What follows belongs to an exercise in optimizing a design on an open flow for small area; a production flow would make more cautious choices.
Only simulation tests tie the RTL to the original design; equivalence was not proved.
Some runs may be left out. An edit can pass the tests and still lose a function that they never use.

Run 1, routed metal, one colour a layer:
Drawn at 1 px/um. Two of the layers only.
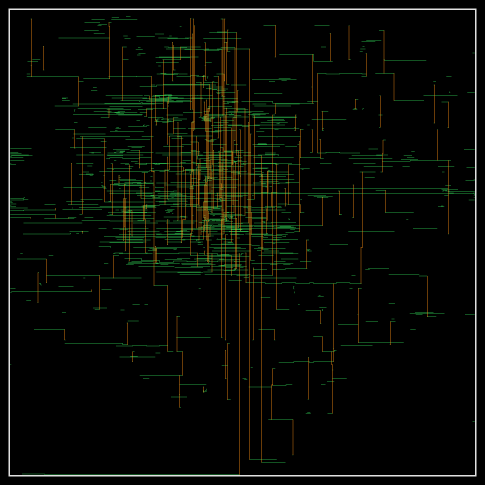
Run 1, routing congestion:
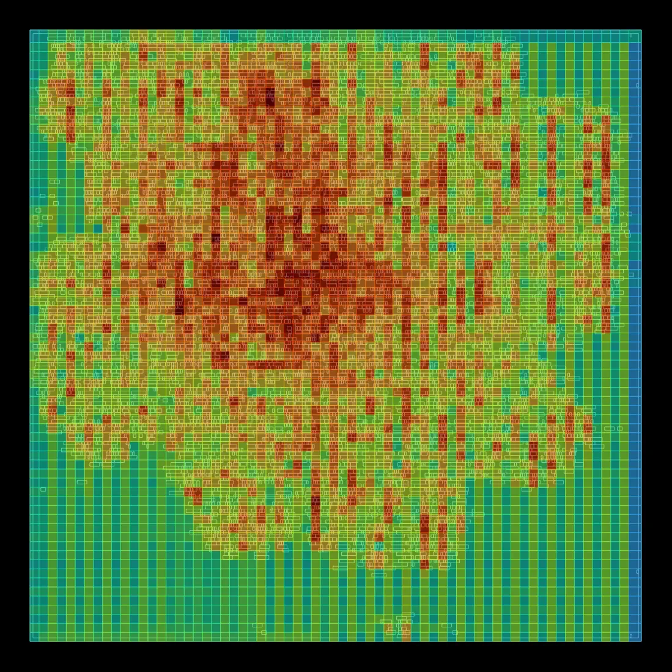
Run 1, where the registers sit:
Drawn at 1.5 px/um. Other sequential cells in the stronger grey, the rest of the logic in the fainter grey.
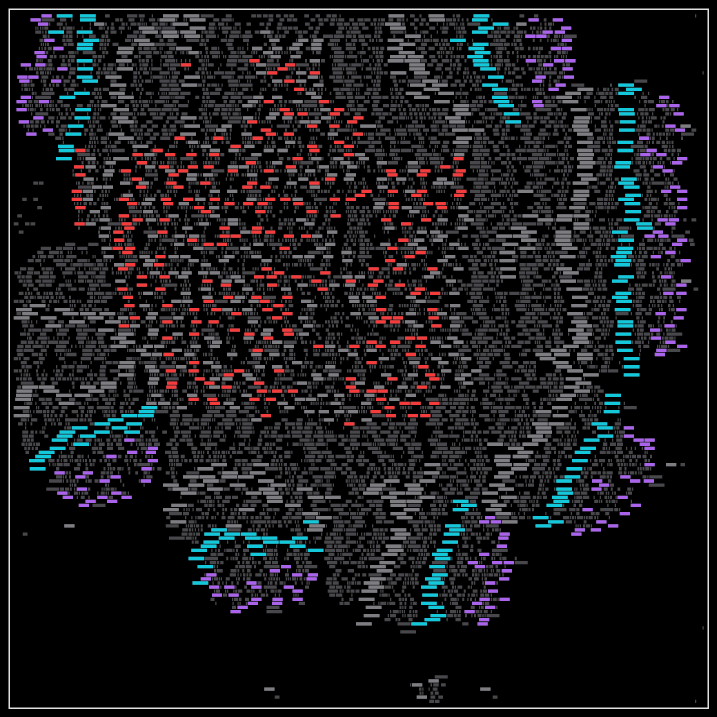
Run 1, wires after detailed routing:
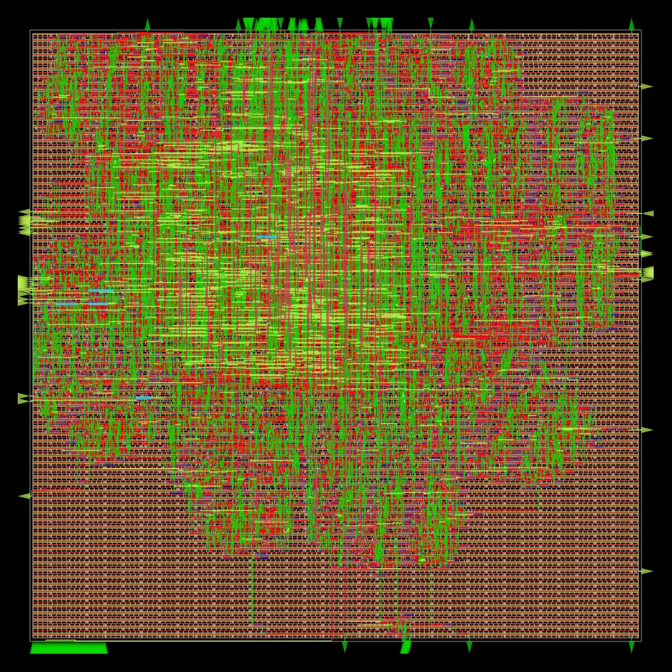
$ cat design/flow/design.v
`timescale 1ns/1ps
module axi_servo_pwm #
   (
    parameter integer C_CLK_FREQ_HZ     = 100000000,
    parameter integer C_PERIOD_US       = 20000,
    parameter integer C_DUTY_MIN_US     = 500,
    parameter integer C_DUTY_MAX_US     = 1800
)  (
    input wire         resetn,
    input wire         clk,
    input signed [7:0] position,
    input signed [7:0] trim,
    input wire         enable,
    output reg         servo_ctl
);
    localparam integer COUNT_BITS       = $clog2((C_CLK_FREQ_HZ / 1000000) * C_PERIOD_US - 1);
    localparam integer DUTY_MIN_COUNT   = (C_CLK_FREQ_HZ / 1000000) * C_DUTY_MIN_US - 1;
    localparam integer DUTY_MAX_COUNT   = (C_CLK_FREQ_HZ / 1000000) * C_DUTY_MAX_US - 1;
    localparam integer PERIOD_COUNT     = (C_CLK_FREQ_HZ / 1000000) * C_PERIOD_US - 1;
    localparam integer STEP_SIZE        = ((C_CLK_FREQ_HZ / 1000000) * (C_DUTY_MAX_US - C_DUTY_MIN_US) / 256);
    localparam integer CENTER_COUNT     = DUTY_MIN_COUNT + ((C_CLK_FREQ_HZ / 1000000) * (C_DUTY_MAX_US - C_DUTY_MIN_US)) / 2;
    reg signed [COUNT_BITS-1:0] position_reg;
    reg signed [COUNT_BITS-1:0] trim_reg;
    reg signed [COUNT_BITS-1:0] target_position;
    reg signed [COUNT_BITS:0] pwm_counter;
    always @(posedge clk) begin
        if (resetn == 1'b0)
            pwm_counter <= 0;
        else begin
            if ((enable == 1'b0) || (pwm_counter == PERIOD_COUNT))
                pwm_counter <= 0;
            else
                pwm_counter <= pwm_counter + 1;
        end
    end
    always @(posedge clk) begin
        if (pwm_counter == PERIOD_COUNT) begin
            position_reg    <= position * STEP_SIZE;
            trim_reg        <= trim * STEP_SIZE;
            target_position <= CENTER_COUNT + position_reg + trim_reg;
        end
    end
    always @(posedge clk) begin
        if (resetn == 1'b0)
            servo_ctl <= 1'b0;
        else
            if (((pwm_counter <= DUTY_MIN_COUNT) || (pwm_counter <= target_position)) &&
                (pwm_counter <= DUTY_MAX_COUNT) && (enable == 1'b1))
                servo_ctl  <= 1'b1;
            else
                servo_ctl <= 1'b0;
    end
endmodule
`timescale 1ns / 1ps
module axi_servo_ctl #
   (
    parameter integer C_AXI_DATA_WIDTH  = 32,
    parameter integer C_CLK_FREQ_HZ     = 100000000,
    parameter integer C_AXI_ADDR_WIDTH  = 32,
    parameter integer C_NUM_SERVOS      = 8,
    parameter integer C_PERIOD_US       = 20000,
    parameter integer C_DUTY_MIN_US     = 500,
    parameter integer C_DUTY_MAX_US     = 1800
)  (
    output wire [C_NUM_SERVOS-1:0]        servo_ctl,
    input wire                            s_axi_aclk,
    input wire                            s_axi_aresetn,
    input wire [C_AXI_ADDR_WIDTH-1:0]     s_axi_awaddr,
    input wire [2:0]                      s_axi_awprot,
    input wire                            s_axi_awvalid,
    output reg                            s_axi_awready,
    input wire [C_AXI_DATA_WIDTH-1:0]     s_axi_wdata,
    input wire                            s_axi_wvalid,
    output reg                            s_axi_wready,
    output reg [1:0]                      s_axi_bresp,
    output reg                            s_axi_bvalid,
    input wire                            s_axi_bready,
    input wire [C_AXI_ADDR_WIDTH-1:0]     s_axi_araddr,
    input wire [2:0]                      s_axi_arprot,
    input wire                            s_axi_arvalid,
    output reg                            s_axi_arready,
    output reg [C_AXI_DATA_WIDTH-1:0]     s_axi_rdata,
    output reg [1:0]                      s_axi_rresp,
    output reg                            s_axi_rvalid,
    input wire                            s_axi_rready
    );
    localparam integer       ADDR_LSB           = (C_AXI_DATA_WIDTH / 32) + 1;
    localparam integer       OPT_MEM_ADDR_BITS  = $clog2(1 + 2 * C_NUM_SERVOS);
    reg [C_AXI_DATA_WIDTH-1:0]  enable_reg;
    reg [C_AXI_DATA_WIDTH-1:0]  trim_reg [C_NUM_SERVOS-1:0];
    reg [C_AXI_DATA_WIDTH-1:0]  position_reg [C_NUM_SERVOS-1:0];
    reg [OPT_MEM_ADDR_BITS-1:0] reg_waddr;
    reg [OPT_MEM_ADDR_BITS-1:0] reg_raddr;
    wire                        slv_reg_rden;
    wire                        slv_reg_wren;
    reg [C_AXI_DATA_WIDTH-1:0]  reg_data_out;
    always @(posedge s_axi_aclk) begin
        if (s_axi_aresetn == 1'b0)
            s_axi_awready <= 1'b0;
        else begin
            if (~s_axi_awready && s_axi_awvalid && s_axi_wvalid)
                s_axi_awready <= 1'b1;
            else
                s_axi_awready <= 1'b0;
        end
    end
    always @(posedge s_axi_aclk) begin
        if (s_axi_aresetn == 1'b0)
            reg_waddr <= 0;
        else
            if (~s_axi_awready && s_axi_awvalid && s_axi_wvalid)
                reg_waddr <= s_axi_awaddr[ADDR_LSB+OPT_MEM_ADDR_BITS:ADDR_LSB];
    end
    always @(posedge s_axi_aclk) begin
        if (s_axi_aresetn == 1'b0)
            s_axi_wready <= 1'b0;
        else
            if (~s_axi_wready && s_axi_wvalid && s_axi_awvalid)
                s_axi_wready <= 1'b1;
            else
                s_axi_wready <= 1'b0;
    end
    assign slv_reg_wren  = s_axi_wready && s_axi_wvalid && s_axi_awready && s_axi_awvalid;
    always @(posedge s_axi_aclk) begin
        if (s_axi_aresetn == 1'b0) begin
            enable_reg <= 0;
            for(int i = 0; i < C_NUM_SERVOS; i = i + 1) begin
                    trim_reg[i]     <= 0;
                    position_reg[i] <= 0;
            end
        end
        else begin
            if (slv_reg_wren) begin
                if (reg_waddr == 0)
                    enable_reg <= s_axi_wdata;
                else begin
                    for (int i = 1; i <= C_NUM_SERVOS; i = i + 1) begin
                        if (reg_waddr == 2 * i - 1)
                            trim_reg[i-1]  <= s_axi_wdata;
                        else if (reg_waddr == 2 * i)
                            position_reg[i-1] <= s_axi_wdata;
                    end
                end
            end
        end
    end
    always @(posedge s_axi_aclk) begin
        if (s_axi_aresetn == 1'b0) begin
            s_axi_bvalid <= 0;
            s_axi_bresp  <= 2'b0;
        end
        else
            if (s_axi_awready && s_axi_awvalid && ~s_axi_bvalid && s_axi_wready && s_axi_wvalid) begin
                s_axi_bvalid <= 1'b1;
                s_axi_bresp  <= 2'b0;
            end
            else if (s_axi_bready && s_axi_bvalid)
                s_axi_bvalid <= 1'b0;
    end
    always @(posedge s_axi_aclk) begin
        if (s_axi_aresetn == 1'b0) begin
            s_axi_arready <= 1'b0;
            reg_raddr     <= 0;
        end
        else
            if (~s_axi_arready && s_axi_arvalid) begin
                s_axi_arready <= 1'b1;
                reg_raddr     <= s_axi_araddr[ADDR_LSB+OPT_MEM_ADDR_BITS:ADDR_LSB];
            end
            else
                s_axi_arready <= 1'b0;
    end
    always @(posedge s_axi_aclk) begin
        if (s_axi_aresetn == 1'b0) begin
            s_axi_rvalid <= 1'b0;
            s_axi_rresp  <= 2'b0;
        end
        else
            if (s_axi_arready && s_axi_arvalid && ~s_axi_rvalid) begin
                s_axi_rvalid <= 1'b1;
                s_axi_rresp  <= 2'b0;
            end
            else if (s_axi_rvalid && s_axi_rready)
                s_axi_rvalid <= 1'b0;
    end
    assign slv_reg_rden  = s_axi_arready & s_axi_arvalid & ~s_axi_rvalid;
    always_comb begin
        reg_data_out  <= 0;
        if (reg_raddr == 0)
            reg_data_out <= enable_reg;
        for(int i = 1; i <= C_NUM_SERVOS; i = i + 1) begin
            if (reg_raddr == 2 * i - 1)
                reg_data_out <= trim_reg[i-1];
            else if (reg_raddr == 2 * i)
                reg_data_out <= position_reg[i-1];
        end
    end
    always @(posedge s_axi_aclk) begin
        if (s_axi_aresetn == 1'b0)
            s_axi_rdata <= 0;
        else
            if (slv_reg_rden)
                s_axi_rdata <= reg_data_out;
    end
    genvar i;
    generate
        for (i = 0; i < C_NUM_SERVOS; i = i + 1) begin
            axi_servo_pwm #
               (
                .C_CLK_FREQ_HZ  ( C_CLK_FREQ_HZ         ),
                .C_PERIOD_US    ( C_PERIOD_US           ),
                .C_DUTY_MAX_US  ( C_DUTY_MAX_US         ),
                .C_DUTY_MIN_US  ( C_DUTY_MIN_US         )
               ) pwm
               (
                .resetn         ( s_axi_aresetn         ),
                .clk            ( s_axi_aclk            ),
                .position       ( position_reg[i][7:0]  ),
                .trim           ( trim_reg[i][7:0]      ),
                .enable         ( enable_reg[i]         ),
                .servo_ctl      ( servo_ctl[i]          )
               );
        end
    endgenerate
endmodule
$ cat design/flow/constraint.sdc
create_clock -name core_clock -period 10.0 [get_ports {s_axi_aclk}]
set_input_delay 2.0000 -clock core_clock [delete_from_list [all_inputs] [get_ports {s_axi_aclk}]]
set_output_delay 2.0000 -clock core_clock [all_outputs]
set_load 0.01 [all_outputs]
$ cat design/flow/config.mk
export PLATFORM = sky130hd
export DESIGN_NAME = axi_servo_ctl
export DESIGN_NICKNAME = axi_servo_ctl
export VERILOG_FILES = /design/flow/design.v
export SDC_FILE = /design/flow/constraint.sdc
export NUM_CORES = 4
export LEC_CHECK = 0
export CAP_MARGIN = 20
export CORE_MARGIN = 2
export CORE_UTILIZATION = 40
export SLEW_MARGIN = 20
$ cat design/flow/run.sh
#!/bin/bash
# synth_recipe.tcl (not shown) runs the flow's synth.tcl, then flattens the netlist and writes it again
# the make line also repeats each setting of config.mk as NAME=value (left out here)
make -C /OpenROAD-flow-scripts/flow DESIGN_CONFIG=/design/flow/config.mk WORK_HOME=/design/flow/orfs CLKGATE_MAP_FILE= SYNTH_SCRIPT=/design/flow/synth_recipe.tcl finish
==> flow_summary.toml, run 1 <==
[clocking]
ctsHtreeMaxLevel = 4
ctsRootBufferMaster = "clkbuf_16"
ctsResizeCount = 0
numCtsBuffers = 147
clk-insertion-delay-late_ns = 0.83
cts_num_sinks = 1231
cts_tree = "built"

[worst_setup_path]
crit_chain = "inv_1 -> ha_1 -> fa_1 -> inv_1 -> ha_1 -> inv_1 -> fa_1 -> inv_1 -> fa_1 -> a21oi_1 -> o21ai_0 -> o41ai_1 -> o21ai_0 -> nor3_1 -> o21bai_1 -> xor2_1"
arrival_ns = 5.56
required_ns = 10.54
cpMostUsedCell = "inv_1"
path_class = "reg2reg"
cp_num_buf_inv = 4

[timing]
tns_ns = 0
layout_setup_ws_ns = 4.99
setup_violations = 0
finalMaxSlewViolations = 0
finalHoldViolCount = 0
min_period_over_period = 0.501
rsz0062_at_grt = "false"
slew_headroom = 0.128
tightest_slew_ns = 1.31
worst_hold_slack_ns = 0.453

[drt]
via_per_inst = 5.31
first_iter_violations = 4983
dr.pass1.iters = 7
ant_nets = 0
wl_um = 224000

[placement]
pre_cts_ws_ns = 4.57
placed_cell_area_um2 = 88500
dpl.hpwl_um = 162000
place_congestion = 0.896
io_buffers = 93

[logic_synthesis]
synth.avg_cell_area_um2 = 9.04
synthArstFlopShare = 0
ys.flop_type = "dfxtp_1"
synth_cell_type_count = 89
synth_edf_count = 456
synthTopCellsByArea = "dfxtp_1, ha_1, edfxtp_1"
synth_top_area_frac = 0.183
ys_warn_count = 6
ys_seq_area_frac = 0.344

[cells_and_area]
num-fill-cells = 20200
final_area_um2 = 93700
drive_above_1_share = 0.0442
layout_commonest_cell = "nand2_1"

[floorplan]
core_area_um2 = 212000
initial_utilization = 0.402
rows = 169

[outcome]
status = "no timing/DRC/antenna violations"

[grt]
grt_first_pass_wirelength_um = 356000
grt_max_degree = 240
antenna_found_initial = 15

[hold_path]
min-delay-path-class = "reg2reg"
Back to the opening pictures, 'routed metal, one colour a layer':
Key: M4 = orange [wire length 9560 um]; M3 = green [wire length 15000 um]

Back to the opening pictures, 'routing congestion':
Final Core Density: 0.442
GRT Overall Usage: 0.205

Back to the opening pictures, 'where the registers sit':
Key: `trim_reg` = red [placed flops 256]; `genblk1.pwm.target_position` = cyan [placed flops 168, where widely spread]; `genblk1.pwm.pwm_counter` = purple [placed flops 176, where widely spread]
Another 631 sequential cells are not coloured.

Back to the opening pictures, 'wires after detailed routing':
top sig layer: met5
met1 wire length: 98200 um

-- run 1: cell usage after synthesis (all sizes together) (26+ instances only) --
cell type / instances
and3: 64
fa: 392
xnor2: 291
nor2b: 67
nand4: 91
a31oi: 52
nand2b: 39
ha: 1120
nor2: 515
nor4: 26
o21ai: 255
a21oi: 931
a21o: 178
a222oi: 42
a211oi: 38
nor3: 158
o211ai: 51
or2: 43
edfxtp: 456
clkbuf: 317
or3: 36
mux2i: 43
o22ai: 60
buf: 62
nand2: 1353
nand3: 113
o21a: 112
dfxtp: 775
inv: 1249
a22oi: 38
xor2: 161
o21bai: 31
-- run 1: layer usage --
layer / GRT usage / share of wire
met5: 0 / 0.00029
met4: 0.0852 / 0.043
met3: 0.0329 / 0.067
met2: 0.332 / 0.45
met1: 0.272 / 0.44
-- run 1: path summary, 6_finish.rpt --
| check | cells past startpoint | end | startpoint |
|---|---|---|---|
| setup / recovery | 16 | genblk1[3].pwm.position_reg[16] | position_reg[3][0] |
| hold / removal | 2 | enable_reg[26] | enable_reg[26] |
| setup reg to reg | 16 | genblk1[3].pwm.position_reg[16] | position_reg[3][0] |
| hold reg to reg | 2 | enable_reg[26] | enable_reg[26] |
-- run 1: worst register-to-register path, stage by stage, from the launching register on --
cell and delay, ns:
dfxtp_1 0.72, inv_1 0.12, ha_1 0.43, fa_1 0.57, inv_1 0.04, ha_1 0.28, inv_1 0.06, fa_1 0.53
inv_1 0.07, fa_1 0.47, a21oi_1 0.18, o21ai_0 0.20, o41ai_1 0.43, o21ai_0 0.22, nor3_1 0.17, o21bai_1 0.10
xor2_1 0.15
-- run 1: cells by family (layout without fill, tap and decap cells) --
logic type	Yosys count	count (layout)	share of synthesized area
other	1	8	0.0000441
AOI/OAI and AO/OA	1966	1966	0.141
muxes	47	47	0.00559
and+or+nand+nor	2566	2566	0.132
DFF	1231	1231	0.344
xor gates and xnor gates	452	452	0.0466
buffers and inverters	1628	1680	0.0739
adders and majority gates	1512	1512	0.257
-- run 1: layout make-up --
cell class	count	area [um^2]	share of cell area
multi-input combinational	6547	49700	0.530
sequential	1231	29200	0.312
inverter	1249	4700	0.0501
clock buffer	198	4140	0.0442
tap	2821	3530	0.0377
timing repair buffer	161	1470	0.0157
clock inverter	72	910	0.00971
antenna	4	10.0	0.000107
==> run 2: changes to the inputs <==
==> design/flow/design.v (replaced) <==
`timescale 1ns/1ps
module axi_servo_pwm (
    input  wire       resetn,
    input  wire       clk,
    input  wire [7:0] position,
    input  wire [7:0] trim,
    input  wire       enable,
    output reg        servo_ctl
);
    reg [8:0]  lo;
    reg [11:0] hi;
    reg [8:0]  pend;    
    reg [8:0]  tgt;     
    wire lo_end = &{lo[8:3], lo[1]};
    wire wrap   = &{hi[11:7], hi[2:1], lo[8:5]};
    always @(posedge clk) begin
        if (!resetn || !enable || wrap) begin
            hi <= 12'd30;
            lo <= 9'd89;
        end else if (lo_end) begin
            hi <= hi + 12'd1;
            lo <= 9'd0;
        end else
            lo <= lo + 9'd1;
    end
    wire [8:0] sum = {1'b0, ~position[7], position[6:0]} + {1'b0, ~trim[7], trim[6:0]};
    always @(posedge clk) begin
        if (wrap) begin
            pend <= sum;
            tgt  <= pend;
        end
    end
    wire le_min = (hi < 12'd128) || (hi == 12'd128 && lo <= 9'd402);
    wire le_max = (hi < 12'd385) || (hi == 12'd385 && lo <= 9'd103);
    wire le_tgt = hi[8:0] <= tgt;
    always @(posedge clk)
        servo_ctl <= resetn && enable && le_max && (le_min || le_tgt);
endmodule
`timescale 1ns / 1ps
module axi_servo_ctl #
   (
    parameter integer C_AXI_DATA_WIDTH  = 32,
    parameter integer C_CLK_FREQ_HZ     = 100000000,
    parameter integer C_AXI_ADDR_WIDTH  = 32,
    parameter integer C_NUM_SERVOS      = 8,
    parameter integer C_PERIOD_US       = 20000,
    parameter integer C_DUTY_MIN_US     = 500,
    parameter integer C_DUTY_MAX_US     = 1800
)  (
    output wire [7:0]                     servo_ctl,
    input wire                            s_axi_aclk,
    input wire                            s_axi_aresetn,
    input wire [C_AXI_ADDR_WIDTH-1:0]     s_axi_awaddr,
    input wire [2:0]                      s_axi_awprot,
    input wire                            s_axi_awvalid,
    output wire                           s_axi_awready,
    input wire [C_AXI_DATA_WIDTH-1:0]     s_axi_wdata,
    input wire                            s_axi_wvalid,
    output wire                           s_axi_wready,
    output wire [1:0]                     s_axi_bresp,
    output reg                            s_axi_bvalid,
    input wire                            s_axi_bready,
    input wire [C_AXI_ADDR_WIDTH-1:0]     s_axi_araddr,
    input wire [2:0]                      s_axi_arprot,
    input wire                            s_axi_arvalid,
    output reg                            s_axi_arready,
    output reg [C_AXI_DATA_WIDTH-1:0]     s_axi_rdata,
    output wire [1:0]                     s_axi_rresp,
    output reg                            s_axi_rvalid,
    input wire                            s_axi_rready
    );
    reg [17*32-1:0] regs;
    reg aw_rdy;
    assign s_axi_awready = aw_rdy;
    assign s_axi_wready  = aw_rdy;
    assign s_axi_bresp   = 2'b00;
    assign s_axi_rresp   = 2'b00;
    always @(posedge s_axi_aclk)
        aw_rdy <= s_axi_aresetn && !aw_rdy && s_axi_awvalid && s_axi_wvalid;
    wire wren = aw_rdy && s_axi_awvalid && s_axi_wvalid;
    always @(posedge s_axi_aclk) begin
        if (!s_axi_aresetn)
            s_axi_bvalid <= 1'b0;
        else if (wren && !s_axi_bvalid)
            s_axi_bvalid <= 1'b1;
        else if (s_axi_bready && s_axi_bvalid)
            s_axi_bvalid <= 1'b0;
    end
    wire [4:0]  widx = s_axi_awaddr[6:2];
    wire [31:0] wd   = s_axi_wdata & {32{s_axi_aresetn}};
    genvar k;
    generate
        for (k = 0; k < 17; k = k + 1) begin : g_reg
            always @(posedge s_axi_aclk)
                if (!s_axi_aresetn || (wren && widx == k))
                    regs[32 * k +: 32] <= wd;
        end
    endgenerate
    always @(posedge s_axi_aclk) begin
        if (!s_axi_aresetn)
            s_axi_arready <= 1'b0;
        else
            s_axi_arready <= !s_axi_arready && s_axi_arvalid;
    end
    wire rden = s_axi_arready && s_axi_arvalid && !s_axi_rvalid;
    always @(posedge s_axi_aclk) begin
        if (!s_axi_aresetn)
            s_axi_rvalid <= 1'b0;
        else if (rden)
            s_axi_rvalid <= 1'b1;
        else if (s_axi_rvalid && s_axi_rready)
            s_axi_rvalid <= 1'b0;
    end
    wire [4:0] ridx = s_axi_araddr[6:2];
    reg [31:0] rmux;
    always @(*) begin
        rmux = 32'd0;
        if (ridx <= 5'd16)
            rmux = regs[32 * ridx +: 32];
    end
    always @(posedge s_axi_aclk)
        if (rden)
            s_axi_rdata <= rmux;
    genvar i;
    generate
        for (i = 0; i < 8; i = i + 1) begin : g_servo
            axi_servo_pwm pwm (
                .resetn    ( s_axi_aresetn           ),
                .clk       ( s_axi_aclk              ),
                .position  ( regs[32 * (2 * i + 2) +: 8] ),
                .trim      ( regs[32 * (2 * i + 1) +: 8] ),
                .enable    ( regs[i]                 ),
                .servo_ctl ( servo_ctl[i]            )
            );
        end
    endgenerate
endmodule
Run 2, routing congestion:
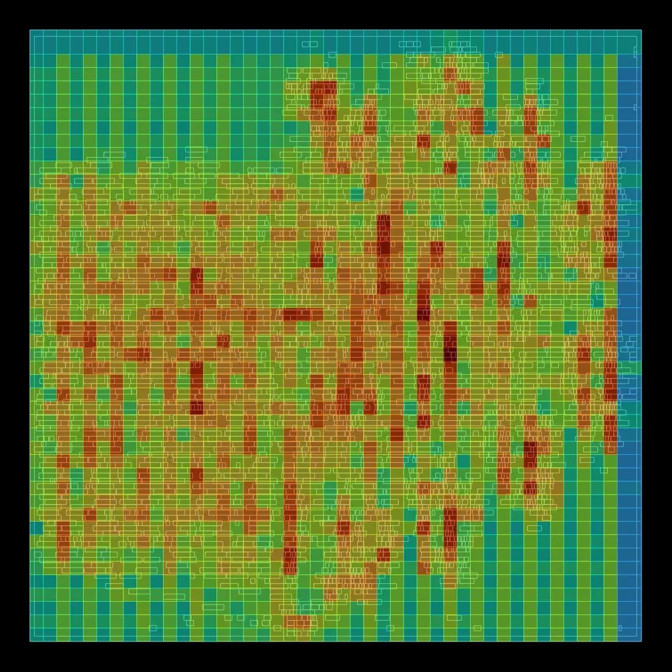
GR peak layer: met2
Final Core Density: 0.463
GR Layer Usage met1: 0.226
met3 Usage GRT: 0.0279

Run 2, wires after detailed routing:
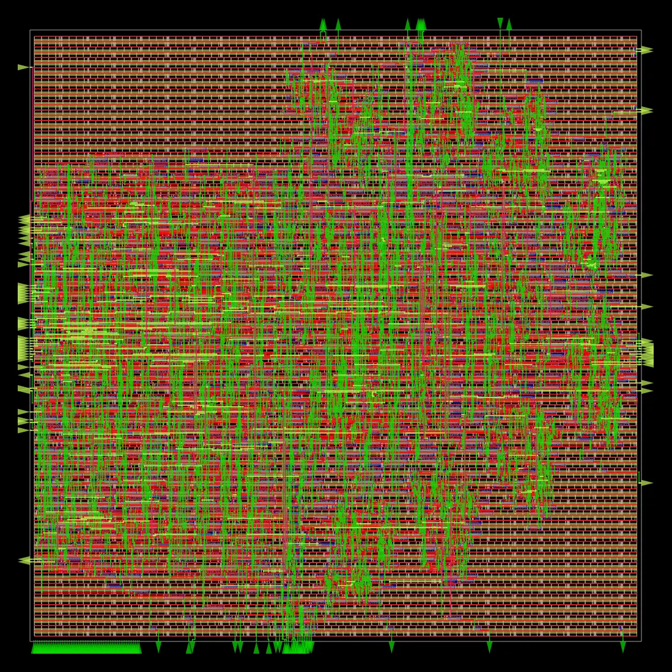
drt total wl: 85600 um
top sig layer: met4

Run 2, where the registers sit:
Drawn at 2 px/um. Other sequential cells in the stronger grey, the rest of the logic in the fainter grey.
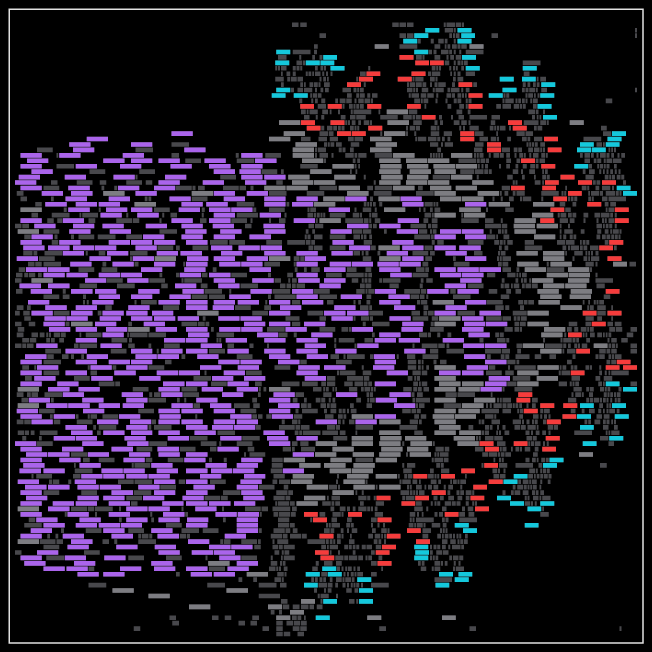
Key: `regs` = purple [placed flops 544]; `g_servo.pwm.lo` = cyan [placed flops 72]; `g_servo.pwm.hi` = red [placed flops 96]

==> run 2 against run 1 <==
Compared with the run above: register-to-register slack better by 2.4 ns; via count decreased by 66%; flip-flop and latch count fell by 331; setup slack gained 0.38 ns; non-clock buffer count fell by 33; utilization increased by 2.0 points; highest routed layer is now met4; wire length shrank 62%; fmax increased by 8.2%; still clean; worst hold slack got worse by 0.039 ns.
==> flow_summary.toml, run 2 <==
[outcome]
status = "no timing/DRC/antenna violations"

[logic_synthesis]
synth_xor_area_frac = 0.0362
yosys.area_share.simple = 0.0872
muxShareOfSynthArea = 0.0907
synth_compound_area_frac = 0.0551
synth_most_common_cell = "edfxtp_1"
synth.avg_cell_area_um2 = 14.3
synth_top_family_by_area = "multiplexers"
synth_top_area_frac = 0.555
synth_edf_count = 720
synthAdderAreaFrac = 0.0606
synthArstFlopShare = 0

[timing]
min_period_over_period = 0.464
rsz0062_at_grt = "false"
worst_hold_slack_ns = 0.414
tns_ns = 0
setup_violations = 0

[worst_setup_path]
ff2ff_path_depth = 4
r2r-end = "regs[106]"
crit_chain = "buf_4 -> buf_4 -> buf_4 -> mux4_2 -> mux2i_1 -> nor2_1 -> a21oi_1 -> o21ai_0"
arrival_ns = 4.99
required_ns = 10.36
reg2reg_from = "aw_rdy"
path_class = "in2reg"

[clocking]
cts_num_sinks = 900
cts_tree = "built"
clk-insertion-delay-late_ns = 0.66

[floorplan]
rows = 114
initial_utilization = 0.403

[cells_and_area]
num-fill-cells = 8278
drive_above_1_share = 0.122
seqCellArea_um2 = 25200

[grt]
antenna_found_initial = 2
grt_first_pass_wirelength_um = 131000

[placement]
place_congestion = 0.840
dpl.hpwl_um = 52000
io_buffers = 93

[hold_path]
hp-start = "g_servo[1].pwm.pend[7]"
min-delay-path-class = "reg2reg"

[drt]
dr.pass1.iters = 5
via_per_inst = 5.33
run 2: cells by family after synthesis:
kind of cell,count (synthesis)
buffers and inverters,212
adders and majority gates,184
AOI/OAI and AO/OA,371
muxes,193
other,1
and+or+nand+nor,695
xor gates and xnor gates,161
DFF,900
run 2: worst max path at each step:
| stage | start | to | slack [ns] | cells past startpoint |
|---|---|---|---|---|
| 2_1_floorplan | s_axi_wvalid | regs[32] | 4.71 | 3 |
| 6_report | s_axi_araddr[3] | s_axi_rdata[1] | 5.36 | 8 |
| 3_5_place_dp | s_axi_araddr[3] | s_axi_rdata[1] | 4.68 | 8 |
| 3_3_place_gp | s_axi_araddr[3] | s_axi_rdata[0] | 4.70 | 8 |
| 5_1_grt | s_axi_araddr[3] | s_axi_rdata[2] | 5.25 | 8 |
| 4_1_cts | s_axi_araddr[3] | s_axi_rdata[1] | 5.38 | 8 |
run 2: worst max-delay path, delay by kind of cell:
kind	cells	cell delay (ns)
compound gates	2	0.38
buf+inv	3	1.86
mux	2	0.60
simple gates	1	0.08
run 2: final cells by class:
class | instances | share of cell area
diodes | 1 | 0.0000560
clock buffers | 133 | 0.0611
inverters | 123 | 0.0103
multi-input cells | 1608 | 0.293
repair buffers | 128 | 0.0266
well taps | 1276 | 0.0357
clock inverters | 46 | 0.00843
flip-flops and latches | 900 | 0.564
run 2: per-stage QoR:
step,setup slack [ns],instance area (um^2)
floorplan,4.71,39000
global placement,4.70,41600
finish,5.36,44700
CTS,5.38,44700
detailed placement,4.68,41600
global route,5.25,44700
run 2: routing by layer:
| metal | GRT usage | share of wire | up-vias |
|---|---|---|---|
| met5 | 0 | 0 | - |
| met4 | 0.0515 | 0.026 | 0 |
| met3 | 0.0279 | 0.051 | 128 |
| met2 | 0.291 | 0.49 | 538 |
| met1 | 0.226 | 0.43 | 11300 |
| li1 | - | - | 10500 |
Run 2, drive-strength map:
Drawn at 2 px/um.
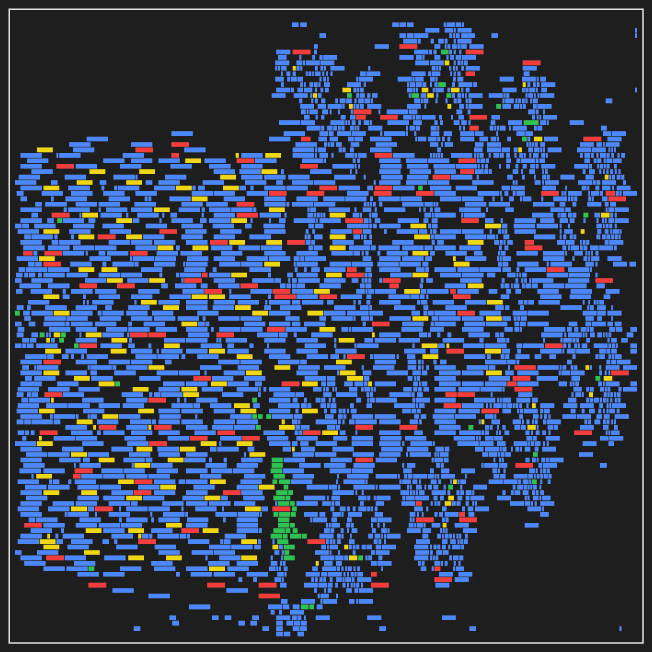

==> run 3: changes to the inputs <==
--- a/design/flow/design.v
+++ b/design/flow/design.v
@@ -11,18 +11,26 @@
     reg [11:0] hi;
-    reg [8:0]  pend;    
-    reg [8:0]  tgt;     
-    wire lo_end = &{lo[8:3], lo[1]};
-    wire wrap   = &{hi[11:7], hi[2:1], lo[8:5]};
+    reg [8:0]  pend;
+    reg [8:0]  tgt;
+    wire [9:0] lo_inc = {1'b0, lo} + 10'd1;
+    wire lo_end = lo_inc[9];
+    wire wrap   = &{hi[11:7], hi[2:1], lo[8:5], lo[2], lo[0]};    
+    wire clr    = !resetn || !enable || wrap;
     always @(posedge clk) begin
-        if (!resetn || !enable || wrap) begin
-            hi <= 12'd30;
-            lo <= 9'd89;
-        end else if (lo_end) begin
-            hi <= hi + 12'd1;
-            lo <= 9'd0;
-        end else
-            lo <= lo + 9'd1;
+        lo <= clr ? 9'd94  : (lo_inc[8:0] | {6'd0, lo_end, 1'b0, lo_end});
+        hi <= clr ? 12'd30 : hi + {11'd0, lo_end};
     end
-    wire [8:0] sum = {1'b0, ~position[7], position[6:0]} + {1'b0, ~trim[7], trim[6:0]};
-    always @(posedge clk) begin
+    wire [7:0] a = {~position[7], position[6:0]};
+    wire [7:0] b = {~trim[7], trim[6:0]};
+    wire [8:0] c;
+    wire [8:0] sum;
+    assign c[0] = 1'b0;
+    genvar n;
+    generate
+        for (n = 0; n < 8; n = n + 1) begin : g_add
+            assign sum[n]   = a[n] ^ b[n] ^ c[n];
+            assign c[n + 1] = (a[n] & b[n]) | (a[n] & c[n]) | (b[n] & c[n]);
+        end
+    endgenerate
+    assign sum[8] = c[8];
+    always @(posedge clk)
         if (wrap) begin
@@ -31,6 +39,12 @@
         end
-    end
-    wire le_min = (hi < 12'd128) || (hi == 12'd128 && lo <= 9'd402);
-    wire le_max = (hi < 12'd385) || (hi == 12'd385 && lo <= 9'd103);
-    wire le_tgt = hi[8:0] <= tgt;
+    wire [9:0] k;
+    assign k[0] = 1'b1;
+    generate
+        for (n = 0; n < 9; n = n + 1) begin : g_cmp
+            assign k[n + 1] = (tgt[n] & ~hi[n]) | (tgt[n] & k[n]) | (~hi[n] & k[n]);
+        end
+    endgenerate
+    wire le_tgt = k[9];
+    wire le_min = (hi < 12'd128) || (hi == 12'd128 && lo <= 9'd407);
+    wire le_max = (hi < 12'd385) || (hi == 12'd385 && lo <= 9'd108);
     always @(posedge clk)
@@ -115,6 +129,7 @@
     reg [31:0] rmux;
+    integer j;
     always @(*) begin
         rmux = 32'd0;
-        if (ridx <= 5'd16)
-            rmux = regs[32 * ridx +: 32];
+        for (j = 0; j < 17; j = j + 1)
+            rmux = rmux | (regs[32 * j +: 32] & {32{ridx == j}});
     end
--- a/design/flow/config.mk
+++ b/design/flow/config.mk
@@ -7,5 +7,6 @@
 export LEC_CHECK = 0
-export CAP_MARGIN = 20
+export CAP_MARGIN = 0
 export CORE_MARGIN = 2
-export CORE_UTILIZATION = 40
-export SLEW_MARGIN = 20
+export CORE_UTILIZATION = 60
+export CTS_BUF_LIST = sky130_fd_sc_hd__clkbuf_4
+export SLEW_MARGIN = 0
Run 3, drive-strength map:
Drawn at 2 px/um.
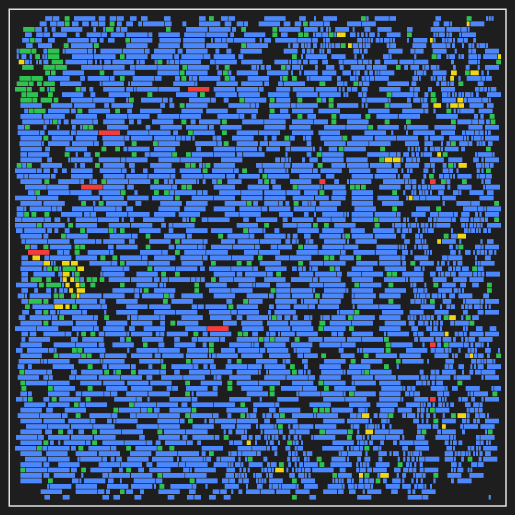
Key: x6 and larger = red [cells 9, share 0.31%, most used bufinv_16]; x2 = yellow [cells 46, share 1.6%, most used or2_2]; x1 and smaller = blue [cells 2460, share 85%, most used edfxtp_1]; x3 and x4 = green [cells 389, share 13%, most used clkbuf_4]

Run 3, routing congestion:
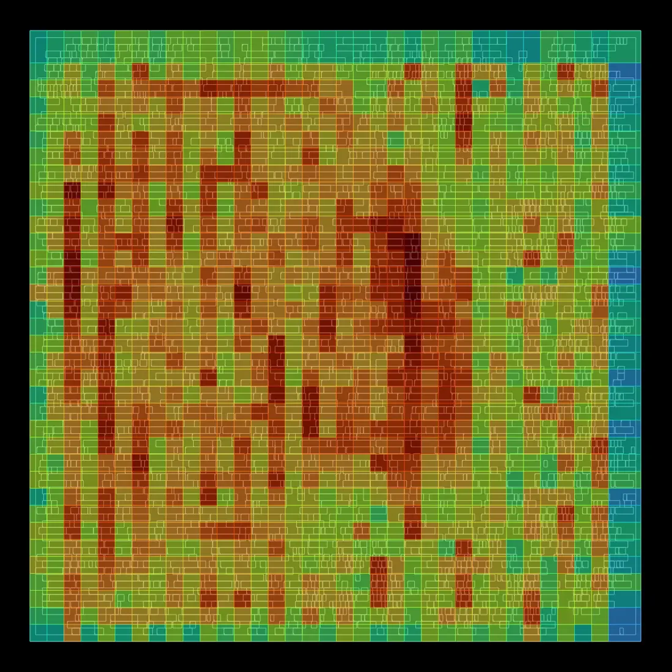
met2 GRT Util: 0.469
met3 Usage GRT: 0.0615

==> run 3 against run 2 <==
Compared with the run above: still clean on timing, DRC and antenna; flip-flop and latch count is the same; die area shrank 39%; register-to-register slack lost 1.3 ns; via count shrank 1.6%; wire length grew 1.2%; critical path type unchanged; critical endpoint is now s_axi_rdata[2].
==> flow_summary.toml, run 3 <==
[logic_synthesis]
synthArstFlopShare = 0
synth_top_area_frac = 0.607
synth_cell_type_count = 73
synthTopCellsByArea = "edfxtp_1, dfxtp_1, a22oi_1"

[timing]
finalMaxSlewViolations = 0
min_period_over_period = 0.434
finalHoldViolCount = 0
slew_headroom = 0.311

[floorplan]
core_area_um2 = 58900
initial_utilization = 0.605
rows = 89

[placement]
dpl.hpwl_um = 50400
io_buffers = 93

[clocking]
cts_num_sinks = 900
ctsRootBufferMaster = "clkbuf_4"
cts_tree = "built"

[drt]
via_per_inst = 6.00

[grt]
grtUsageTotal = 0.288

[outcome]
status = "no timing/DRC/antenna violations"

[hold_path]
hp-start = "g_servo[1].pwm.pend[8]"
min-delay-path-class = "reg2reg"

[worst_setup_path]
cp.depth = 9
reg2reg_from = "regs[96]"
crit_chain = "clkdlybuf4s50_1 -> and2b_1 -> nand2b_1 -> nor3_2 -> buf_4 -> a22o_1 -> a221oi_1 -> and3_1 -> nand4_1"
path_class = "in2reg"
cp_num_buf_inv = 2

[cells_and_area]
layout_commonest_cell = "edfxtp_1"
Run 3, gate families picked out:
Drawn at 2 px/um.
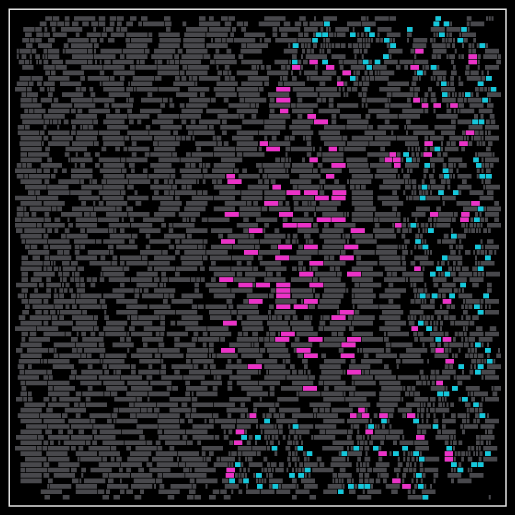
Key: xor and xnor cells = cyan [cells 126]; fa/ha/maj cells = magenta [cells 114]

-- run 3: cell count changes after synthesis, sizes merged, moves of 23 or more --
cell    delta
o21a      -24
xor2      -23
a22oi    +150
a22o      +37
o21ai     -92
mux4     -128
a221oi    +44
nor2      -79
a21oi     -82
mux2i     -64
fa        +48
ha       -136
-- run 3: worst max-delay path by stage --
stage | startpoint | endpoint
after floorplan | s_axi_awaddr[3] | regs[288]
after global placement | s_axi_araddr[5] | s_axi_rdata[2]
after detailed placement | s_axi_araddr[5] | s_axi_rdata[2]
after CTS | s_axi_araddr[5] | s_axi_rdata[2]
after global routing | s_axi_araddr[5] | s_axi_rdata[2]
final | s_axi_araddr[5] | s_axi_rdata[2]
-- run 3: kinds of logic (layout without fill, tap and decap cells) --
kind of cell | count (synthesis) | in the layout | synth area share
DFF | 900 | 900 | 0.708
xor gates and xnor gates | 126 | 126 | 0.0310
and+or+nand+nor | 684 | 684 | 0.0966
buffers and inverters | 211 | 651 | 0.0247
other | 1 | 11 | 0.000105
AOI/OAI and AO/OA | 422 | 422 | 0.0880
muxes | 3 | 3 | 0.000913
adders and majority gates | 114 | 114 | 0.0508
-- run 3: area by class of cell --
type                            count  area [um^2]
Timing Repair Buffer              143         1300
Multi-Input combinational cell   1353         9860
Fill cell                        4157        18300
Tap cell                          773          967
Clock inverter                     81          492
Clock buffer                      309         2320
Sequential cell                   900        25200
Antenna cell                        7         17.5
Inverter                          118          443
-- run 3: per-stage QoR --
stage	setup WS [ns]	hold slack, ns	cell area (um^2)	util
2_1_floorplan	4.73	0.400	35600	-
5_1_grt	5.69	0.425	40600	0.689
6_report	5.66	0.408	40600	0.690
3_5_place_dp	4.71	0.405	37800	0.642
3_3_place_gp	4.76	0.401	37800	0.642
4_1_cts	5.86	0.397	40600	0.689
-- run 3: layer usage --
| layer | up-vias | wire length [um] |
|---|---|---|
| li1 | 10000 | - |
| met1 | 10900 | 34500 |
| met4 | 2 | 2690 |
| met5 | - | 14 |
| met3 | 170 | 7300 |
| met2 | 993 | 42100 |
Run 3, where the registers sit:
Drawn at 3 px/um. Other sequential cells in the stronger grey, the rest of the logic in the fainter grey.
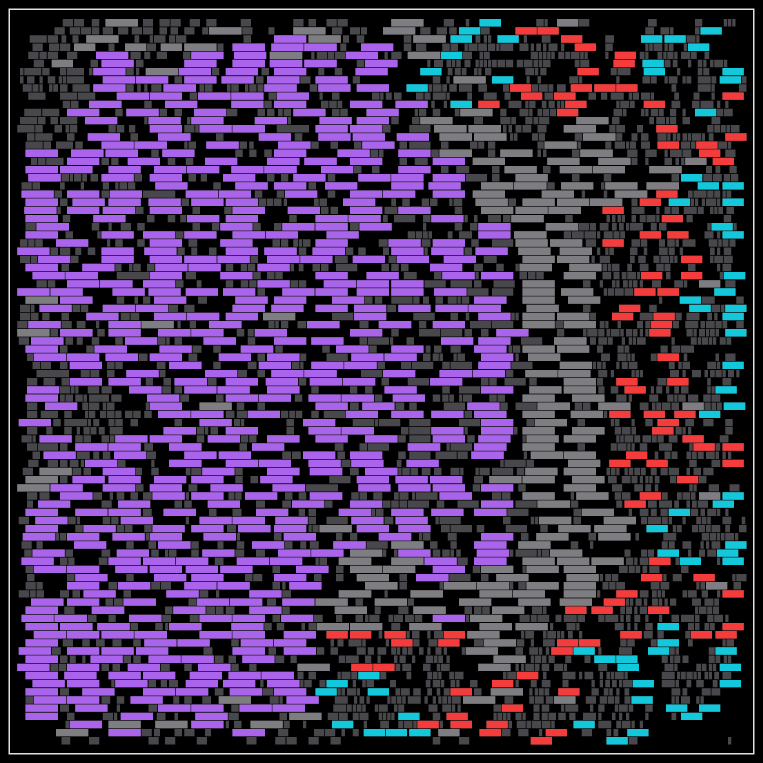

==> run 4: changes to the inputs <==
--- a/design/flow/config.mk
+++ b/design/flow/config.mk
@@ -10,3 +10,3 @@
 export CORE_UTILIZATION = 60
-export CTS_BUF_LIST = sky130_fd_sc_hd__clkbuf_4
+export CTS_BUF_LIST = sky130_fd_sc_hd__clkbuf_8
 export SLEW_MARGIN = 0
Run 4, where the registers sit:
Drawn at 3 px/um. Other sequential cells in the stronger grey, the rest of the logic in the fainter grey.
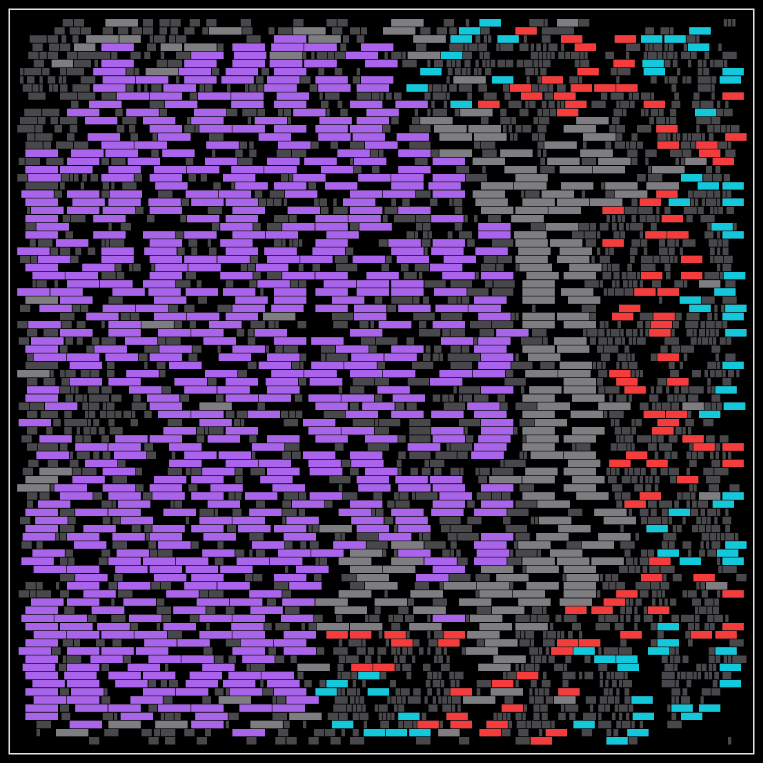
Key: `g_servo.pwm.lo` = cyan [placed flops 72]; `g_servo.pwm.hi` = red [placed flops 96]; `regs` = purple [placed flops 544]

Run 4, drive-strength map:
Drawn at 2 px/um.
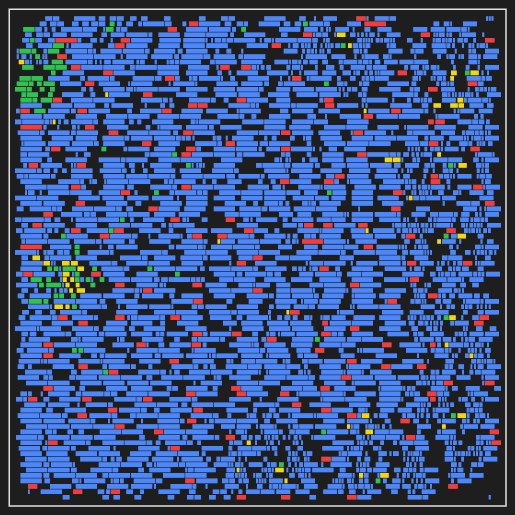
Key: x2 = yellow [cells 51, share 1.8%, most used or2_2]; x1 and smaller = blue [cells 2488, share 89%, most used edfxtp_1]; x3 and x4 = green [cells 78, share 2.8%, most used buf_4]; x6 and larger = red [cells 166, share 6.0%, most used clkbuf_8]

==> run 4 against run 3 <==
Compared with the run above: die area unchanged; wire length decreased by 0.61%; clock-buffer cell count decreased by 153; flip-flop and latch count unchanged; worst hold slack improved by 0.0028 ns; sequential share of layout area increased by 0.10 points; final cell count decreased by 3.4%; critical path depth unchanged; critical path type unchanged.
==> flow_summary.toml, run 4 <==
[outcome]
status = "no timing/DRC/antenna violations"

[logic_synthesis]
ys_seq_area_frac = 0.708
synth_top_area_frac = 0.607
synth_cell_type_count = 73
synth_edf_count = 720
synth.avg_cell_area_um2 = 14.5
netlist_top_cells_count = "edfxtp_1, dfxtp_1, nor2_1"
synthArstFlopShare = 0
ys.flop_type = "edfxtp_1"

[floorplan]
core_area_um2 = 58900

[clocking]
cts_num_sinks = 900
ctsResizeCount = 0
cts_tree = "built"
clk-insertion-delay-late_ns = 0.81
numCtsBuffers = 147

[timing]
tns_ns = 0
rsz0062_at_grt = "false"
slew_headroom = 0.321
worst_hold_slack_ns = 0.411
tightest_slew_ns = 1.01
finalHoldViolCount = 0
layout_setup_ws_ns = 5.44

[grt]
grt_first_pass_wirelength_um = 128000
grt_max_degree = 43
antenna_found_initial = 2

[hold_path]
min-delay-path-class = "reg2reg"

[drt]
via_per_inst = 6.08
first_iter_violations = 1906
highest_layer = "met5"
dr.pass1.iters = 10

[cells_and_area]
layout_commonest_cell = "edfxtp_1"
drive_above_1_share = 0.106

[worst_setup_path]
crit_chain = "clkdlybuf4s50_1 -> and2b_1 -> nand2b_1 -> nor3_2 -> buf_4 -> a22o_1 -> a221oi_1 -> and3_1 -> nand4_1"
arrival_ns = 5.18
path_class = "in2reg"
Run 4, wires after detailed routing:
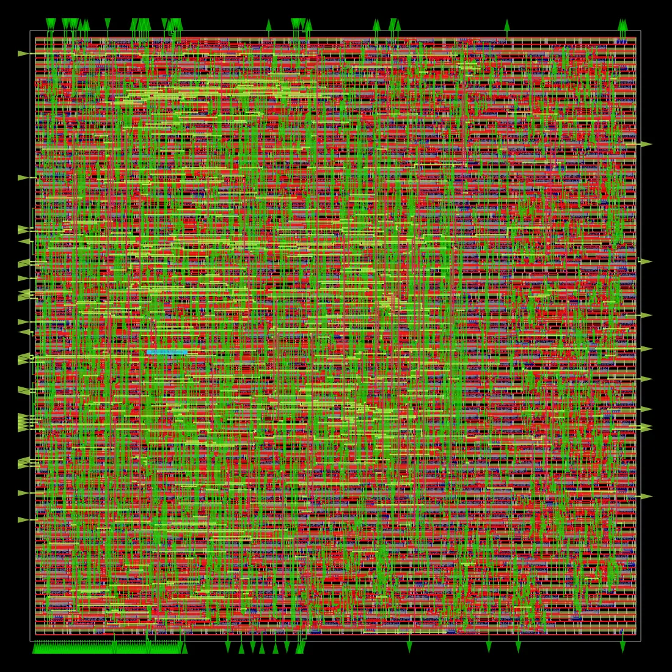
met1 wire length: 34700 um
GRT Overall Usage: 0.286
drt total wl: 86100 um
WL/cell: 24.2 um
metal3 WL: 6610 um

-- run 4: cell types whose count changed in the layout (fill, tap and decap cells not counted), sizes merged --
cell | previous run | this run
inv | 122 | 176
clkbuf | 309 | 156
clkinv | 69 | 45
diode | 7 | 1
clkinvlp | 3 | 5
-- run 4: worst max-delay path: cells and delay by family --
| family | cells | cell delay [ns] |
|---|---|---|
| compound gates | 2 | 0.28 |
| buf+inv | 2 | 1.31 |
| simple gates | 5 | 1.57 |
-- run 4: cell type report --
type                            count  area, um^2  area share
Sequential cell                   900       25200       0.622
Timing Repair Buffer              143        1300      0.0321
Clock inverter                    113         613      0.0151
Clock buffer                      156        2150      0.0529
Tap cell                          773         967      0.0238
Inverter                          118         443      0.0109
Multi-Input combinational cell   1353        9860       0.243
Antenna cell                        1        2.50   0.0000617
-- run 4: metal layers --
layer,up-vias,track usage
li1,9767,-
met3,185,0.0554
met4,2,0.117
met2,899,0.468
met1,10800,0.379
met5,-,0
-- run 4: kinds of logic (layout without fill, tap and decap cells) --
group / after synthesis / count (layout) / share of synthesized area
adder cells (fa/ha/maj): 114 / 114 / 0.0508
other: 1 / 5 / 0.000105
AO/OA/AOI/OAI: 422 / 422 / 0.0880
buffers and inverters: 211 / 530 / 0.0247
XOR/XNOR: 126 / 126 / 0.0310
AND/OR/NAND/NOR: 684 / 684 / 0.0966
multiplexers: 3 / 3 / 0.000913
flip-flops: 900 / 900 / 0.708
-- run 4: final timing paths --
| check | startpoint | cells past startpoint | to |
|---|---|---|---|
| worst max-delay path | s_axi_araddr[5] | 9 | s_axi_rdata[2] |
| worst min register to register | g_servo[2].pwm.pend[2] | 0 | g_servo[2].pwm.tgt[2] |
| worst max register to register | regs[96] | 10 | g_servo[1].pwm.pend[7] |
| worst min-delay path | g_servo[2].pwm.pend[2] | 0 | g_servo[2].pwm.tgt[2] |
-- run 4: through the flow --
step                      area, um^2   util
after floorplan                35600      -
after global placement         37800  0.642
after detailed placement       37800  0.642
after CTS                      40600  0.688
after global routing           40600  0.688
final                          40600  0.688
Run 4, routing congestion:
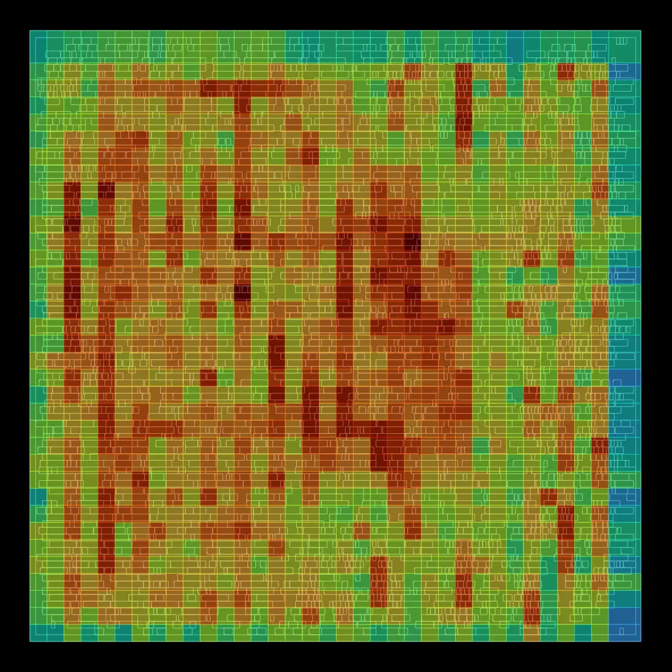

==> run 5: changes to the inputs <==
--- a/design/flow/config.mk
+++ b/design/flow/config.mk
@@ -10,3 +10,5 @@
 export CORE_UTILIZATION = 60
-export CTS_BUF_LIST = sky130_fd_sc_hd__clkbuf_8
+export CTS_BUF_LIST = sky130_fd_sc_hd__clkbuf_16
+export CTS_CLUSTER_DIAMETER = 80
+export CTS_CLUSTER_SIZE = 26
 export SLEW_MARGIN = 0
Run 5, routing congestion:
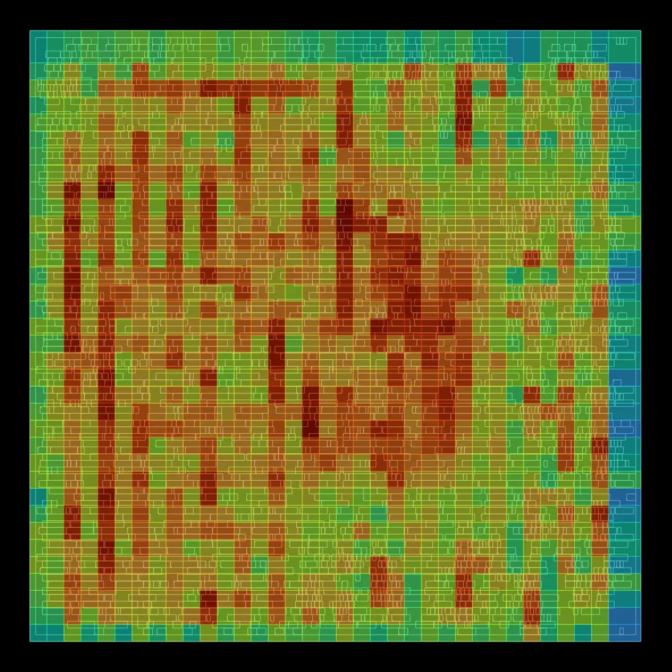
GRT Overall Usage: 0.275
met2 GRT Util: 0.458
WL/cell: 24.9 um
met3 Usage GRT: 0.0410

Run 5, drive-strength map:
Drawn at 2 px/um.
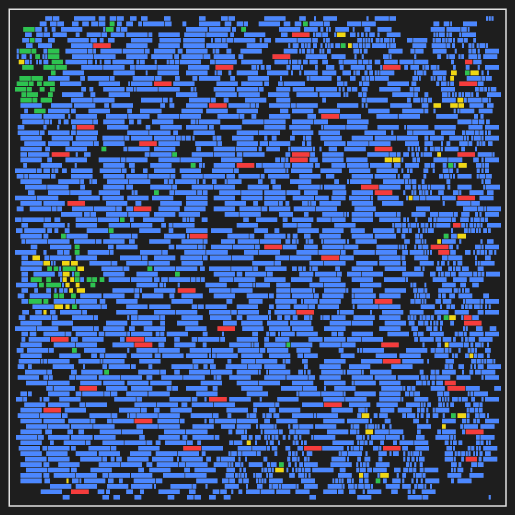
worst setup margin: 5.23 ns
Signal buffers: 143
Final Cell Area: 39200 um^2
Synth-to-Final Area Change: 9.90%

==> run 5 against run 4 <==
Compared with the run above: non-clock buffer count unchanged; utilization shrank 2.4 points; clock skew down 0.017 ns; worst hold slack better by 0.013 ns; area after synthesis is the same; critical path type unchanged; highest routed layer unchanged.
==> flow_summary.toml, run 5 <==
[clocking]
numCtsBuffers = 43
path_clk_slew_ns = 0.09
ctsHtreeMaxLevel = 2
ctsResizeCount = 0
clk-insertion-delay-late_ns = 0.61

[logic_synthesis]
netlist_top_cells_count = "edfxtp_1, dfxtp_1, nor2_1"
synth_cell_type_count = 73
synth_edf_count = 720
synthTopCellsByArea = "edfxtp_1, dfxtp_1, a22oi_1"
ys_warn_count = 2
synth.avg_cell_area_um2 = 14.5
ys_seq_area_frac = 0.708
synthArstFlopShare = 0
ys.flop_type = "edfxtp_1"

[drt]
via_per_inst = 6.19
ant_nets = 0
dr.pass1.iters = 6
wl_um = 83900
first_iter_violations = 1869

[grt]
grt_first_pass_wirelength_um = 124000
antenna_found_initial = 1
grt_overflow = 0

[cells_and_area]
layout_commonest_cell = "edfxtp_1"
drive_above_1_share = 0.0659
largest-register = "regs"
final_cell_mix = "edfxtp_1, dfxtp_1, nor2_1"
antenna_cells = 0

[timing]
slew_headroom = 0.302
finalMaxSlewViolations = 0
tns_ns = 0
min_period_over_period = 0.477
worst_hold_slack_ns = 0.424
tightest_slew_ns = 1.04
finalHoldViolCount = 0
rsz0062_at_grt = "false"
setup_violations = 0

[floorplan]
core_area_um2 = 58900
die-width_um = 248
ios = 158
rows = 89

[placement]
io_buffers = 93
dpl.hpwl_um = 50400
placed_cell_area_um2 = 37800
place_congestion = 0.901

[worst_setup_path]
cp_num_buf_inv = 2
cp_max_fo = 25
cpLargestDelayFamily = "simple AND/OR/NAND/NOR gates"
required_ns = 10.43
path_class = "in2reg"
crit_chain = "clkdlybuf4s50_1 -> and2b_1 -> nand2b_1 -> nor3_2 -> buf_4 -> a22o_1 -> a221oi_1 -> and3_1 -> nand4_1"
arrival_ns = 5.20

[outcome]
status = "no timing/DRC/antenna violations"

[hold_path]
min-delay-path-class = "reg2reg"
Run 5, routed metal, one colour a layer:
Drawn at 1.5 px/um. Two of the layers only.
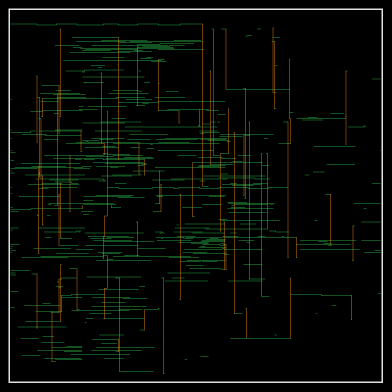
Key: M3 = green [wire length 6670 um]; M4 = orange [wire length 2760 um]

-- run 5: final timing paths --
check / start / endpoint / slack (ns) / cells after the start
setup / recovery: s_axi_araddr[5] / s_axi_rdata[2] / 5.23 / 9
hold / removal: g_servo[5].pwm.pend[0] / g_servo[5].pwm.tgt[0] / 0.42 / 0
setup reg to reg: regs[96] / g_servo[1].pwm.pend[7] / 6.08 / 10
hold reg to reg: g_servo[5].pwm.pend[0] / g_servo[5].pwm.tgt[0] / 0.42 / 0
-- run 5: cell families (layout without fill, tap and decap cells) --
logic type	count (synthesis)	count (layout)	synth area share
fa+ha+maj	114	114	0.0508
xor+xnor	126	126	0.0310
compound gates	422	422	0.0880
other cells	1	4	0.000105
simple gates	684	684	0.0966
flops	900	900	0.708
mux	3	3	0.000913
buf+inv	211	340	0.0247
-- run 5: cell type report --
| type | count | area, um^2 |
|---|---|---|
| inverters | 118 | 443 |
| repair buffers | 143 | 1300 |
| clock buffers | 47 | 1180 |
| clock inverters | 32 | 184 |
| flip-flops and latches | 900 | 25200 |
| fillers | 4157 | 19800 |
| multi-input cells | 1353 | 9860 |
| well taps | 773 | 967 |
-- run 5: stage by stage --
step                      utilization  setup slack, ns
after global placement          0.642             4.76
after global routing            0.665             5.19
after CTS                       0.665             5.35
after detailed placement        0.642             4.71
final                           0.665             5.23
after floorplan                     -             4.73
-- run 5: routing by layer --
metal | wire length [um] | GRT usage | part of all wire
met1 | 33800 | 0.376 | 0.40
met2 | 40600 | 0.458 | 0.48
met3 | 6670 | 0.0410 | 0.080
met4 | 2760 | 0.0932 | 0.033
met5 | 19 | 0 | 0.00023
Run 5, wires after detailed routing:
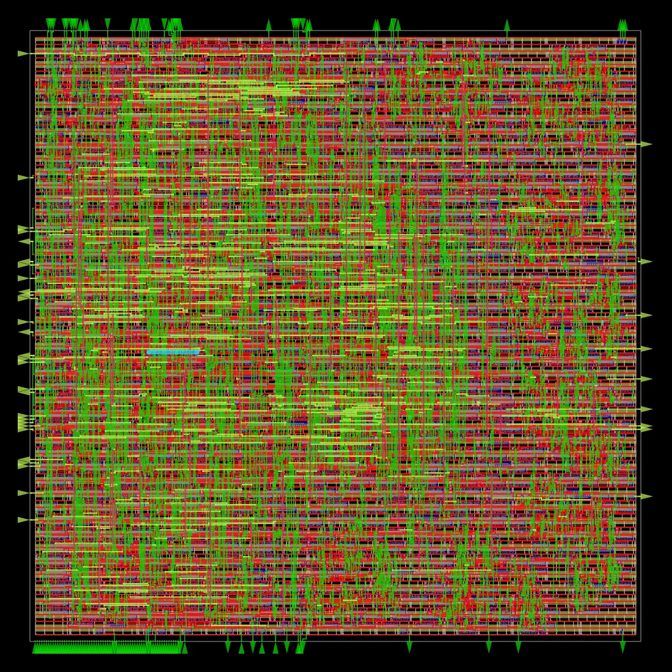

==> run 6: changes to the inputs <==
--- a/design/flow/config.mk
+++ b/design/flow/config.mk
@@ -11,4 +11,4 @@
 export CTS_BUF_LIST = sky130_fd_sc_hd__clkbuf_16
-export CTS_CLUSTER_DIAMETER = 80
-export CTS_CLUSTER_SIZE = 26
+export CTS_CLUSTER_DIAMETER = 90
+export CTS_CLUSTER_SIZE = 30
 export SLEW_MARGIN = 0
Run 6, wires after detailed routing:
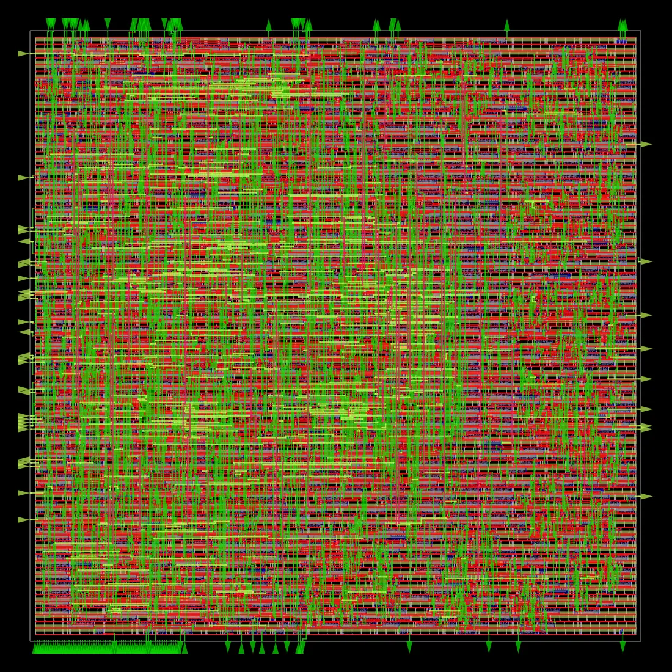
WL/cell: 25.1 um
Met2 Wirelength: 40700 um
drt total wl: 84100 um
metal3 WL: 6360 um
met1 wire length: 34100 um

Run 6, where the registers sit:
Drawn at 3 px/um. Other sequential cells in the stronger grey, the rest of the logic in the fainter grey.
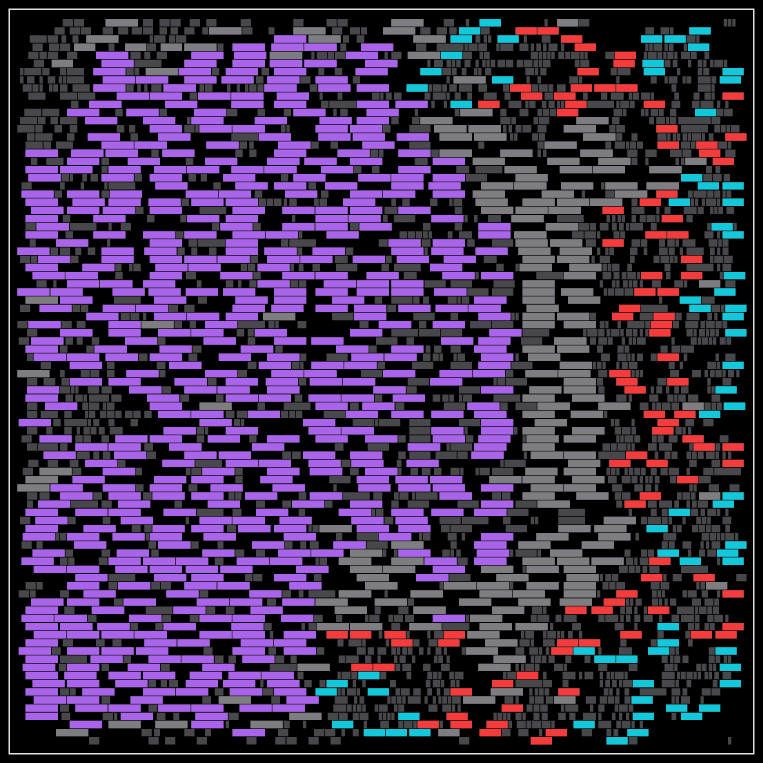
Final Core Density: 0.662
register share of the cell area: 0.647
FF+latch area: 25200 um^2

Run 6, gate families picked out:
Drawn at 2 px/um.
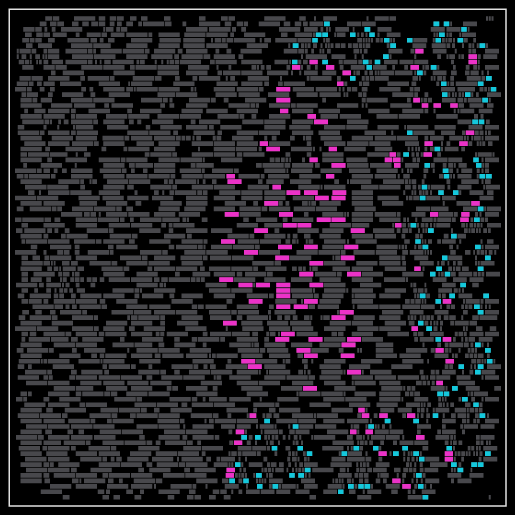
Key: xor and xnor cells = cyan [cells 126]; fa/ha/maj cells = magenta [cells 114]

==> run 6 against run 5 <==
Compared with the run above: area after synthesis did not move; largest cell class unchanged; setup slack worse by 0.034 ns; fmax down 0.71%; register-to-register slack got worse by 0.02 ns; first-iteration DRC count rose by 15%; sequential share of layout area grew 0.26 points; still clean; flip-flop and latch count stayed put; clock skew down 0.0031 ns; utilization decreased by 0.27 points; die area unchanged.
==> flow_summary.toml, run 6 <==
[logic_synthesis]
synthTopCellsByArea = "edfxtp_1, dfxtp_1, a22oi_1"
ys.flop_type = "edfxtp_1"
synth_cell_type_count = 73
netlist_top_cells_count = "edfxtp_1, dfxtp_1, nor2_1"
ys_seq_area_frac = 0.708
synth_most_common_cell = "edfxtp_1"
synth_edf_count = 720
synth.avg_cell_area_um2 = 14.5

[floorplan]
core_area_um2 = 58900

[outcome]
status = "no timing/DRC/antenna violations"

[clocking]
ctsHtreeMaxLevel = 2
cts_tree = "built"
ctsResizeCount = 0
numCtsBuffers = 38
path_clk_slew_ns = 0.10

[cells_and_area]
layout_commonest_cell = "edfxtp_1"
area_growth_syn_to_layout_pct = 9.46
final_cell_mix = "edfxtp_1, dfxtp_1, nor2_1"
largest-register = "regs"

[timing]
finalMaxSlewViolations = 0
rsz0062_at_grt = "false"
setup_violations = 0
finalHoldViolCount = 0
slew_headroom = 0.297

[worst_setup_path]
r2r-end = "g_servo[1].pwm.pend[7]"
cp_max_fo = 25
path_class = "in2reg"

[hold_path]
whs_endpoint = "g_servo[5].pwm.tgt[0]"
whs_path_depth = 0
hp-start = "g_servo[5].pwm.pend[0]"

[grt]
grtUsageTotal = 0.276
grt_max_degree = 43

[drt]
dr.pass1.iters = 7
via_per_inst = 6.24
run 6: worst max-delay path: stages:
cell             delay, ns
clkdlybuf4s50_1       0.73
and2b_1               0.29
nand2b_1              0.15
nor3_2                0.81
buf_4                 0.58
a22o_1                0.24
a221oi_1              0.05
and3_1                0.18
nand4_1               0.18
run 6: metal layers:
layer | track usage | up-vias
li1 | - | 9452
met1 | 0.377 | 10400
met2 | 0.459 | 856
met3 | 0.0394 | 152
met4 | 0.0925 | 0
met5 | 0 | -
run 6: per-stage QoR:
step | utilization | setup WS (ns) | std cells | instance area [um^2]
6_report | 0.662 | 5.20 | 3351 | 39000
5_1_grt | 0.662 | 5.22 | 3350 | 39000
2_1_floorplan | - | 4.73 | 2464 | 35600
3_5_place_dp | 0.642 | 4.71 | 3287 | 37800
3_3_place_gp | 0.642 | 4.76 | 3287 | 37800
4_1_cts | 0.662 | 5.35 | 3350 | 39000
run 6: kinds of logic after synthesis:
| group | Yosys count | share of synthesized area |
|---|---|---|
| flip-flops | 900 | 0.708 |
| AO/OA/AOI/OAI | 422 | 0.0880 |
| XOR/XNOR | 126 | 0.0310 |
| buffers and inverters | 211 | 0.0247 |
| AND/OR/NAND/NOR | 684 | 0.0966 |
| other | 1 | 0.000105 |
| multiplexers | 3 | 0.000913 |
| adder cells (fa/ha/maj) | 114 | 0.0508 |
run 6: area by class of cell:
type	count	area [um^2]	area share
repair buffers	143	1300	0.0334
well taps	773	967	0.0248
clock buffers	41	1030	0.0263
clock inverters	22	175	0.00449
flip-flops and latches	900	25200	0.647
inverters	118	443	0.0114
multi-input cells	1353	9860	0.253
diodes	1	2.50	0.0000642
run 6: how the worst max path moves through the flow:
stage | slack, ns | end | start
floorplan | 4.73 | regs[288] | s_axi_awaddr[3]
global placement | 4.76 | s_axi_rdata[2] | s_axi_araddr[5]
detailed placement | 4.71 | s_axi_rdata[2] | s_axi_araddr[5]
CTS | 5.35 | s_axi_rdata[2] | s_axi_araddr[5]
global route | 5.22 | s_axi_rdata[2] | s_axi_araddr[5]
finish | 5.20 | s_axi_rdata[2] | s_axi_araddr[5]
Run 6, routed metal, one colour a layer:
Drawn at 1.5 px/um. Two of the layers only.
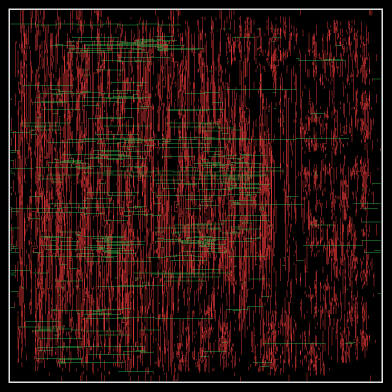

==> run 7: changes to the inputs <==
==> design/flow/flow/run.sh (new file) <==
#!/bin/bash
# Layout flow: the standard ORFS flow (standard.sh), with
#  - port buffers of the smallest buffer cell (buf_1) instead of the default choice,
#  - a clock tree of clkbuf_8 leaf clusters without balancing dummy loads.
# Everything else, synthesis included, is the standard flow. Full tool output goes to
# logs under this folder (orfs/logs/...) and the make output to flow_make.log.
set -euo pipefail
bash standard.sh \
  "BUFFER_PORTS_ARGS=-buffer_cell sky130_fd_sc_hd__buf_1" \
  "CTS_ARGS=-sink_clustering_enable -repair_clock_nets -dont_use_dummy_load -buf_list sky130_fd_sc_hd__clkbuf_8 -sink_clustering_size 16 -sink_clustering_max_diameter 50" \
  finish > flow_make.log 2>&1
==> design/flow/standard.sh (new file) <==
#!/bin/bash
# synth_recipe.tcl (not shown) runs the flow's synth.tcl, then flattens the netlist and writes it again
# the make line also repeats each setting of config.mk as NAME=value (left out here)
make -C /OpenROAD-flow-scripts/flow DESIGN_CONFIG=/design/flow/config.mk WORK_HOME=/design/flow/orfs CLKGATE_MAP_FILE= SYNTH_SCRIPT=/design/flow/synth_recipe.tcl "${@:-finish}"
--- a/design/flow/config.mk
+++ b/design/flow/config.mk
@@ -10,5 +10,2 @@
 export CORE_UTILIZATION = 60
-export CTS_BUF_LIST = sky130_fd_sc_hd__clkbuf_16
-export CTS_CLUSTER_DIAMETER = 90
-export CTS_CLUSTER_SIZE = 30
 export SLEW_MARGIN = 0
removed: design/flow/run.sh
Run 7, routed metal, one colour a layer:
Drawn at 1.5 px/um. Two of the layers only.
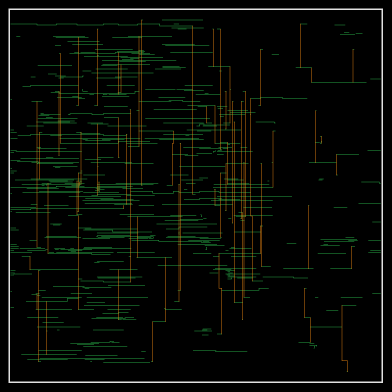
Via Count: 21000
WL/cell: 25.3 um
drt total wl: 85400 um
GRT Overall Usage: 0.282

Run 7, drive-strength map:
Drawn at 2 px/um.
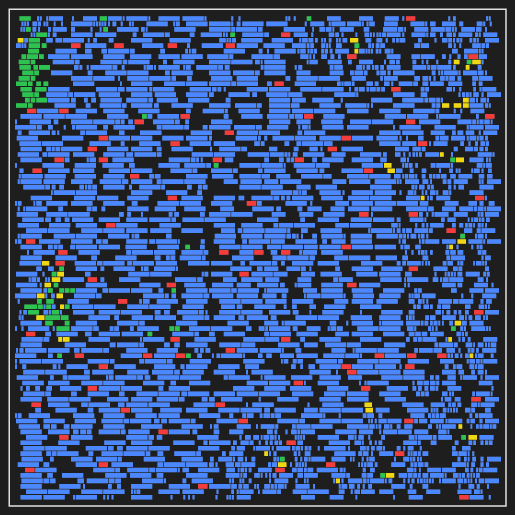
Key: x3 and x4 = green [cells 73, share 2.8%, most used buf_4]; x1 and smaller = blue [cells 2399, share 92%, most used edfxtp_1]; x6 and larger = red [cells 85, share 3.3%, most used clkbuf_8]; x2 = yellow [cells 38, share 1.5%, most used or2_2]

Run 7, wires after detailed routing:
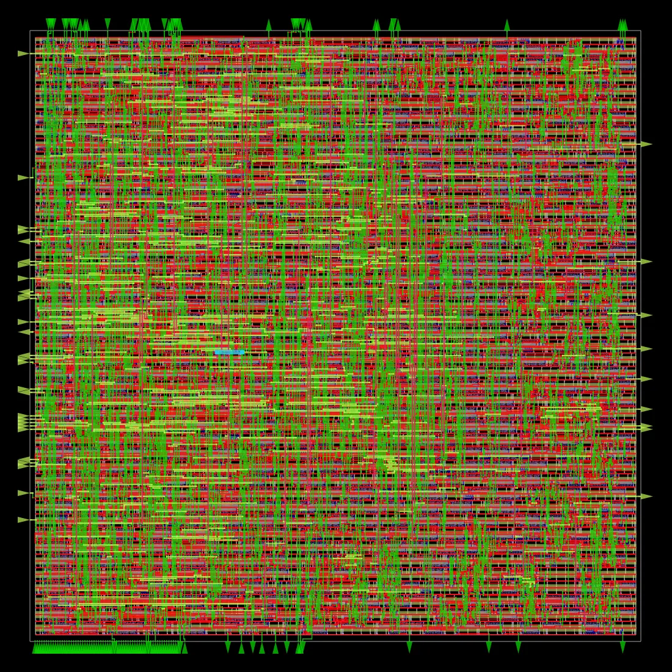
top sig layer: met5
met1 wire length: 34300 um
metal3 WL: 6850 um
Met2 Wirelength: 41300 um

==> run 7 against run 6 <==
Compared with the run above: still clean; first-iteration DRC count decreased by 4.7%; wire length increased by 1.6%; area after synthesis unchanged; worst hold slack got worse by 0.033 ns.
==> flow_summary.toml, run 7 <==
[logic_synthesis]
ys_warn_count = 2
synth.avg_cell_area_um2 = 14.5
synth_top_area_frac = 0.607
yosys.area_share.simple = 0.0966
synth_top_family_by_area = "simple AND/OR/NAND/NOR gates"
netlist_top_cells_count = "edfxtp_1, dfxtp_1, nor2_1"
synth_most_common_cell = "edfxtp_1"
muxShareOfSynthArea = 0.000913
synth_compound_area_frac = 0.0880
synth_xor_area_frac = 0.0310
synthAdderAreaFrac = 0.0508
ys_seq_area_frac = 0.708

[clocking]
cts_num_sinks = 900
path_clk_slew_ns = 0.09
numCtsBuffers = 85
ctsResizeCount = 0
cts_tree = "built"

[grt]
grt_first_pass_wirelength_um = 127000
grt_max_degree = 47
antenna_found_initial = 2

[hold_path]
whs_endpoint = "g_servo[1].pwm.tgt[3]"
min-delay-path-class = "reg2reg"

[worst_setup_path]
arrival_ns = 4.92
r2r_slack_ns = 6.09
crit_slowest_cell = "nor4_4"
crit_chain = "buf_1 -> nand2_1 -> nor4_4 -> buf_4 -> a22oi_1 -> and3_1 -> nand4_1"
cp.depth = 7
r2r-end = "g_servo[6].pwm.pend[7]"
ff2ff_path_depth = 10
required_ns = 10.48
cpLargestDelayFamily = "simple AND/OR/NAND/NOR gates"

[floorplan]
ios = 158
rows = 89

[drt]
dr.pass1.iters = 6
first_iter_violations = 2049
via_per_inst = 6.23

[cells_and_area]
largest-register = "regs"
num-fill-cells = 4318
final_area_um2 = 38400
layout_commonest_cell = "edfxtp_1"

[timing]
rsz0062_at_grt = "false"
tightest_slew_ns = 0.898
tns_ns = 0
slew_headroom = 0.397
finalHoldViolCount = 0

[outcome]
status = "no timing/DRC/antenna violations"

[placement]
place_congestion = 0.880
run 7: cell count changes in the layout (fill, tap and decap cells not counted), sizes merged, moves of 2 or more:
cell / previous run / this run
clkinv: 6 / 0
inv: 131 / 118
buf: 51 / 138
clkinvlp: 2 / 0
clkbuf: 41 / 86
clkdlybuf4s50: 92 / 0
run 7: area by class of cell:
class / count / area [um^2] / share of cell area
flip-flops and latches: 900 / 25200 / 0.657
multi-input cells: 1353 / 9880 / 0.257
clock buffers: 85 / 1170 / 0.0305
well taps: 773 / 967 / 0.0252
repair buffers: 139 / 698 / 0.0182
inverters: 118 / 443 / 0.0115
diodes: 2 / 5.00 / 0.000130
run 7: per-stage QoR:
stage                     hold WS [ns]  setup WS, ns  cells
after floorplan                  0.400          4.73   2464
after global placement           0.402          5.02   3283
after detailed placement         0.405          4.96   3283
after CTS                        0.396          5.69   3368
after global routing             0.401          5.58   3369
final                            0.394          5.57   3370
run 7: metal layers:
metal  wire, um  GRT usage
met5         10          0
met4       3000      0.107
met3       6850     0.0434
met2      41300      0.463
met1      34300      0.385
run 7: cells by family (layout without fill, tap and decap cells):
| family | after synthesis | count (layout) |
|---|---|---|
| AO/OA/AOI/OAI | 422 | 422 |
| XOR/XNOR | 126 | 126 |
| multiplexers | 3 | 3 |
| AND/OR/NAND/NOR | 684 | 684 |
| other | 1 | 6 |
| adder cells (fa/ha/maj) | 114 | 114 |
| buffers and inverters | 211 | 342 |
| flip-flops | 900 | 900 |
run 7: worst max-delay path by stage:
stage                          startpoint  slack, ns              to
final                     s_axi_araddr[3]       5.57  s_axi_rdata[2]
after global routing      s_axi_araddr[3]       5.58  s_axi_rdata[7]
after CTS                 s_axi_araddr[3]       5.69  s_axi_rdata[7]
after detailed placement  s_axi_araddr[3]       4.96  s_axi_rdata[7]
after global placement    s_axi_araddr[3]       5.02  s_axi_rdata[7]
after floorplan           s_axi_awaddr[3]       4.73       regs[288]
Run 7, gate families picked out:
Drawn at 2 px/um.
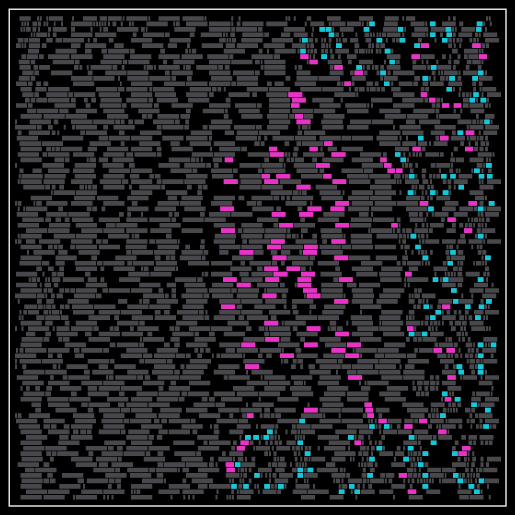

==> run 8: changes to the inputs <==
==> design/flow/flow/run.sh (replaced) <==
#!/bin/bash
# Layout flow: the standard ORFS flow (standard.sh) with three changes:
#  1. after the standard synthesis, the combinational gates are mapped again by ABC with an
#     area-oriented script (flow/reopt.tcl, flow/area.abc); the flip-flops are untouched. The
#     new netlist is used only if a SAT proof (flow/equiv.ys) shows it equal to the standard
#     one with the flip-flops cut into ports; otherwise the standard netlist is kept;
#  2. port buffers of the smallest buffer cell (buf_1);
#  3. a clock tree of clkbuf_8 leaf clusters without balancing dummy loads.
# Each tool writes its full output to a log in this folder (orfs/logs/... for ORFS steps).
set -euo pipefail
HERE=$PWD
FL=$HERE/flow
R=$HERE/orfs/results/$FLOW_PLATFORM/axi_servo_ctl/base
LIB=$FLOW_HOME/platforms/$FLOW_PLATFORM/lib/sky130_fd_sc_hd__tt_025C_1v80.lib
YOSYS=$(command -v yosys || echo "$FLOW_HOME/../tools/install/yosys/bin/yosys")

bash standard.sh synth > synth_make.log 2>&1

cp "$R/1_2_yosys.v" std_1_2_yosys.v
python3 "$FL/genmodels.py" "$LIB" cells.v > genmodels.log 2>&1
DONT_USE=$(make -s -C "$FLOW_HOME" DESIGN_CONFIG="$HERE/config.mk" print-DONT_USE_CELLS 2>/dev/null | sed 's/^DONT_USE_CELLS: //')
if LIBFILE="$LIB" CELLS_V=cells.v IN_V=std_1_2_yosys.v TOP="$FLOW_TOP" DONT_USE="$DONT_USE" \
     ABC_SCRIPT="$FL/area.abc" OUT_V=reopt.v "$YOSYS" -c "$FL/reopt.tcl" > reopt.log 2>&1 &&
   python3 "$FL/cutff.py" std_1_2_yosys.v std_cut.v > cutff.log 2>&1 &&
   python3 "$FL/cutff.py" reopt.v reopt_cut.v >> cutff.log 2>&1 &&
   "$YOSYS" "$FL/equiv.ys" > equiv.log 2>&1 &&
   grep -q "SAT proof finished - no model found: SUCCESS" equiv.log; then
  echo "using the re-mapped netlist" > reopt_used.txt
  cp reopt.v "$R/1_2_yosys.v"
  touch "$R/1_2_yosys.v"
else
  echo "re-mapping failed or was not proven; keeping the standard netlist" > reopt_used.txt
fi

bash standard.sh \
  "BUFFER_PORTS_ARGS=-buffer_cell sky130_fd_sc_hd__buf_1" \
  "CTS_ARGS=-sink_clustering_enable -repair_clock_nets -dont_use_dummy_load -buf_list sky130_fd_sc_hd__clkbuf_8 -sink_clustering_size 16 -sink_clustering_max_diameter 50" \
  finish > flow_make.log 2>&1
==> design/flow/flow/area.abc (new file) <==
&get -n
&st
&dch -f
&nf -R 1000
&put
strash
&get -n
&st
&dch -f
&nf -R 1000
&put
strash
&get -n
&st
&dch -f
&nf -R 1000
&put
==> design/flow/flow/cutff.py (new file) <==
#!/usr/bin/env python3
"""Cut the flip-flops of a flat cell netlist: each flop's Q becomes a new input port and its
D/DE new output ports, named after the flop instance. usage: cutff.py IN.v OUT.v"""
import re, sys
t = open(sys.argv[1]).read()
inst = re.compile(r'^\s*(sky130_fd_sc_hd__(?:e?dfxtp)_\d)\s+(\\\S+|\S+)\s*\((.*?)\);\s*$', re.S | re.M)
newports, decls, assigns = [], [], []
def sub(m):
    cell, name, body = m.groups()
    pins = dict(re.findall(r'\.(\w+)\s*\(\s*(.*?)\s*\)\s*(?:,|$)', body.strip(), re.S))
    n = re.sub(r'\W', '_', name.lstrip('\\'))
    newports.append('ff_q_' + n); decls.append('  input ff_q_%s;' % n)
    assigns.append('  assign %s = ff_q_%s ;' % (pins['Q'], n))
    newports.append('ff_d_' + n); decls.append('  output ff_d_%s;' % n)
    assigns.append('  assign ff_d_%s = %s ;' % (n, pins['D']))
    if 'DE' in pins:
        newports.append('ff_de_' + n); decls.append('  output ff_de_%s;' % n)
        assigns.append('  assign ff_de_%s = %s ;' % (n, pins['DE']))
    return ''
t2 = inst.sub(sub, t)
# add ports to the module header
m = re.search(r'module\s+\w+\s*\(', t2)
t2 = t2[:m.end()] + ', '.join(newports) + ', ' + t2[m.end():]
t2 = t2.replace('endmodule', '\n'.join(decls + assigns) + '\nendmodule', 1)
open(sys.argv[2], 'w').write(t2)
print(len(newports), 'ports')
==> design/flow/flow/equiv.ys (new file) <==
# Combinational equivalence of two netlists whose flip-flops are cut into ports (cutff.py).
read_verilog cells.v
read_verilog std_cut.v
rename axi_servo_ctl gold
read_verilog reopt_cut.v
rename axi_servo_ctl gate
hierarchy -check
flatten gold gate
proc
opt_clean
miter -equiv -flatten -make_outputs gold gate miter
hierarchy -top miter
sat -verify -prove trigger 0 miter
==> design/flow/flow/genmodels.py (new file) <==
#!/usr/bin/env python3
"""Write Verilog models of the liberty's cells: combinational cells as assigns from their
liberty functions, sequential ones as blackboxes. usage: genmodels.py LIB OUT.v"""
import re, sys

def blocks(text, start, kind):
    """yield (name, body) for each 'kind (name) { body }' group directly inside text[start:]."""
    pat = re.compile(r'\b' + kind + r'\s*\(\s*"?([^")]*)"?\s*\)\s*\{')
    for m in pat.finditer(text, start):
        i = m.end(); depth = 1
        while depth:
            c = text[i]
            if c == '{': depth += 1
            elif c == '}': depth -= 1
            i += 1
        yield m.group(1), text[m.end():i - 1]

lib = open(sys.argv[1]).read()
out = []
for cname, body in blocks(lib, 0, 'cell'):
    seq = re.search(r'\b(ff|latch|statetable|ff_bank|latch_bank)\s*\(', body) is not None
    pins = []
    for pname, pbody in blocks(body, 0, 'pin'):
        d = re.search(r'direction\s*:\s*"?(\w+)', pbody)
        f = re.search(r'\bfunction\s*:\s*"([^"]*)"', pbody)
        tri = re.search(r'three_state', pbody)
        pins.append((pname, d.group(1) if d else None, f.group(1) if f else None, tri))
    if not pins:
        continue
    seen = set(); ports = []
    for p in pins:
        if p[1] in ('input', 'output', 'inout') and p[0] not in seen:
            seen.add(p[0]); ports.append(p)
    decl = ', '.join(p[0] for p in ports)
    lines = []
    comb_ok = not seq
    for pname, d, f, tri in ports:
        if d == 'output' and (f is None or tri):
            comb_ok = False
    if comb_ok:
        lines.append('module %s(%s);' % (cname, decl))
        for pname, d, f, tri in ports:
            lines.append('  %s %s;' % (d, pname))
        for pname, d, f, tri in ports:
            if d == 'output':
                e = f.replace('!', '~')
                e = re.sub(r'\b1\b', "1'b1", e); e = re.sub(r'\b0\b', "1'b0", e)
                lines.append('  assign %s = %s;' % (pname, e))
    else:
        lines.append('(* blackbox *)')
        lines.append('module %s(%s);' % (cname, decl))
        for pname, d, f, tri in ports:
            lines.append('  %s %s;' % (d, pname))
    lines.append('endmodule')
    out.append('\n'.join(lines))
open(sys.argv[2], 'w').write('\n'.join(out) + '\n')
==> design/flow/flow/reopt.tcl (new file) <==
# Re-map the combinational logic of the standard synthesis netlist for area. The flip-flops
# stay as they are (same instances, names and cell types); only the gates between them are
# mapped again with ABC.
yosys -import
set lib $::env(LIBFILE)
read_verilog $::env(CELLS_V)
read_verilog $::env(IN_V)
hierarchy -top $::env(TOP)
flatten
techmap
opt -fast
set dont_use {}
foreach c $::env(DONT_USE) { lappend dont_use -dont_use $c }
abc -script $::env(ABC_SCRIPT) -liberty $lib {*}$dont_use
opt_clean -purge
setundef -zero
splitnets
opt_clean -purge
hilomap -singleton -hicell sky130_fd_sc_hd__conb_1 HI -locell sky130_fd_sc_hd__conb_1 LO
insbuf -buf sky130_fd_sc_hd__buf_4 A X
opt_clean -purge
read_liberty -lib -overwrite $lib
check -assert -mapped
tee -o $::env(OUT_V).stat stat -liberty $lib
write_verilog -noattr -nohex -nodec $::env(OUT_V)
Run 8, gate families picked out:
Drawn at 2 px/um.
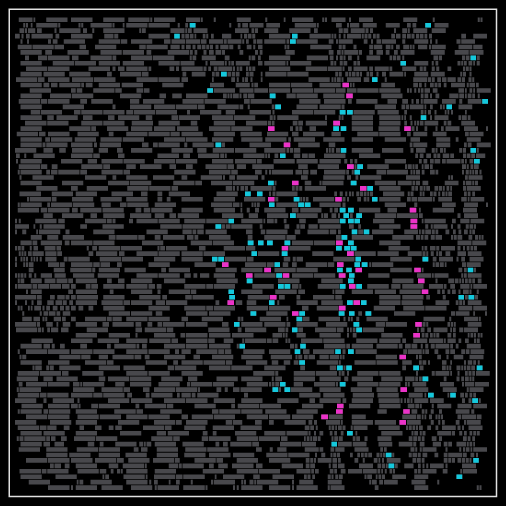
Finished Layout Cells: 3323
commonest non-fill, non-tap cell in the layout: edfxtp_1

Run 8, where the registers sit:
Drawn at 3 px/um. Other sequential cells in the stronger grey, the rest of the logic in the fainter grey.
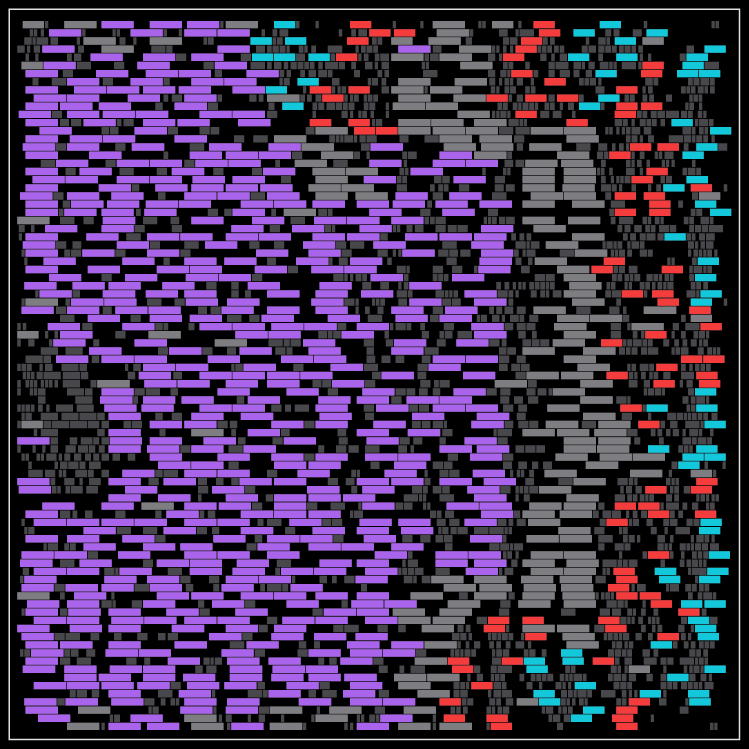
Key: `regs` = purple [placed flops 544]; `g_servo.pwm.lo` = cyan [placed flops 72]; `g_servo.pwm.hi` = red [placed flops 96]
Another 188 sequential cells are not coloured.

Run 8, wires after detailed routing:
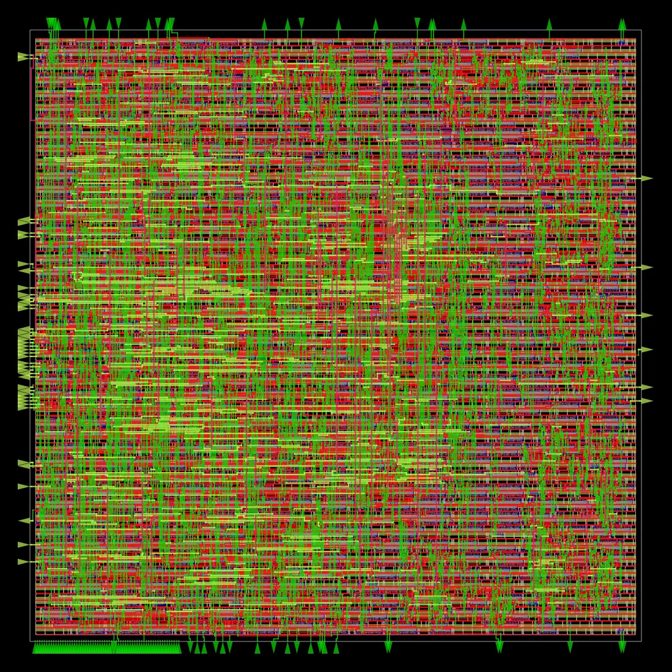
drt total wl: 84900 um
metal3 WL: 7820 um
Via Count: 21600

==> run 8 against run 7 <==
Compared with the run above: clock-buffer cell count fell by 3; register-to-register slack improved by 0.49 ns; critical path depth did not move; clock skew rose by 0.0050 ns; area after synthesis fell by 3.9%; worst hold slack got worse by 0.0076 ns; still clean; global-route usage rose by 0.65 points; utilization rose by 0.90 points.
==> flow_summary.toml, run 8 <==
[clocking]
ctsRootBufferMaster = "clkbuf_8"
clk-insertion-delay-late_ns = 0.69
ctsResizeCount = 0
numCtsBuffers = 82
postCtsSetupRepairBufs = 0
path_clk_slew_ns = 0.09
cts_tree = "built"
ctsHtreeMaxLevel = 3
cts_num_sinks = 900

[grt]
grt_max_degree = 38
grt_overflow = 0
grt_first_pass_wirelength_um = 127000
grt_pass1_vias = 20500
antenna_found_initial = 1
grtUsageTotal = 0.289

[cells_and_area]
final_util = 0.661
seqCellArea_um2 = 25200
area_growth_syn_to_layout_pct = 8.79
drive_above_1_share = 0.0663
largest-register = "regs"
num-fill-cells = 4170
final_cell_mix = "edfxtp_1, dfxtp_1, a222oi_1"
multiInputGateArea_um2 = 9060

[worst_setup_path]
cp_max_fo = 20
path_class = "in2reg"
arrival_ns = 4.57
ff2ff_path_depth = 9
required_ns = 10.52

[floorplan]
initial_utilization = 0.607
rows = 87
fp.dieArea_um2 = 59000
core_area_um2 = 56400
die-width_um = 243
ios = 158

[drt]
first_iter_violations = 2706
dr.pass1.iters = 13
ant_nets = 0
wire_per_inst_um = 25.6
via_per_inst = 6.51

[placement]
place_congestion = 0.852
dpl.hpwl_um = 49400
io_buffers = 93
placedCellCount = 3240

[timing]
tns_ns = 0
finalHoldViolCount = 0
rsz0062_at_grt = "false"
tightest_slew_ns = 1.22
slew_headroom = 0.183
setup_violations = 0
min_period_over_period = 0.406
finalMaxSlewViolations = 0
worst_hold_slack_ns = 0.386

[hold_path]
whs_path_depth = 0
min-delay-path-class = "reg2reg"

[flow_run]
drv_cap = 0

[outcome]
status = "no timing/DRC/antenna violations"

[logic_synthesis]
synth.avg_cell_area_um2 = 14.5
ys_warn_count = 2
-- run 8: final timing paths --
path / start / end / slack (ns)
worst min-delay path: g_servo[6].pwm.pend[7] / g_servo[6].pwm.tgt[7] / 0.39
worst max register to register: regs[513] / g_servo[7].pwm.pend[6] / 6.58
worst max-delay path: s_axi_araddr[2] / s_axi_rdata[7] / 5.94
worst min register to register: g_servo[6].pwm.pend[7] / g_servo[6].pwm.tgt[7] / 0.39
-- run 8: area by class of cell --
class,instances,share of cell area
multi-input cells,1393,0.243
diodes,1,0.0000672
repair buffers,137,0.0183
flip-flops and latches,900,0.677
inverters,54,0.00544
well taps,756,0.0254
clock buffers,82,0.0303
-- run 8: worst max-delay path: stages --
cell and delay (ns):
buf_1 0.38, nand2b_1 0.30, nor2_2 0.77, buf_4 0.52
a222oi_1 0.20, and4_1 0.27, nand3_1 0.11
-- run 8: routing by layer --
| metal | vias to the layer above | wire length [um] | share of wire | GRT usage |
|---|---|---|---|---|
| met5 | - | 0 | 0 | 0 |
| met4 | 0 | 2820 | 0.033 | 0.0938 |
| met3 | 170 | 7820 | 0.092 | 0.0454 |
| met2 | 1075 | 40500 | 0.48 | 0.468 |
| met1 | 10600 | 33800 | 0.40 | 0.405 |
| li1 | 9740 | - | - | - |
-- run 8: stage by stage --
| stage | setup WS [ns] | instance area (um^2) |
|---|---|---|
| floorplan | 4.82 | 34300 |
| global placement | 5.27 | 36100 |
| detailed placement | 5.29 | 36100 |
| CTS | 6.03 | 37200 |
| global route | 5.96 | 37200 |
| finish | 5.94 | 37200 |
Run 8, routed metal, one colour a layer:
Drawn at 1.5 px/um. Two of the layers only.
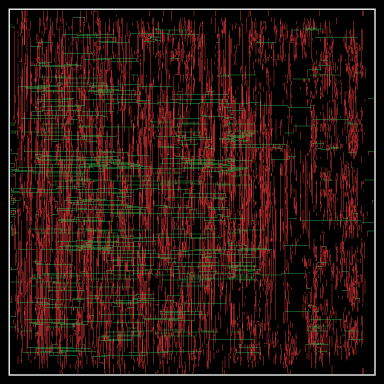

==> run 9: changes to the inputs <==
--- a/design/flow/design.v
+++ b/design/flow/design.v
@@ -85,3 +85,8 @@
     );
-    reg [17*32-1:0] regs;
+    wire resetn = s_axi_aresetn;
+    reg [31:0]     en_r;      
+    reg [16*8-1:0] lowb;      
+    reg [8*24-1:0] ra, rb;    
+    reg            ph;        
+    reg            clr2;      
     reg aw_rdy;
@@ -91,7 +96,8 @@
     assign s_axi_rresp   = 2'b00;
+    wire aw_req = resetn && !aw_rdy && s_axi_awvalid && s_axi_wvalid;
+    wire wren   = aw_rdy && s_axi_awvalid && s_axi_wvalid;
     always @(posedge s_axi_aclk)
-        aw_rdy <= s_axi_aresetn && !aw_rdy && s_axi_awvalid && s_axi_wvalid;
-    wire wren = aw_rdy && s_axi_awvalid && s_axi_wvalid;
+        aw_rdy <= aw_req;
     always @(posedge s_axi_aclk) begin
-        if (!s_axi_aresetn)
+        if (!resetn)
             s_axi_bvalid <= 1'b0;
@@ -103,9 +109,28 @@
     wire [4:0]  widx = s_axi_awaddr[6:2];
-    wire [31:0] wd   = s_axi_wdata & {32{s_axi_aresetn}};
+    wire [31:0] wd   = s_axi_wdata & {32{resetn}};
+    always @(posedge s_axi_aclk)
+        if (!resetn || (wren && widx == 5'd0))
+            en_r <= wd;
     genvar k;
     generate
-        for (k = 0; k < 17; k = k + 1) begin : g_reg
+        for (k = 1; k <= 16; k = k + 1) begin : g_low
             always @(posedge s_axi_aclk)
-                if (!s_axi_aresetn || (wren && widx == k))
-                    regs[32 * k +: 32] <= wd;
+                if (!resetn || (wren && widx == k))
+                    lowb[8 * (k - 1) +: 8] <= wd[7:0];
+        end
+    endgenerate
+    wire       wring = (widx != 5'd0) && (widx <= 5'd16);
+    wire [3:0] wm1   = widx[3:0] - 4'd1;
+    wire       win_b = !(ph ^ widx[0]);
+    wire       ins   = (aw_req || wren) && resetn && wring && win_b;
+    wire       hold  = resetn && !clr2;
+    genvar i;
+    generate
+        for (i = 0; i < 8; i = i + 1) begin : g_ring
+            wire s1 = ins && (wm1[3:1] == i);
+            wire s2 = !s1 && hold;
+            always @(posedge s_axi_aclk) begin
+                ra[24 * i +: 24] <= (s_axi_wdata[31:8] & {24{s1}}) | (rb[24 * i +: 24] & {24{s2}});
+                rb[24 * i +: 24] <= ra[24 * i +: 24];
+            end
         end
@@ -113,3 +138,7 @@
     always @(posedge s_axi_aclk) begin
-        if (!s_axi_aresetn)
+        ph   <= !ph;
+        clr2 <= !resetn;
+    end
+    always @(posedge s_axi_aclk) begin
+        if (!resetn)
             s_axi_arready <= 1'b0;
@@ -120,3 +149,3 @@
     always @(posedge s_axi_aclk) begin
-        if (!s_axi_aresetn)
+        if (!resetn)
             s_axi_rvalid <= 1'b0;
@@ -127,3 +156,5 @@
     end
-    wire [4:0] ridx = s_axi_araddr[6:2];
+    wire [4:0] ridx  = s_axi_araddr[6:2];
+    wire [31:0] rdec  = 32'd1 << ridx;
+    wire        rin_a = ph ^ ridx[0];
     reg [31:0] rmux;
@@ -131,10 +162,18 @@
     always @(*) begin
-        rmux = 32'd0;
-        for (j = 0; j < 17; j = j + 1)
-            rmux = rmux | (regs[32 * j +: 32] & {32{ridx == j}});
+        rmux = en_r & {32{rdec[0]}};
+        for (j = 1; j <= 16; j = j + 1)
+            rmux[7:0] = rmux[7:0] | (lowb[8 * (j - 1) +: 8] & {8{rdec[j]}});
+        for (j = 0; j < 8; j = j + 1)
+            rmux[31:8] = rmux[31:8]
+                       | (ra[24 * j +: 24] & {24{(rdec[2 * j + 1] | rdec[2 * j + 2]) & rin_a & !clr2}})
+                       | (rb[24 * j +: 24] & {24{(rdec[2 * j + 1] | rdec[2 * j + 2]) & !rin_a & !clr2}});
     end
+    wire ar_req = resetn && !s_axi_arready && s_axi_arvalid;
+    wire rconf  = aw_req && wring && win_b && ar_req && !s_axi_rvalid && (ridx == widx);
+    reg  skip;
     always @(posedge s_axi_aclk)
-        if (rden)
+        skip <= rconf;
+    always @(posedge s_axi_aclk)
+        if ((rden && !skip) || rconf)
             s_axi_rdata <= rmux;
-    genvar i;
     generate
@@ -142,8 +181,8 @@
             axi_servo_pwm pwm (
-                .resetn    ( s_axi_aresetn           ),
-                .clk       ( s_axi_aclk              ),
-                .position  ( regs[32 * (2 * i + 2) +: 8] ),
-                .trim      ( regs[32 * (2 * i + 1) +: 8] ),
-                .enable    ( regs[i]                 ),
-                .servo_ctl ( servo_ctl[i]            )
+                .resetn    ( resetn                       ),
+                .clk       ( s_axi_aclk                   ),
+                .position  ( lowb[8 * (2 * i + 1) +: 8]   ),
+                .trim      ( lowb[8 * (2 * i) +: 8]       ),
+                .enable    ( en_r[i]                      ),
+                .servo_ctl ( servo_ctl[i]                 )
             );
==> design/flow/flow/area.abc (replaced) <==
&get -n
&st
&dch
&nf -R 1000
&put
&get -n
&st
&dch
&nf -R 1000
&put
&get -n
&st
&dch
&nf -R 1000
&put
&get -n
&st
&dch
&nf -R 1000
&put
&get -n
&st
&dch
&nf -R 1000
&put
&get -n
&st
&dch
&nf -R 1000
&put
Run 9, routed metal, one colour a layer:
Drawn at 1.5 px/um. Two of the layers only.
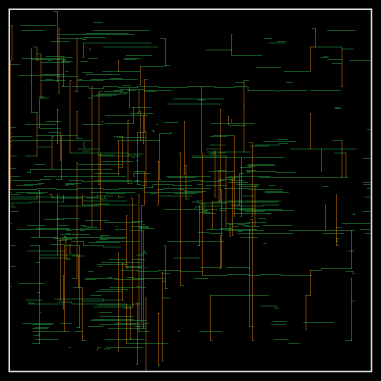
Key: M3 = green [wire length 6180 um]; M4 = orange [wire length 3650 um]

Run 9, where the registers sit:
Drawn at 3 px/um. Other sequential cells in the stronger grey, the rest of the logic in the fainter grey.
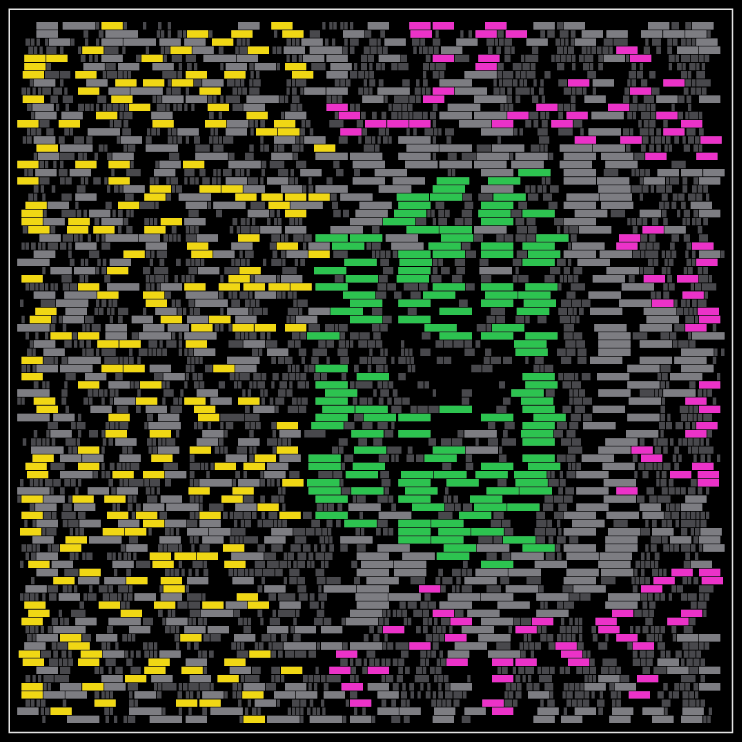
Key: `g_servo.pwm.hi` = magenta [placed flops 96]; `ra` = yellow [placed flops 192]; `lowb` = green [placed flops 128]

==> run 9 against run 8 <==
Compared with the run above: utilization down 0.14 points; worst hold slack worse by 0.071 ns; wire length up 2.2%; sequential share of layout area down 8.8 points; clock-buffer cell count down 6; fmax down 18%; area after synthesis down 1.9%; global-route usage up 1.2 points; synthesized cell count up 31%; cell area down 2.3%; largest cell class unchanged.
==> flow_summary.toml, run 9 <==
[placement]
io_buffers = 93
pre_cts_ws_ns = 4.50
place_congestion = 0.944
dpl.hpwl_um = 55500

[timing]
rsz0062_at_grt = "false"
tightest_slew_ns = 1.26
tns_ns = 0
finalMaxSlewViolations = 0
finalHoldViolCount = 0
slew_headroom = 0.150
min_period_over_period = 0.495

[floorplan]
ios = 158
die-width_um = 241
core_area_um2 = 55200
initial_utilization = 0.608
fp.dieArea_um2 = 57900

[grt]
grt_overflow = 0
grtUsageTotal = 0.301
antenna_found_initial = 5
grt_first_pass_wirelength_um = 134000
grt_max_degree = 99

[clocking]
clk-insertion-delay-late_ns = 0.69
postCtsSetupRepairBufs = 0
cts_tree = "built"
ctsHtreeMaxLevel = 3
ctsResizeCount = 0
numCtsBuffers = 76
path_clk_slew_ns = 0.09

[flow_run]
drv_cap = 0

[worst_setup_path]
cpLargestDelayFamily = "simple AND/OR/NAND/NOR gates"
crit_slowest_cell = "nor2_1"
setup.worst_path.start = "s_axi_araddr[5]"
cp.depth = 12
crit_chain = "buf_1 -> buf_4 -> nor2b_1 -> nand2b_1 -> nor2_1 -> or2_2 -> buf_4 -> nor2b_1 -> o21ai_0 -> nor2_1 -> a221oi_1 -> nand2_1"
cp_max_fo = 41
ff2ff_path_depth = 7
path_class = "in2reg"
reg2reg_from = "ph"
cp_num_buf_inv = 3
max_stage_delay_ns = 0.86
arrival_ns = 5.51

[hold_path]
hp-start = "ra[158]"
min-delay-path-class = "reg2reg"
whs_path_depth = 0

[drt]
vias = 25000
ant_nets = 0
wl_um = 86800
wire_per_inst_um = 21.4
dr.pass1.iters = 8

[cells_and_area]
final_cell_mix = "dfxtp_1, nand2_1, o21ai_0"
num-fill-cells = 4351
drive_above_1_share = 0.0482

[outcome]
status = "no timing/DRC/antenna violations"

[logic_synthesis]
ys_warn_count = 2
Run 9, drive-strength map:
Drawn at 2 px/um.
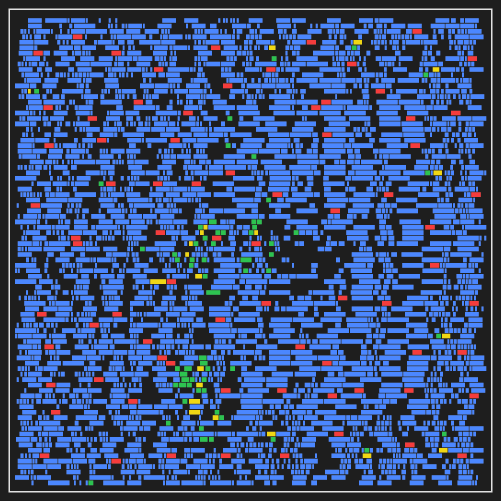
Signal buffers: 145
Synth-to-Final Area Change: 8.39%
worst setup margin: 5.05 ns

run 9: cell type report:
| class | count | area, um^2 | area share |
|---|---|---|---|
| Multi-Input combinational cell | 2125 | 12000 | 0.331 |
| Antenna cell | 3 | 7.51 | 0.000206 |
| Sequential cell | 903 | 21400 | 0.589 |
| Tap cell | 748 | 936 | 0.0257 |
| Timing Repair Buffer | 145 | 741 | 0.0204 |
| Clock buffer | 76 | 1050 | 0.0287 |
| Inverter | 50 | 188 | 0.00516 |
run 9: through the flow:
step | area (um^2) | utilization | hold WS (ns) | std cells
global route | 36400 | 0.659 | 0.310 | 4048
CTS | 36400 | 0.659 | 0.313 | 4047
floorplan | 33600 | - | 0.324 | 3091
global placement | 35300 | 0.640 | 0.330 | 3971
finish | 36400 | 0.659 | 0.315 | 4050
detailed placement | 35300 | 0.640 | 0.335 | 3971
run 9: worst paths after layout:
check,slack (ns),endpoint
setup / recovery,5.05,s_axi_rdata[18]
hold / removal,0.32,rb[158]
setup reg to reg,6.58,s_axi_rdata[22]
hold reg to reg,0.32,rb[158]
run 9: routing by layer:
metal  vias up  track usage  share of wire
met2       948        0.510           0.49
met4         6        0.128          0.042
met1     12000        0.386           0.40
li1      11800            -              -
met3       241       0.0475          0.071
met5         -            0        0.00039
Run 9, gate families picked out:
Drawn at 2 px/um.
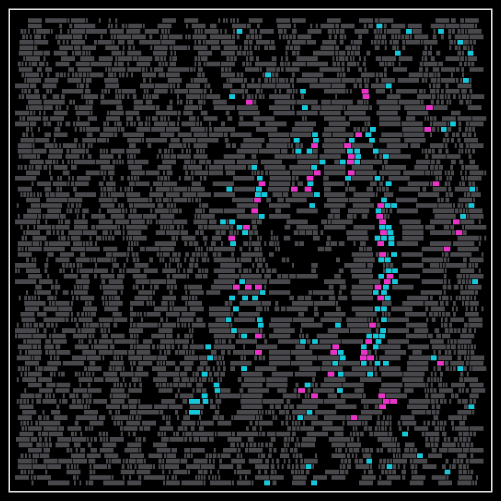

==> run 10: changes to the inputs <==
--- a/design/flow/flow/run.sh
+++ b/design/flow/flow/run.sh
@@ -36,3 +36,3 @@
   "BUFFER_PORTS_ARGS=-buffer_cell sky130_fd_sc_hd__buf_1" \
-  "CTS_ARGS=-sink_clustering_enable -repair_clock_nets -dont_use_dummy_load -buf_list sky130_fd_sc_hd__clkbuf_8 -sink_clustering_size 16 -sink_clustering_max_diameter 50" \
+  "CTS_ARGS=-sink_clustering_enable -repair_clock_nets -dont_use_dummy_load -buf_list sky130_fd_sc_hd__clkbuf_8 -sink_clustering_size 20 -sink_clustering_max_diameter 60" \
   finish > flow_make.log 2>&1
Run 10, gate families picked out:
Drawn at 2 px/um.
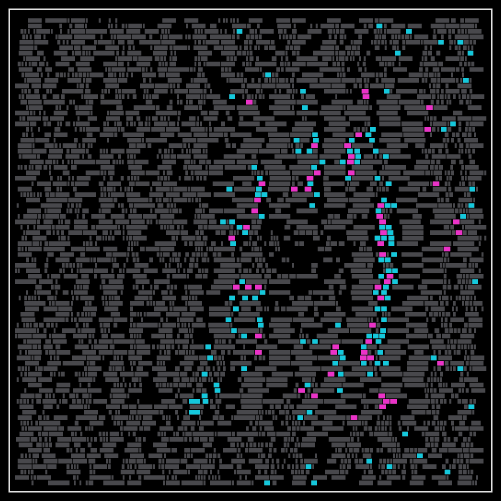
multi-input combinational area share: 0.333
Finished Layout Cells: 4027
commonest non-fill, non-tap cell in the layout: dfxtp_1

Run 10, drive-strength map:
Drawn at 2 px/um.
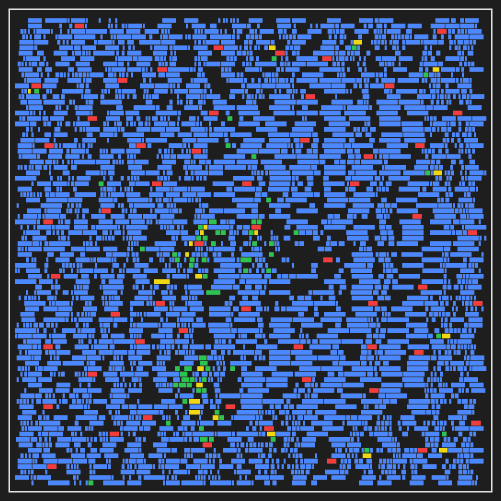
Key: x6 and larger = red [cells 55, share 1.7%, most used clkbuf_8]; x1 and smaller = blue [cells 3140, share 96%, most used dfxtp_1]; x3 and x4 = green [cells 62, share 1.9%, most used buf_4]; x2 = yellow [cells 21, share 0.64%, most used nor4_2]

==> run 10 against run 9 <==
Compared with the run above: still clean on timing, DRC and antenna; fmax rose by 1.9%; clock-buffer cell count shrank 21; final cell count is 0.57% lower; global-route usage shrank 0.29 points; via count is 0.57% lower; cell area down 0.81%; synthesized cell count unchanged; clock skew is 0.049 ns higher.
==> flow_summary.toml, run 10 <==
[grt]
grt_max_degree = 99
grt_overflow = 0
grt_first_pass_wirelength_um = 133000
grt_pass1_vias = 24000

[floorplan]
initial_utilization = 0.608
fp.dieArea_um2 = 57900
ios = 158
die-width_um = 241

[worst_setup_path]
cpMostUsedCell = "buf_4"
required_ns = 10.56
cp_num_buf_inv = 3
crit_chain = "buf_1 -> buf_4 -> nor2b_1 -> nand2b_1 -> nor2_1 -> or2_2 -> buf_4 -> a222oi_1 -> nand4_1 -> a21oi_1 -> a211oi_1 -> a221o_1"
crit_slowest_cell = "nor2_1"
cpLargestDelayFamily = "simple AND/OR/NAND/NOR gates"
cp_max_fo = 41
path_class = "in2reg"

[logic_synthesis]
synth.avg_cell_area_um2 = 10.9
ys_warn_count = 2

[drt]
via_per_inst = 6.16

[placement]
dpl.hpwl_um = 55500
place_congestion = 0.944
placed_cell_area_um2 = 35300
io_buffers = 93

[cells_and_area]
final_cell_mix = "dfxtp_1, nand2_1, o21ai_0"
drive_above_1_share = 0.0421
multiInputGateArea_um2 = 12000
seqCellArea_um2 = 21400
final_area_um2 = 36100

[clocking]
ctsResizeCount = 0
ctsRootBufferMaster = "clkbuf_8"
path_clk_slew_ns = 0.11
clk-insertion-delay-late_ns = 0.75
cts_num_sinks = 903
numCtsBuffers = 55

[timing]
tns_ns = 0
setup_violations = 0
layout_setup_ws_ns = 5.14
finalHoldViolCount = 0
min_period_over_period = 0.486
tightest_slew_ns = 1.25

[outcome]
status = "no timing/DRC/antenna violations"

[hold_path]
min-delay-path-class = "reg2reg"
Run 10, wires after detailed routing:
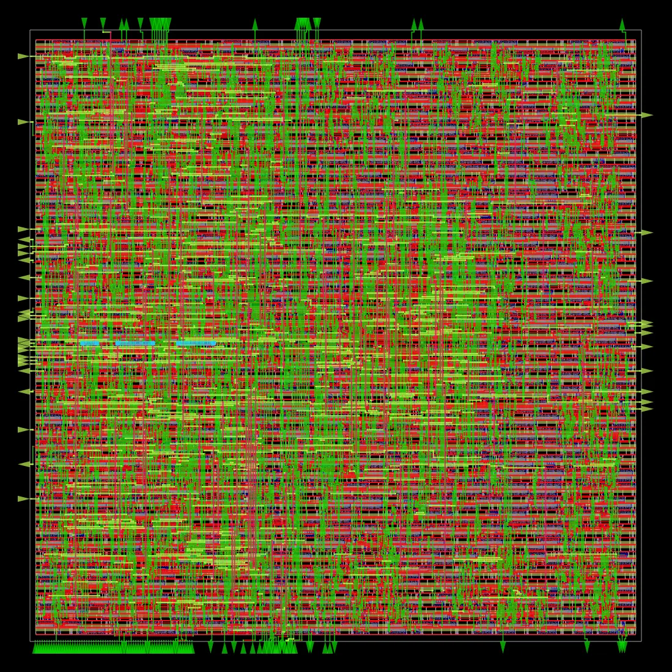
Via Count: 24800
Met2 Wirelength: 42100 um

## run 10: layout make-up
| cell class | instances | share of cell area |
|---|---|---|
| sequential | 903 | 0.594 |
| multi-input combinational | 2125 | 0.333 |
| tap | 748 | 0.0259 |
| clock buffer | 55 | 0.0210 |
| timing repair buffer | 145 | 0.0205 |
| inverter | 50 | 0.00520 |
| antenna | 1 | 0.0000693 |
## run 10: final timing paths
check / from / endpoint / slack (ns) / cells past startpoint
worst min-delay path: ra[101] / rb[101] / 0.33 / 0
worst max-delay path: s_axi_araddr[5] / s_axi_rdata[25] / 5.14 / 12
worst min register to register: ra[101] / rb[101] / 0.33 / 0
worst max register to register: ph / s_axi_rdata[22] / 6.61 / 7
## run 10: through the flow
| step | hold WS (ns) | util |
|---|---|---|
| CTS | 0.325 | 0.654 |
| global route | 0.325 | 0.654 |
| floorplan | 0.324 | - |
| finish | 0.329 | 0.654 |
| detailed placement | 0.335 | 0.640 |
| global placement | 0.330 | 0.640 |
## run 10: routing by layer
metal | up-vias | wire, um | GRT usage
li1 | 11700 | - | -
met1 | 11900 | 34500 | 0.386
met2 | 963 | 42100 | 0.509
met3 | 214 | 6300 | 0.0421
met4 | 6 | 3420 | 0.115
met5 | - | 33 | 0
## run 10: worst register-to-register path, cell delays in order, from the launching register on
cell      delay, ns
dfxtp_1        0.47
xor2_2         0.16
buf_4          0.35
nand2b_1       0.66
nor3_1         1.03
buf_4          0.31
a222oi_1       0.09
o21ai_0        0.18

==> gallery <==
Routing congestion.
image #1
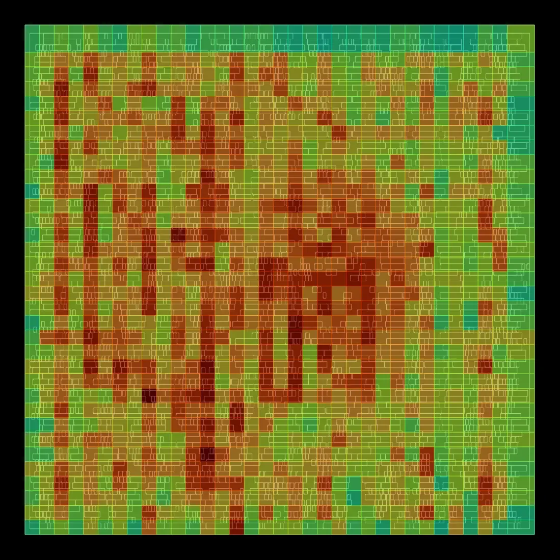
image #2
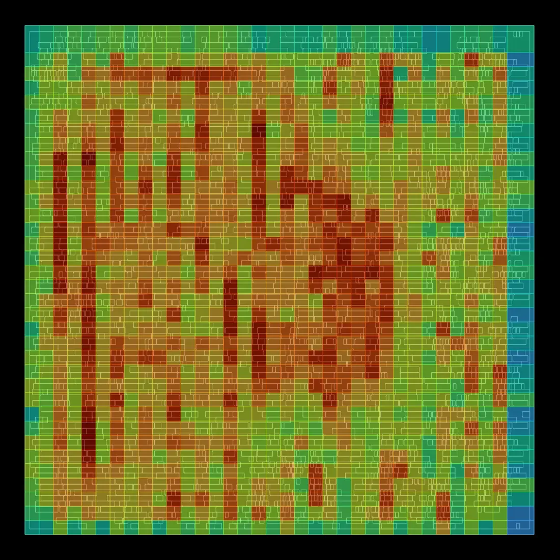
- image #1 = run 9
- image #2 = run 6
Of these, most wire per cell: image #2


==> gallery <==
Routed metal, one colour a layer.
Plate I
Drawn at 1.5 px/um. Two of the layers only.
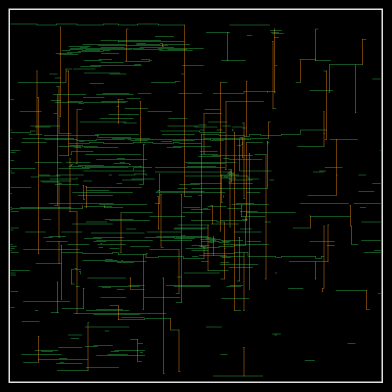
Plate II
Drawn at 1 px/um. Two of the layers only.
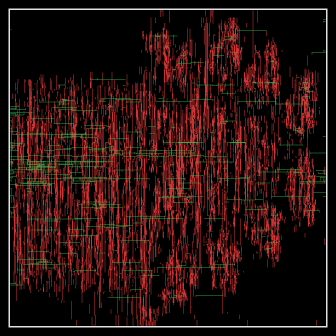
Plate III
Drawn at 1.5 px/um. Two of the layers only.
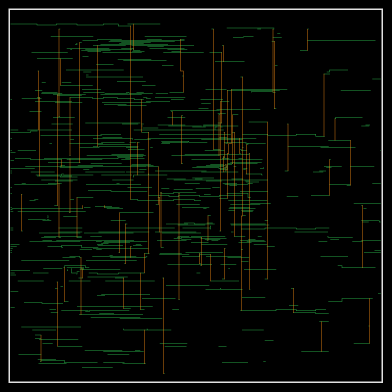
Plate IV
Drawn at 1.5 px/um. Two of the layers only.
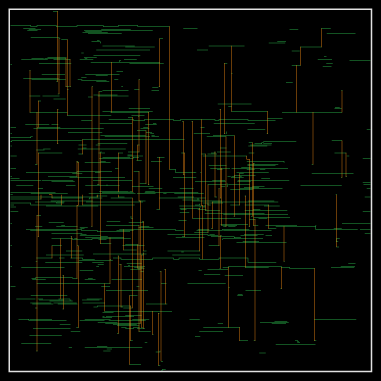
The one with the largest die is Plate II.
Plate II is run 2.
Plate I is run 4.
Plate III is run 3.
Plate IV is run 10.

Key to Plate IV:
Key: M3 = green [wire length 6300 um]; M4 = orange [wire length 3420 um]

afterwards: timing with drivers on the ports:
The flow's constraints put no driver on any port. The routed layouts listed below were extracted and timed again, unchanged, in two steps. Step 1 assumes that a clkbuf_16 drives the clock port and a buf_2 every other input. Step 2 adds t to the input delays and takes it off the output delays; t is the mean of the earliest and latest rising clock arrival at the registers after step 1. Input paths then give back, and output paths get back, about the clock's delay inside the block. Slacks: ideal / step 1 / step 2; pairs: ideal / step 1.
run	shift t [ns]	setup slack, ns	worst register clock-pin slew, ns	cell pins on the clock port's net
run 1	0.888	4.985 / 4.985 / 4.594	0.07 / 0.07	1
run 2	0.712	5.365 / 5.405 / 4.693	0.06 / 0.06	1
run 3	1.118	5.663 / 5.697 / 4.579	0.08 / 0.08	1
run 4	0.851	5.437 / 5.472 / 4.621	0.07 / 0.07	1
run 5	0.669	5.233 / 5.271 / 4.602	0.10 / 0.10	1
run 6	0.663	5.199 / 5.235 / 4.573	0.11 / 0.11	1
run 7	0.738	5.566 / 5.600 / 4.862	0.10 / 0.10	1
run 8	0.720	5.944 / 5.981 / 5.261	0.10 / 0.10	1
run 9	0.720	5.050 / 5.082 / 4.362	0.10 / 0.10	1
run 10	0.760	5.142 / 5.178 / 4.418	0.13 / 0.13	1
After both steps setup and hold are still met in every run listed. For run 3, which loses most, drivers alone change the setup slack by +0.034 ns; drivers and shift together by -1.084 ns.
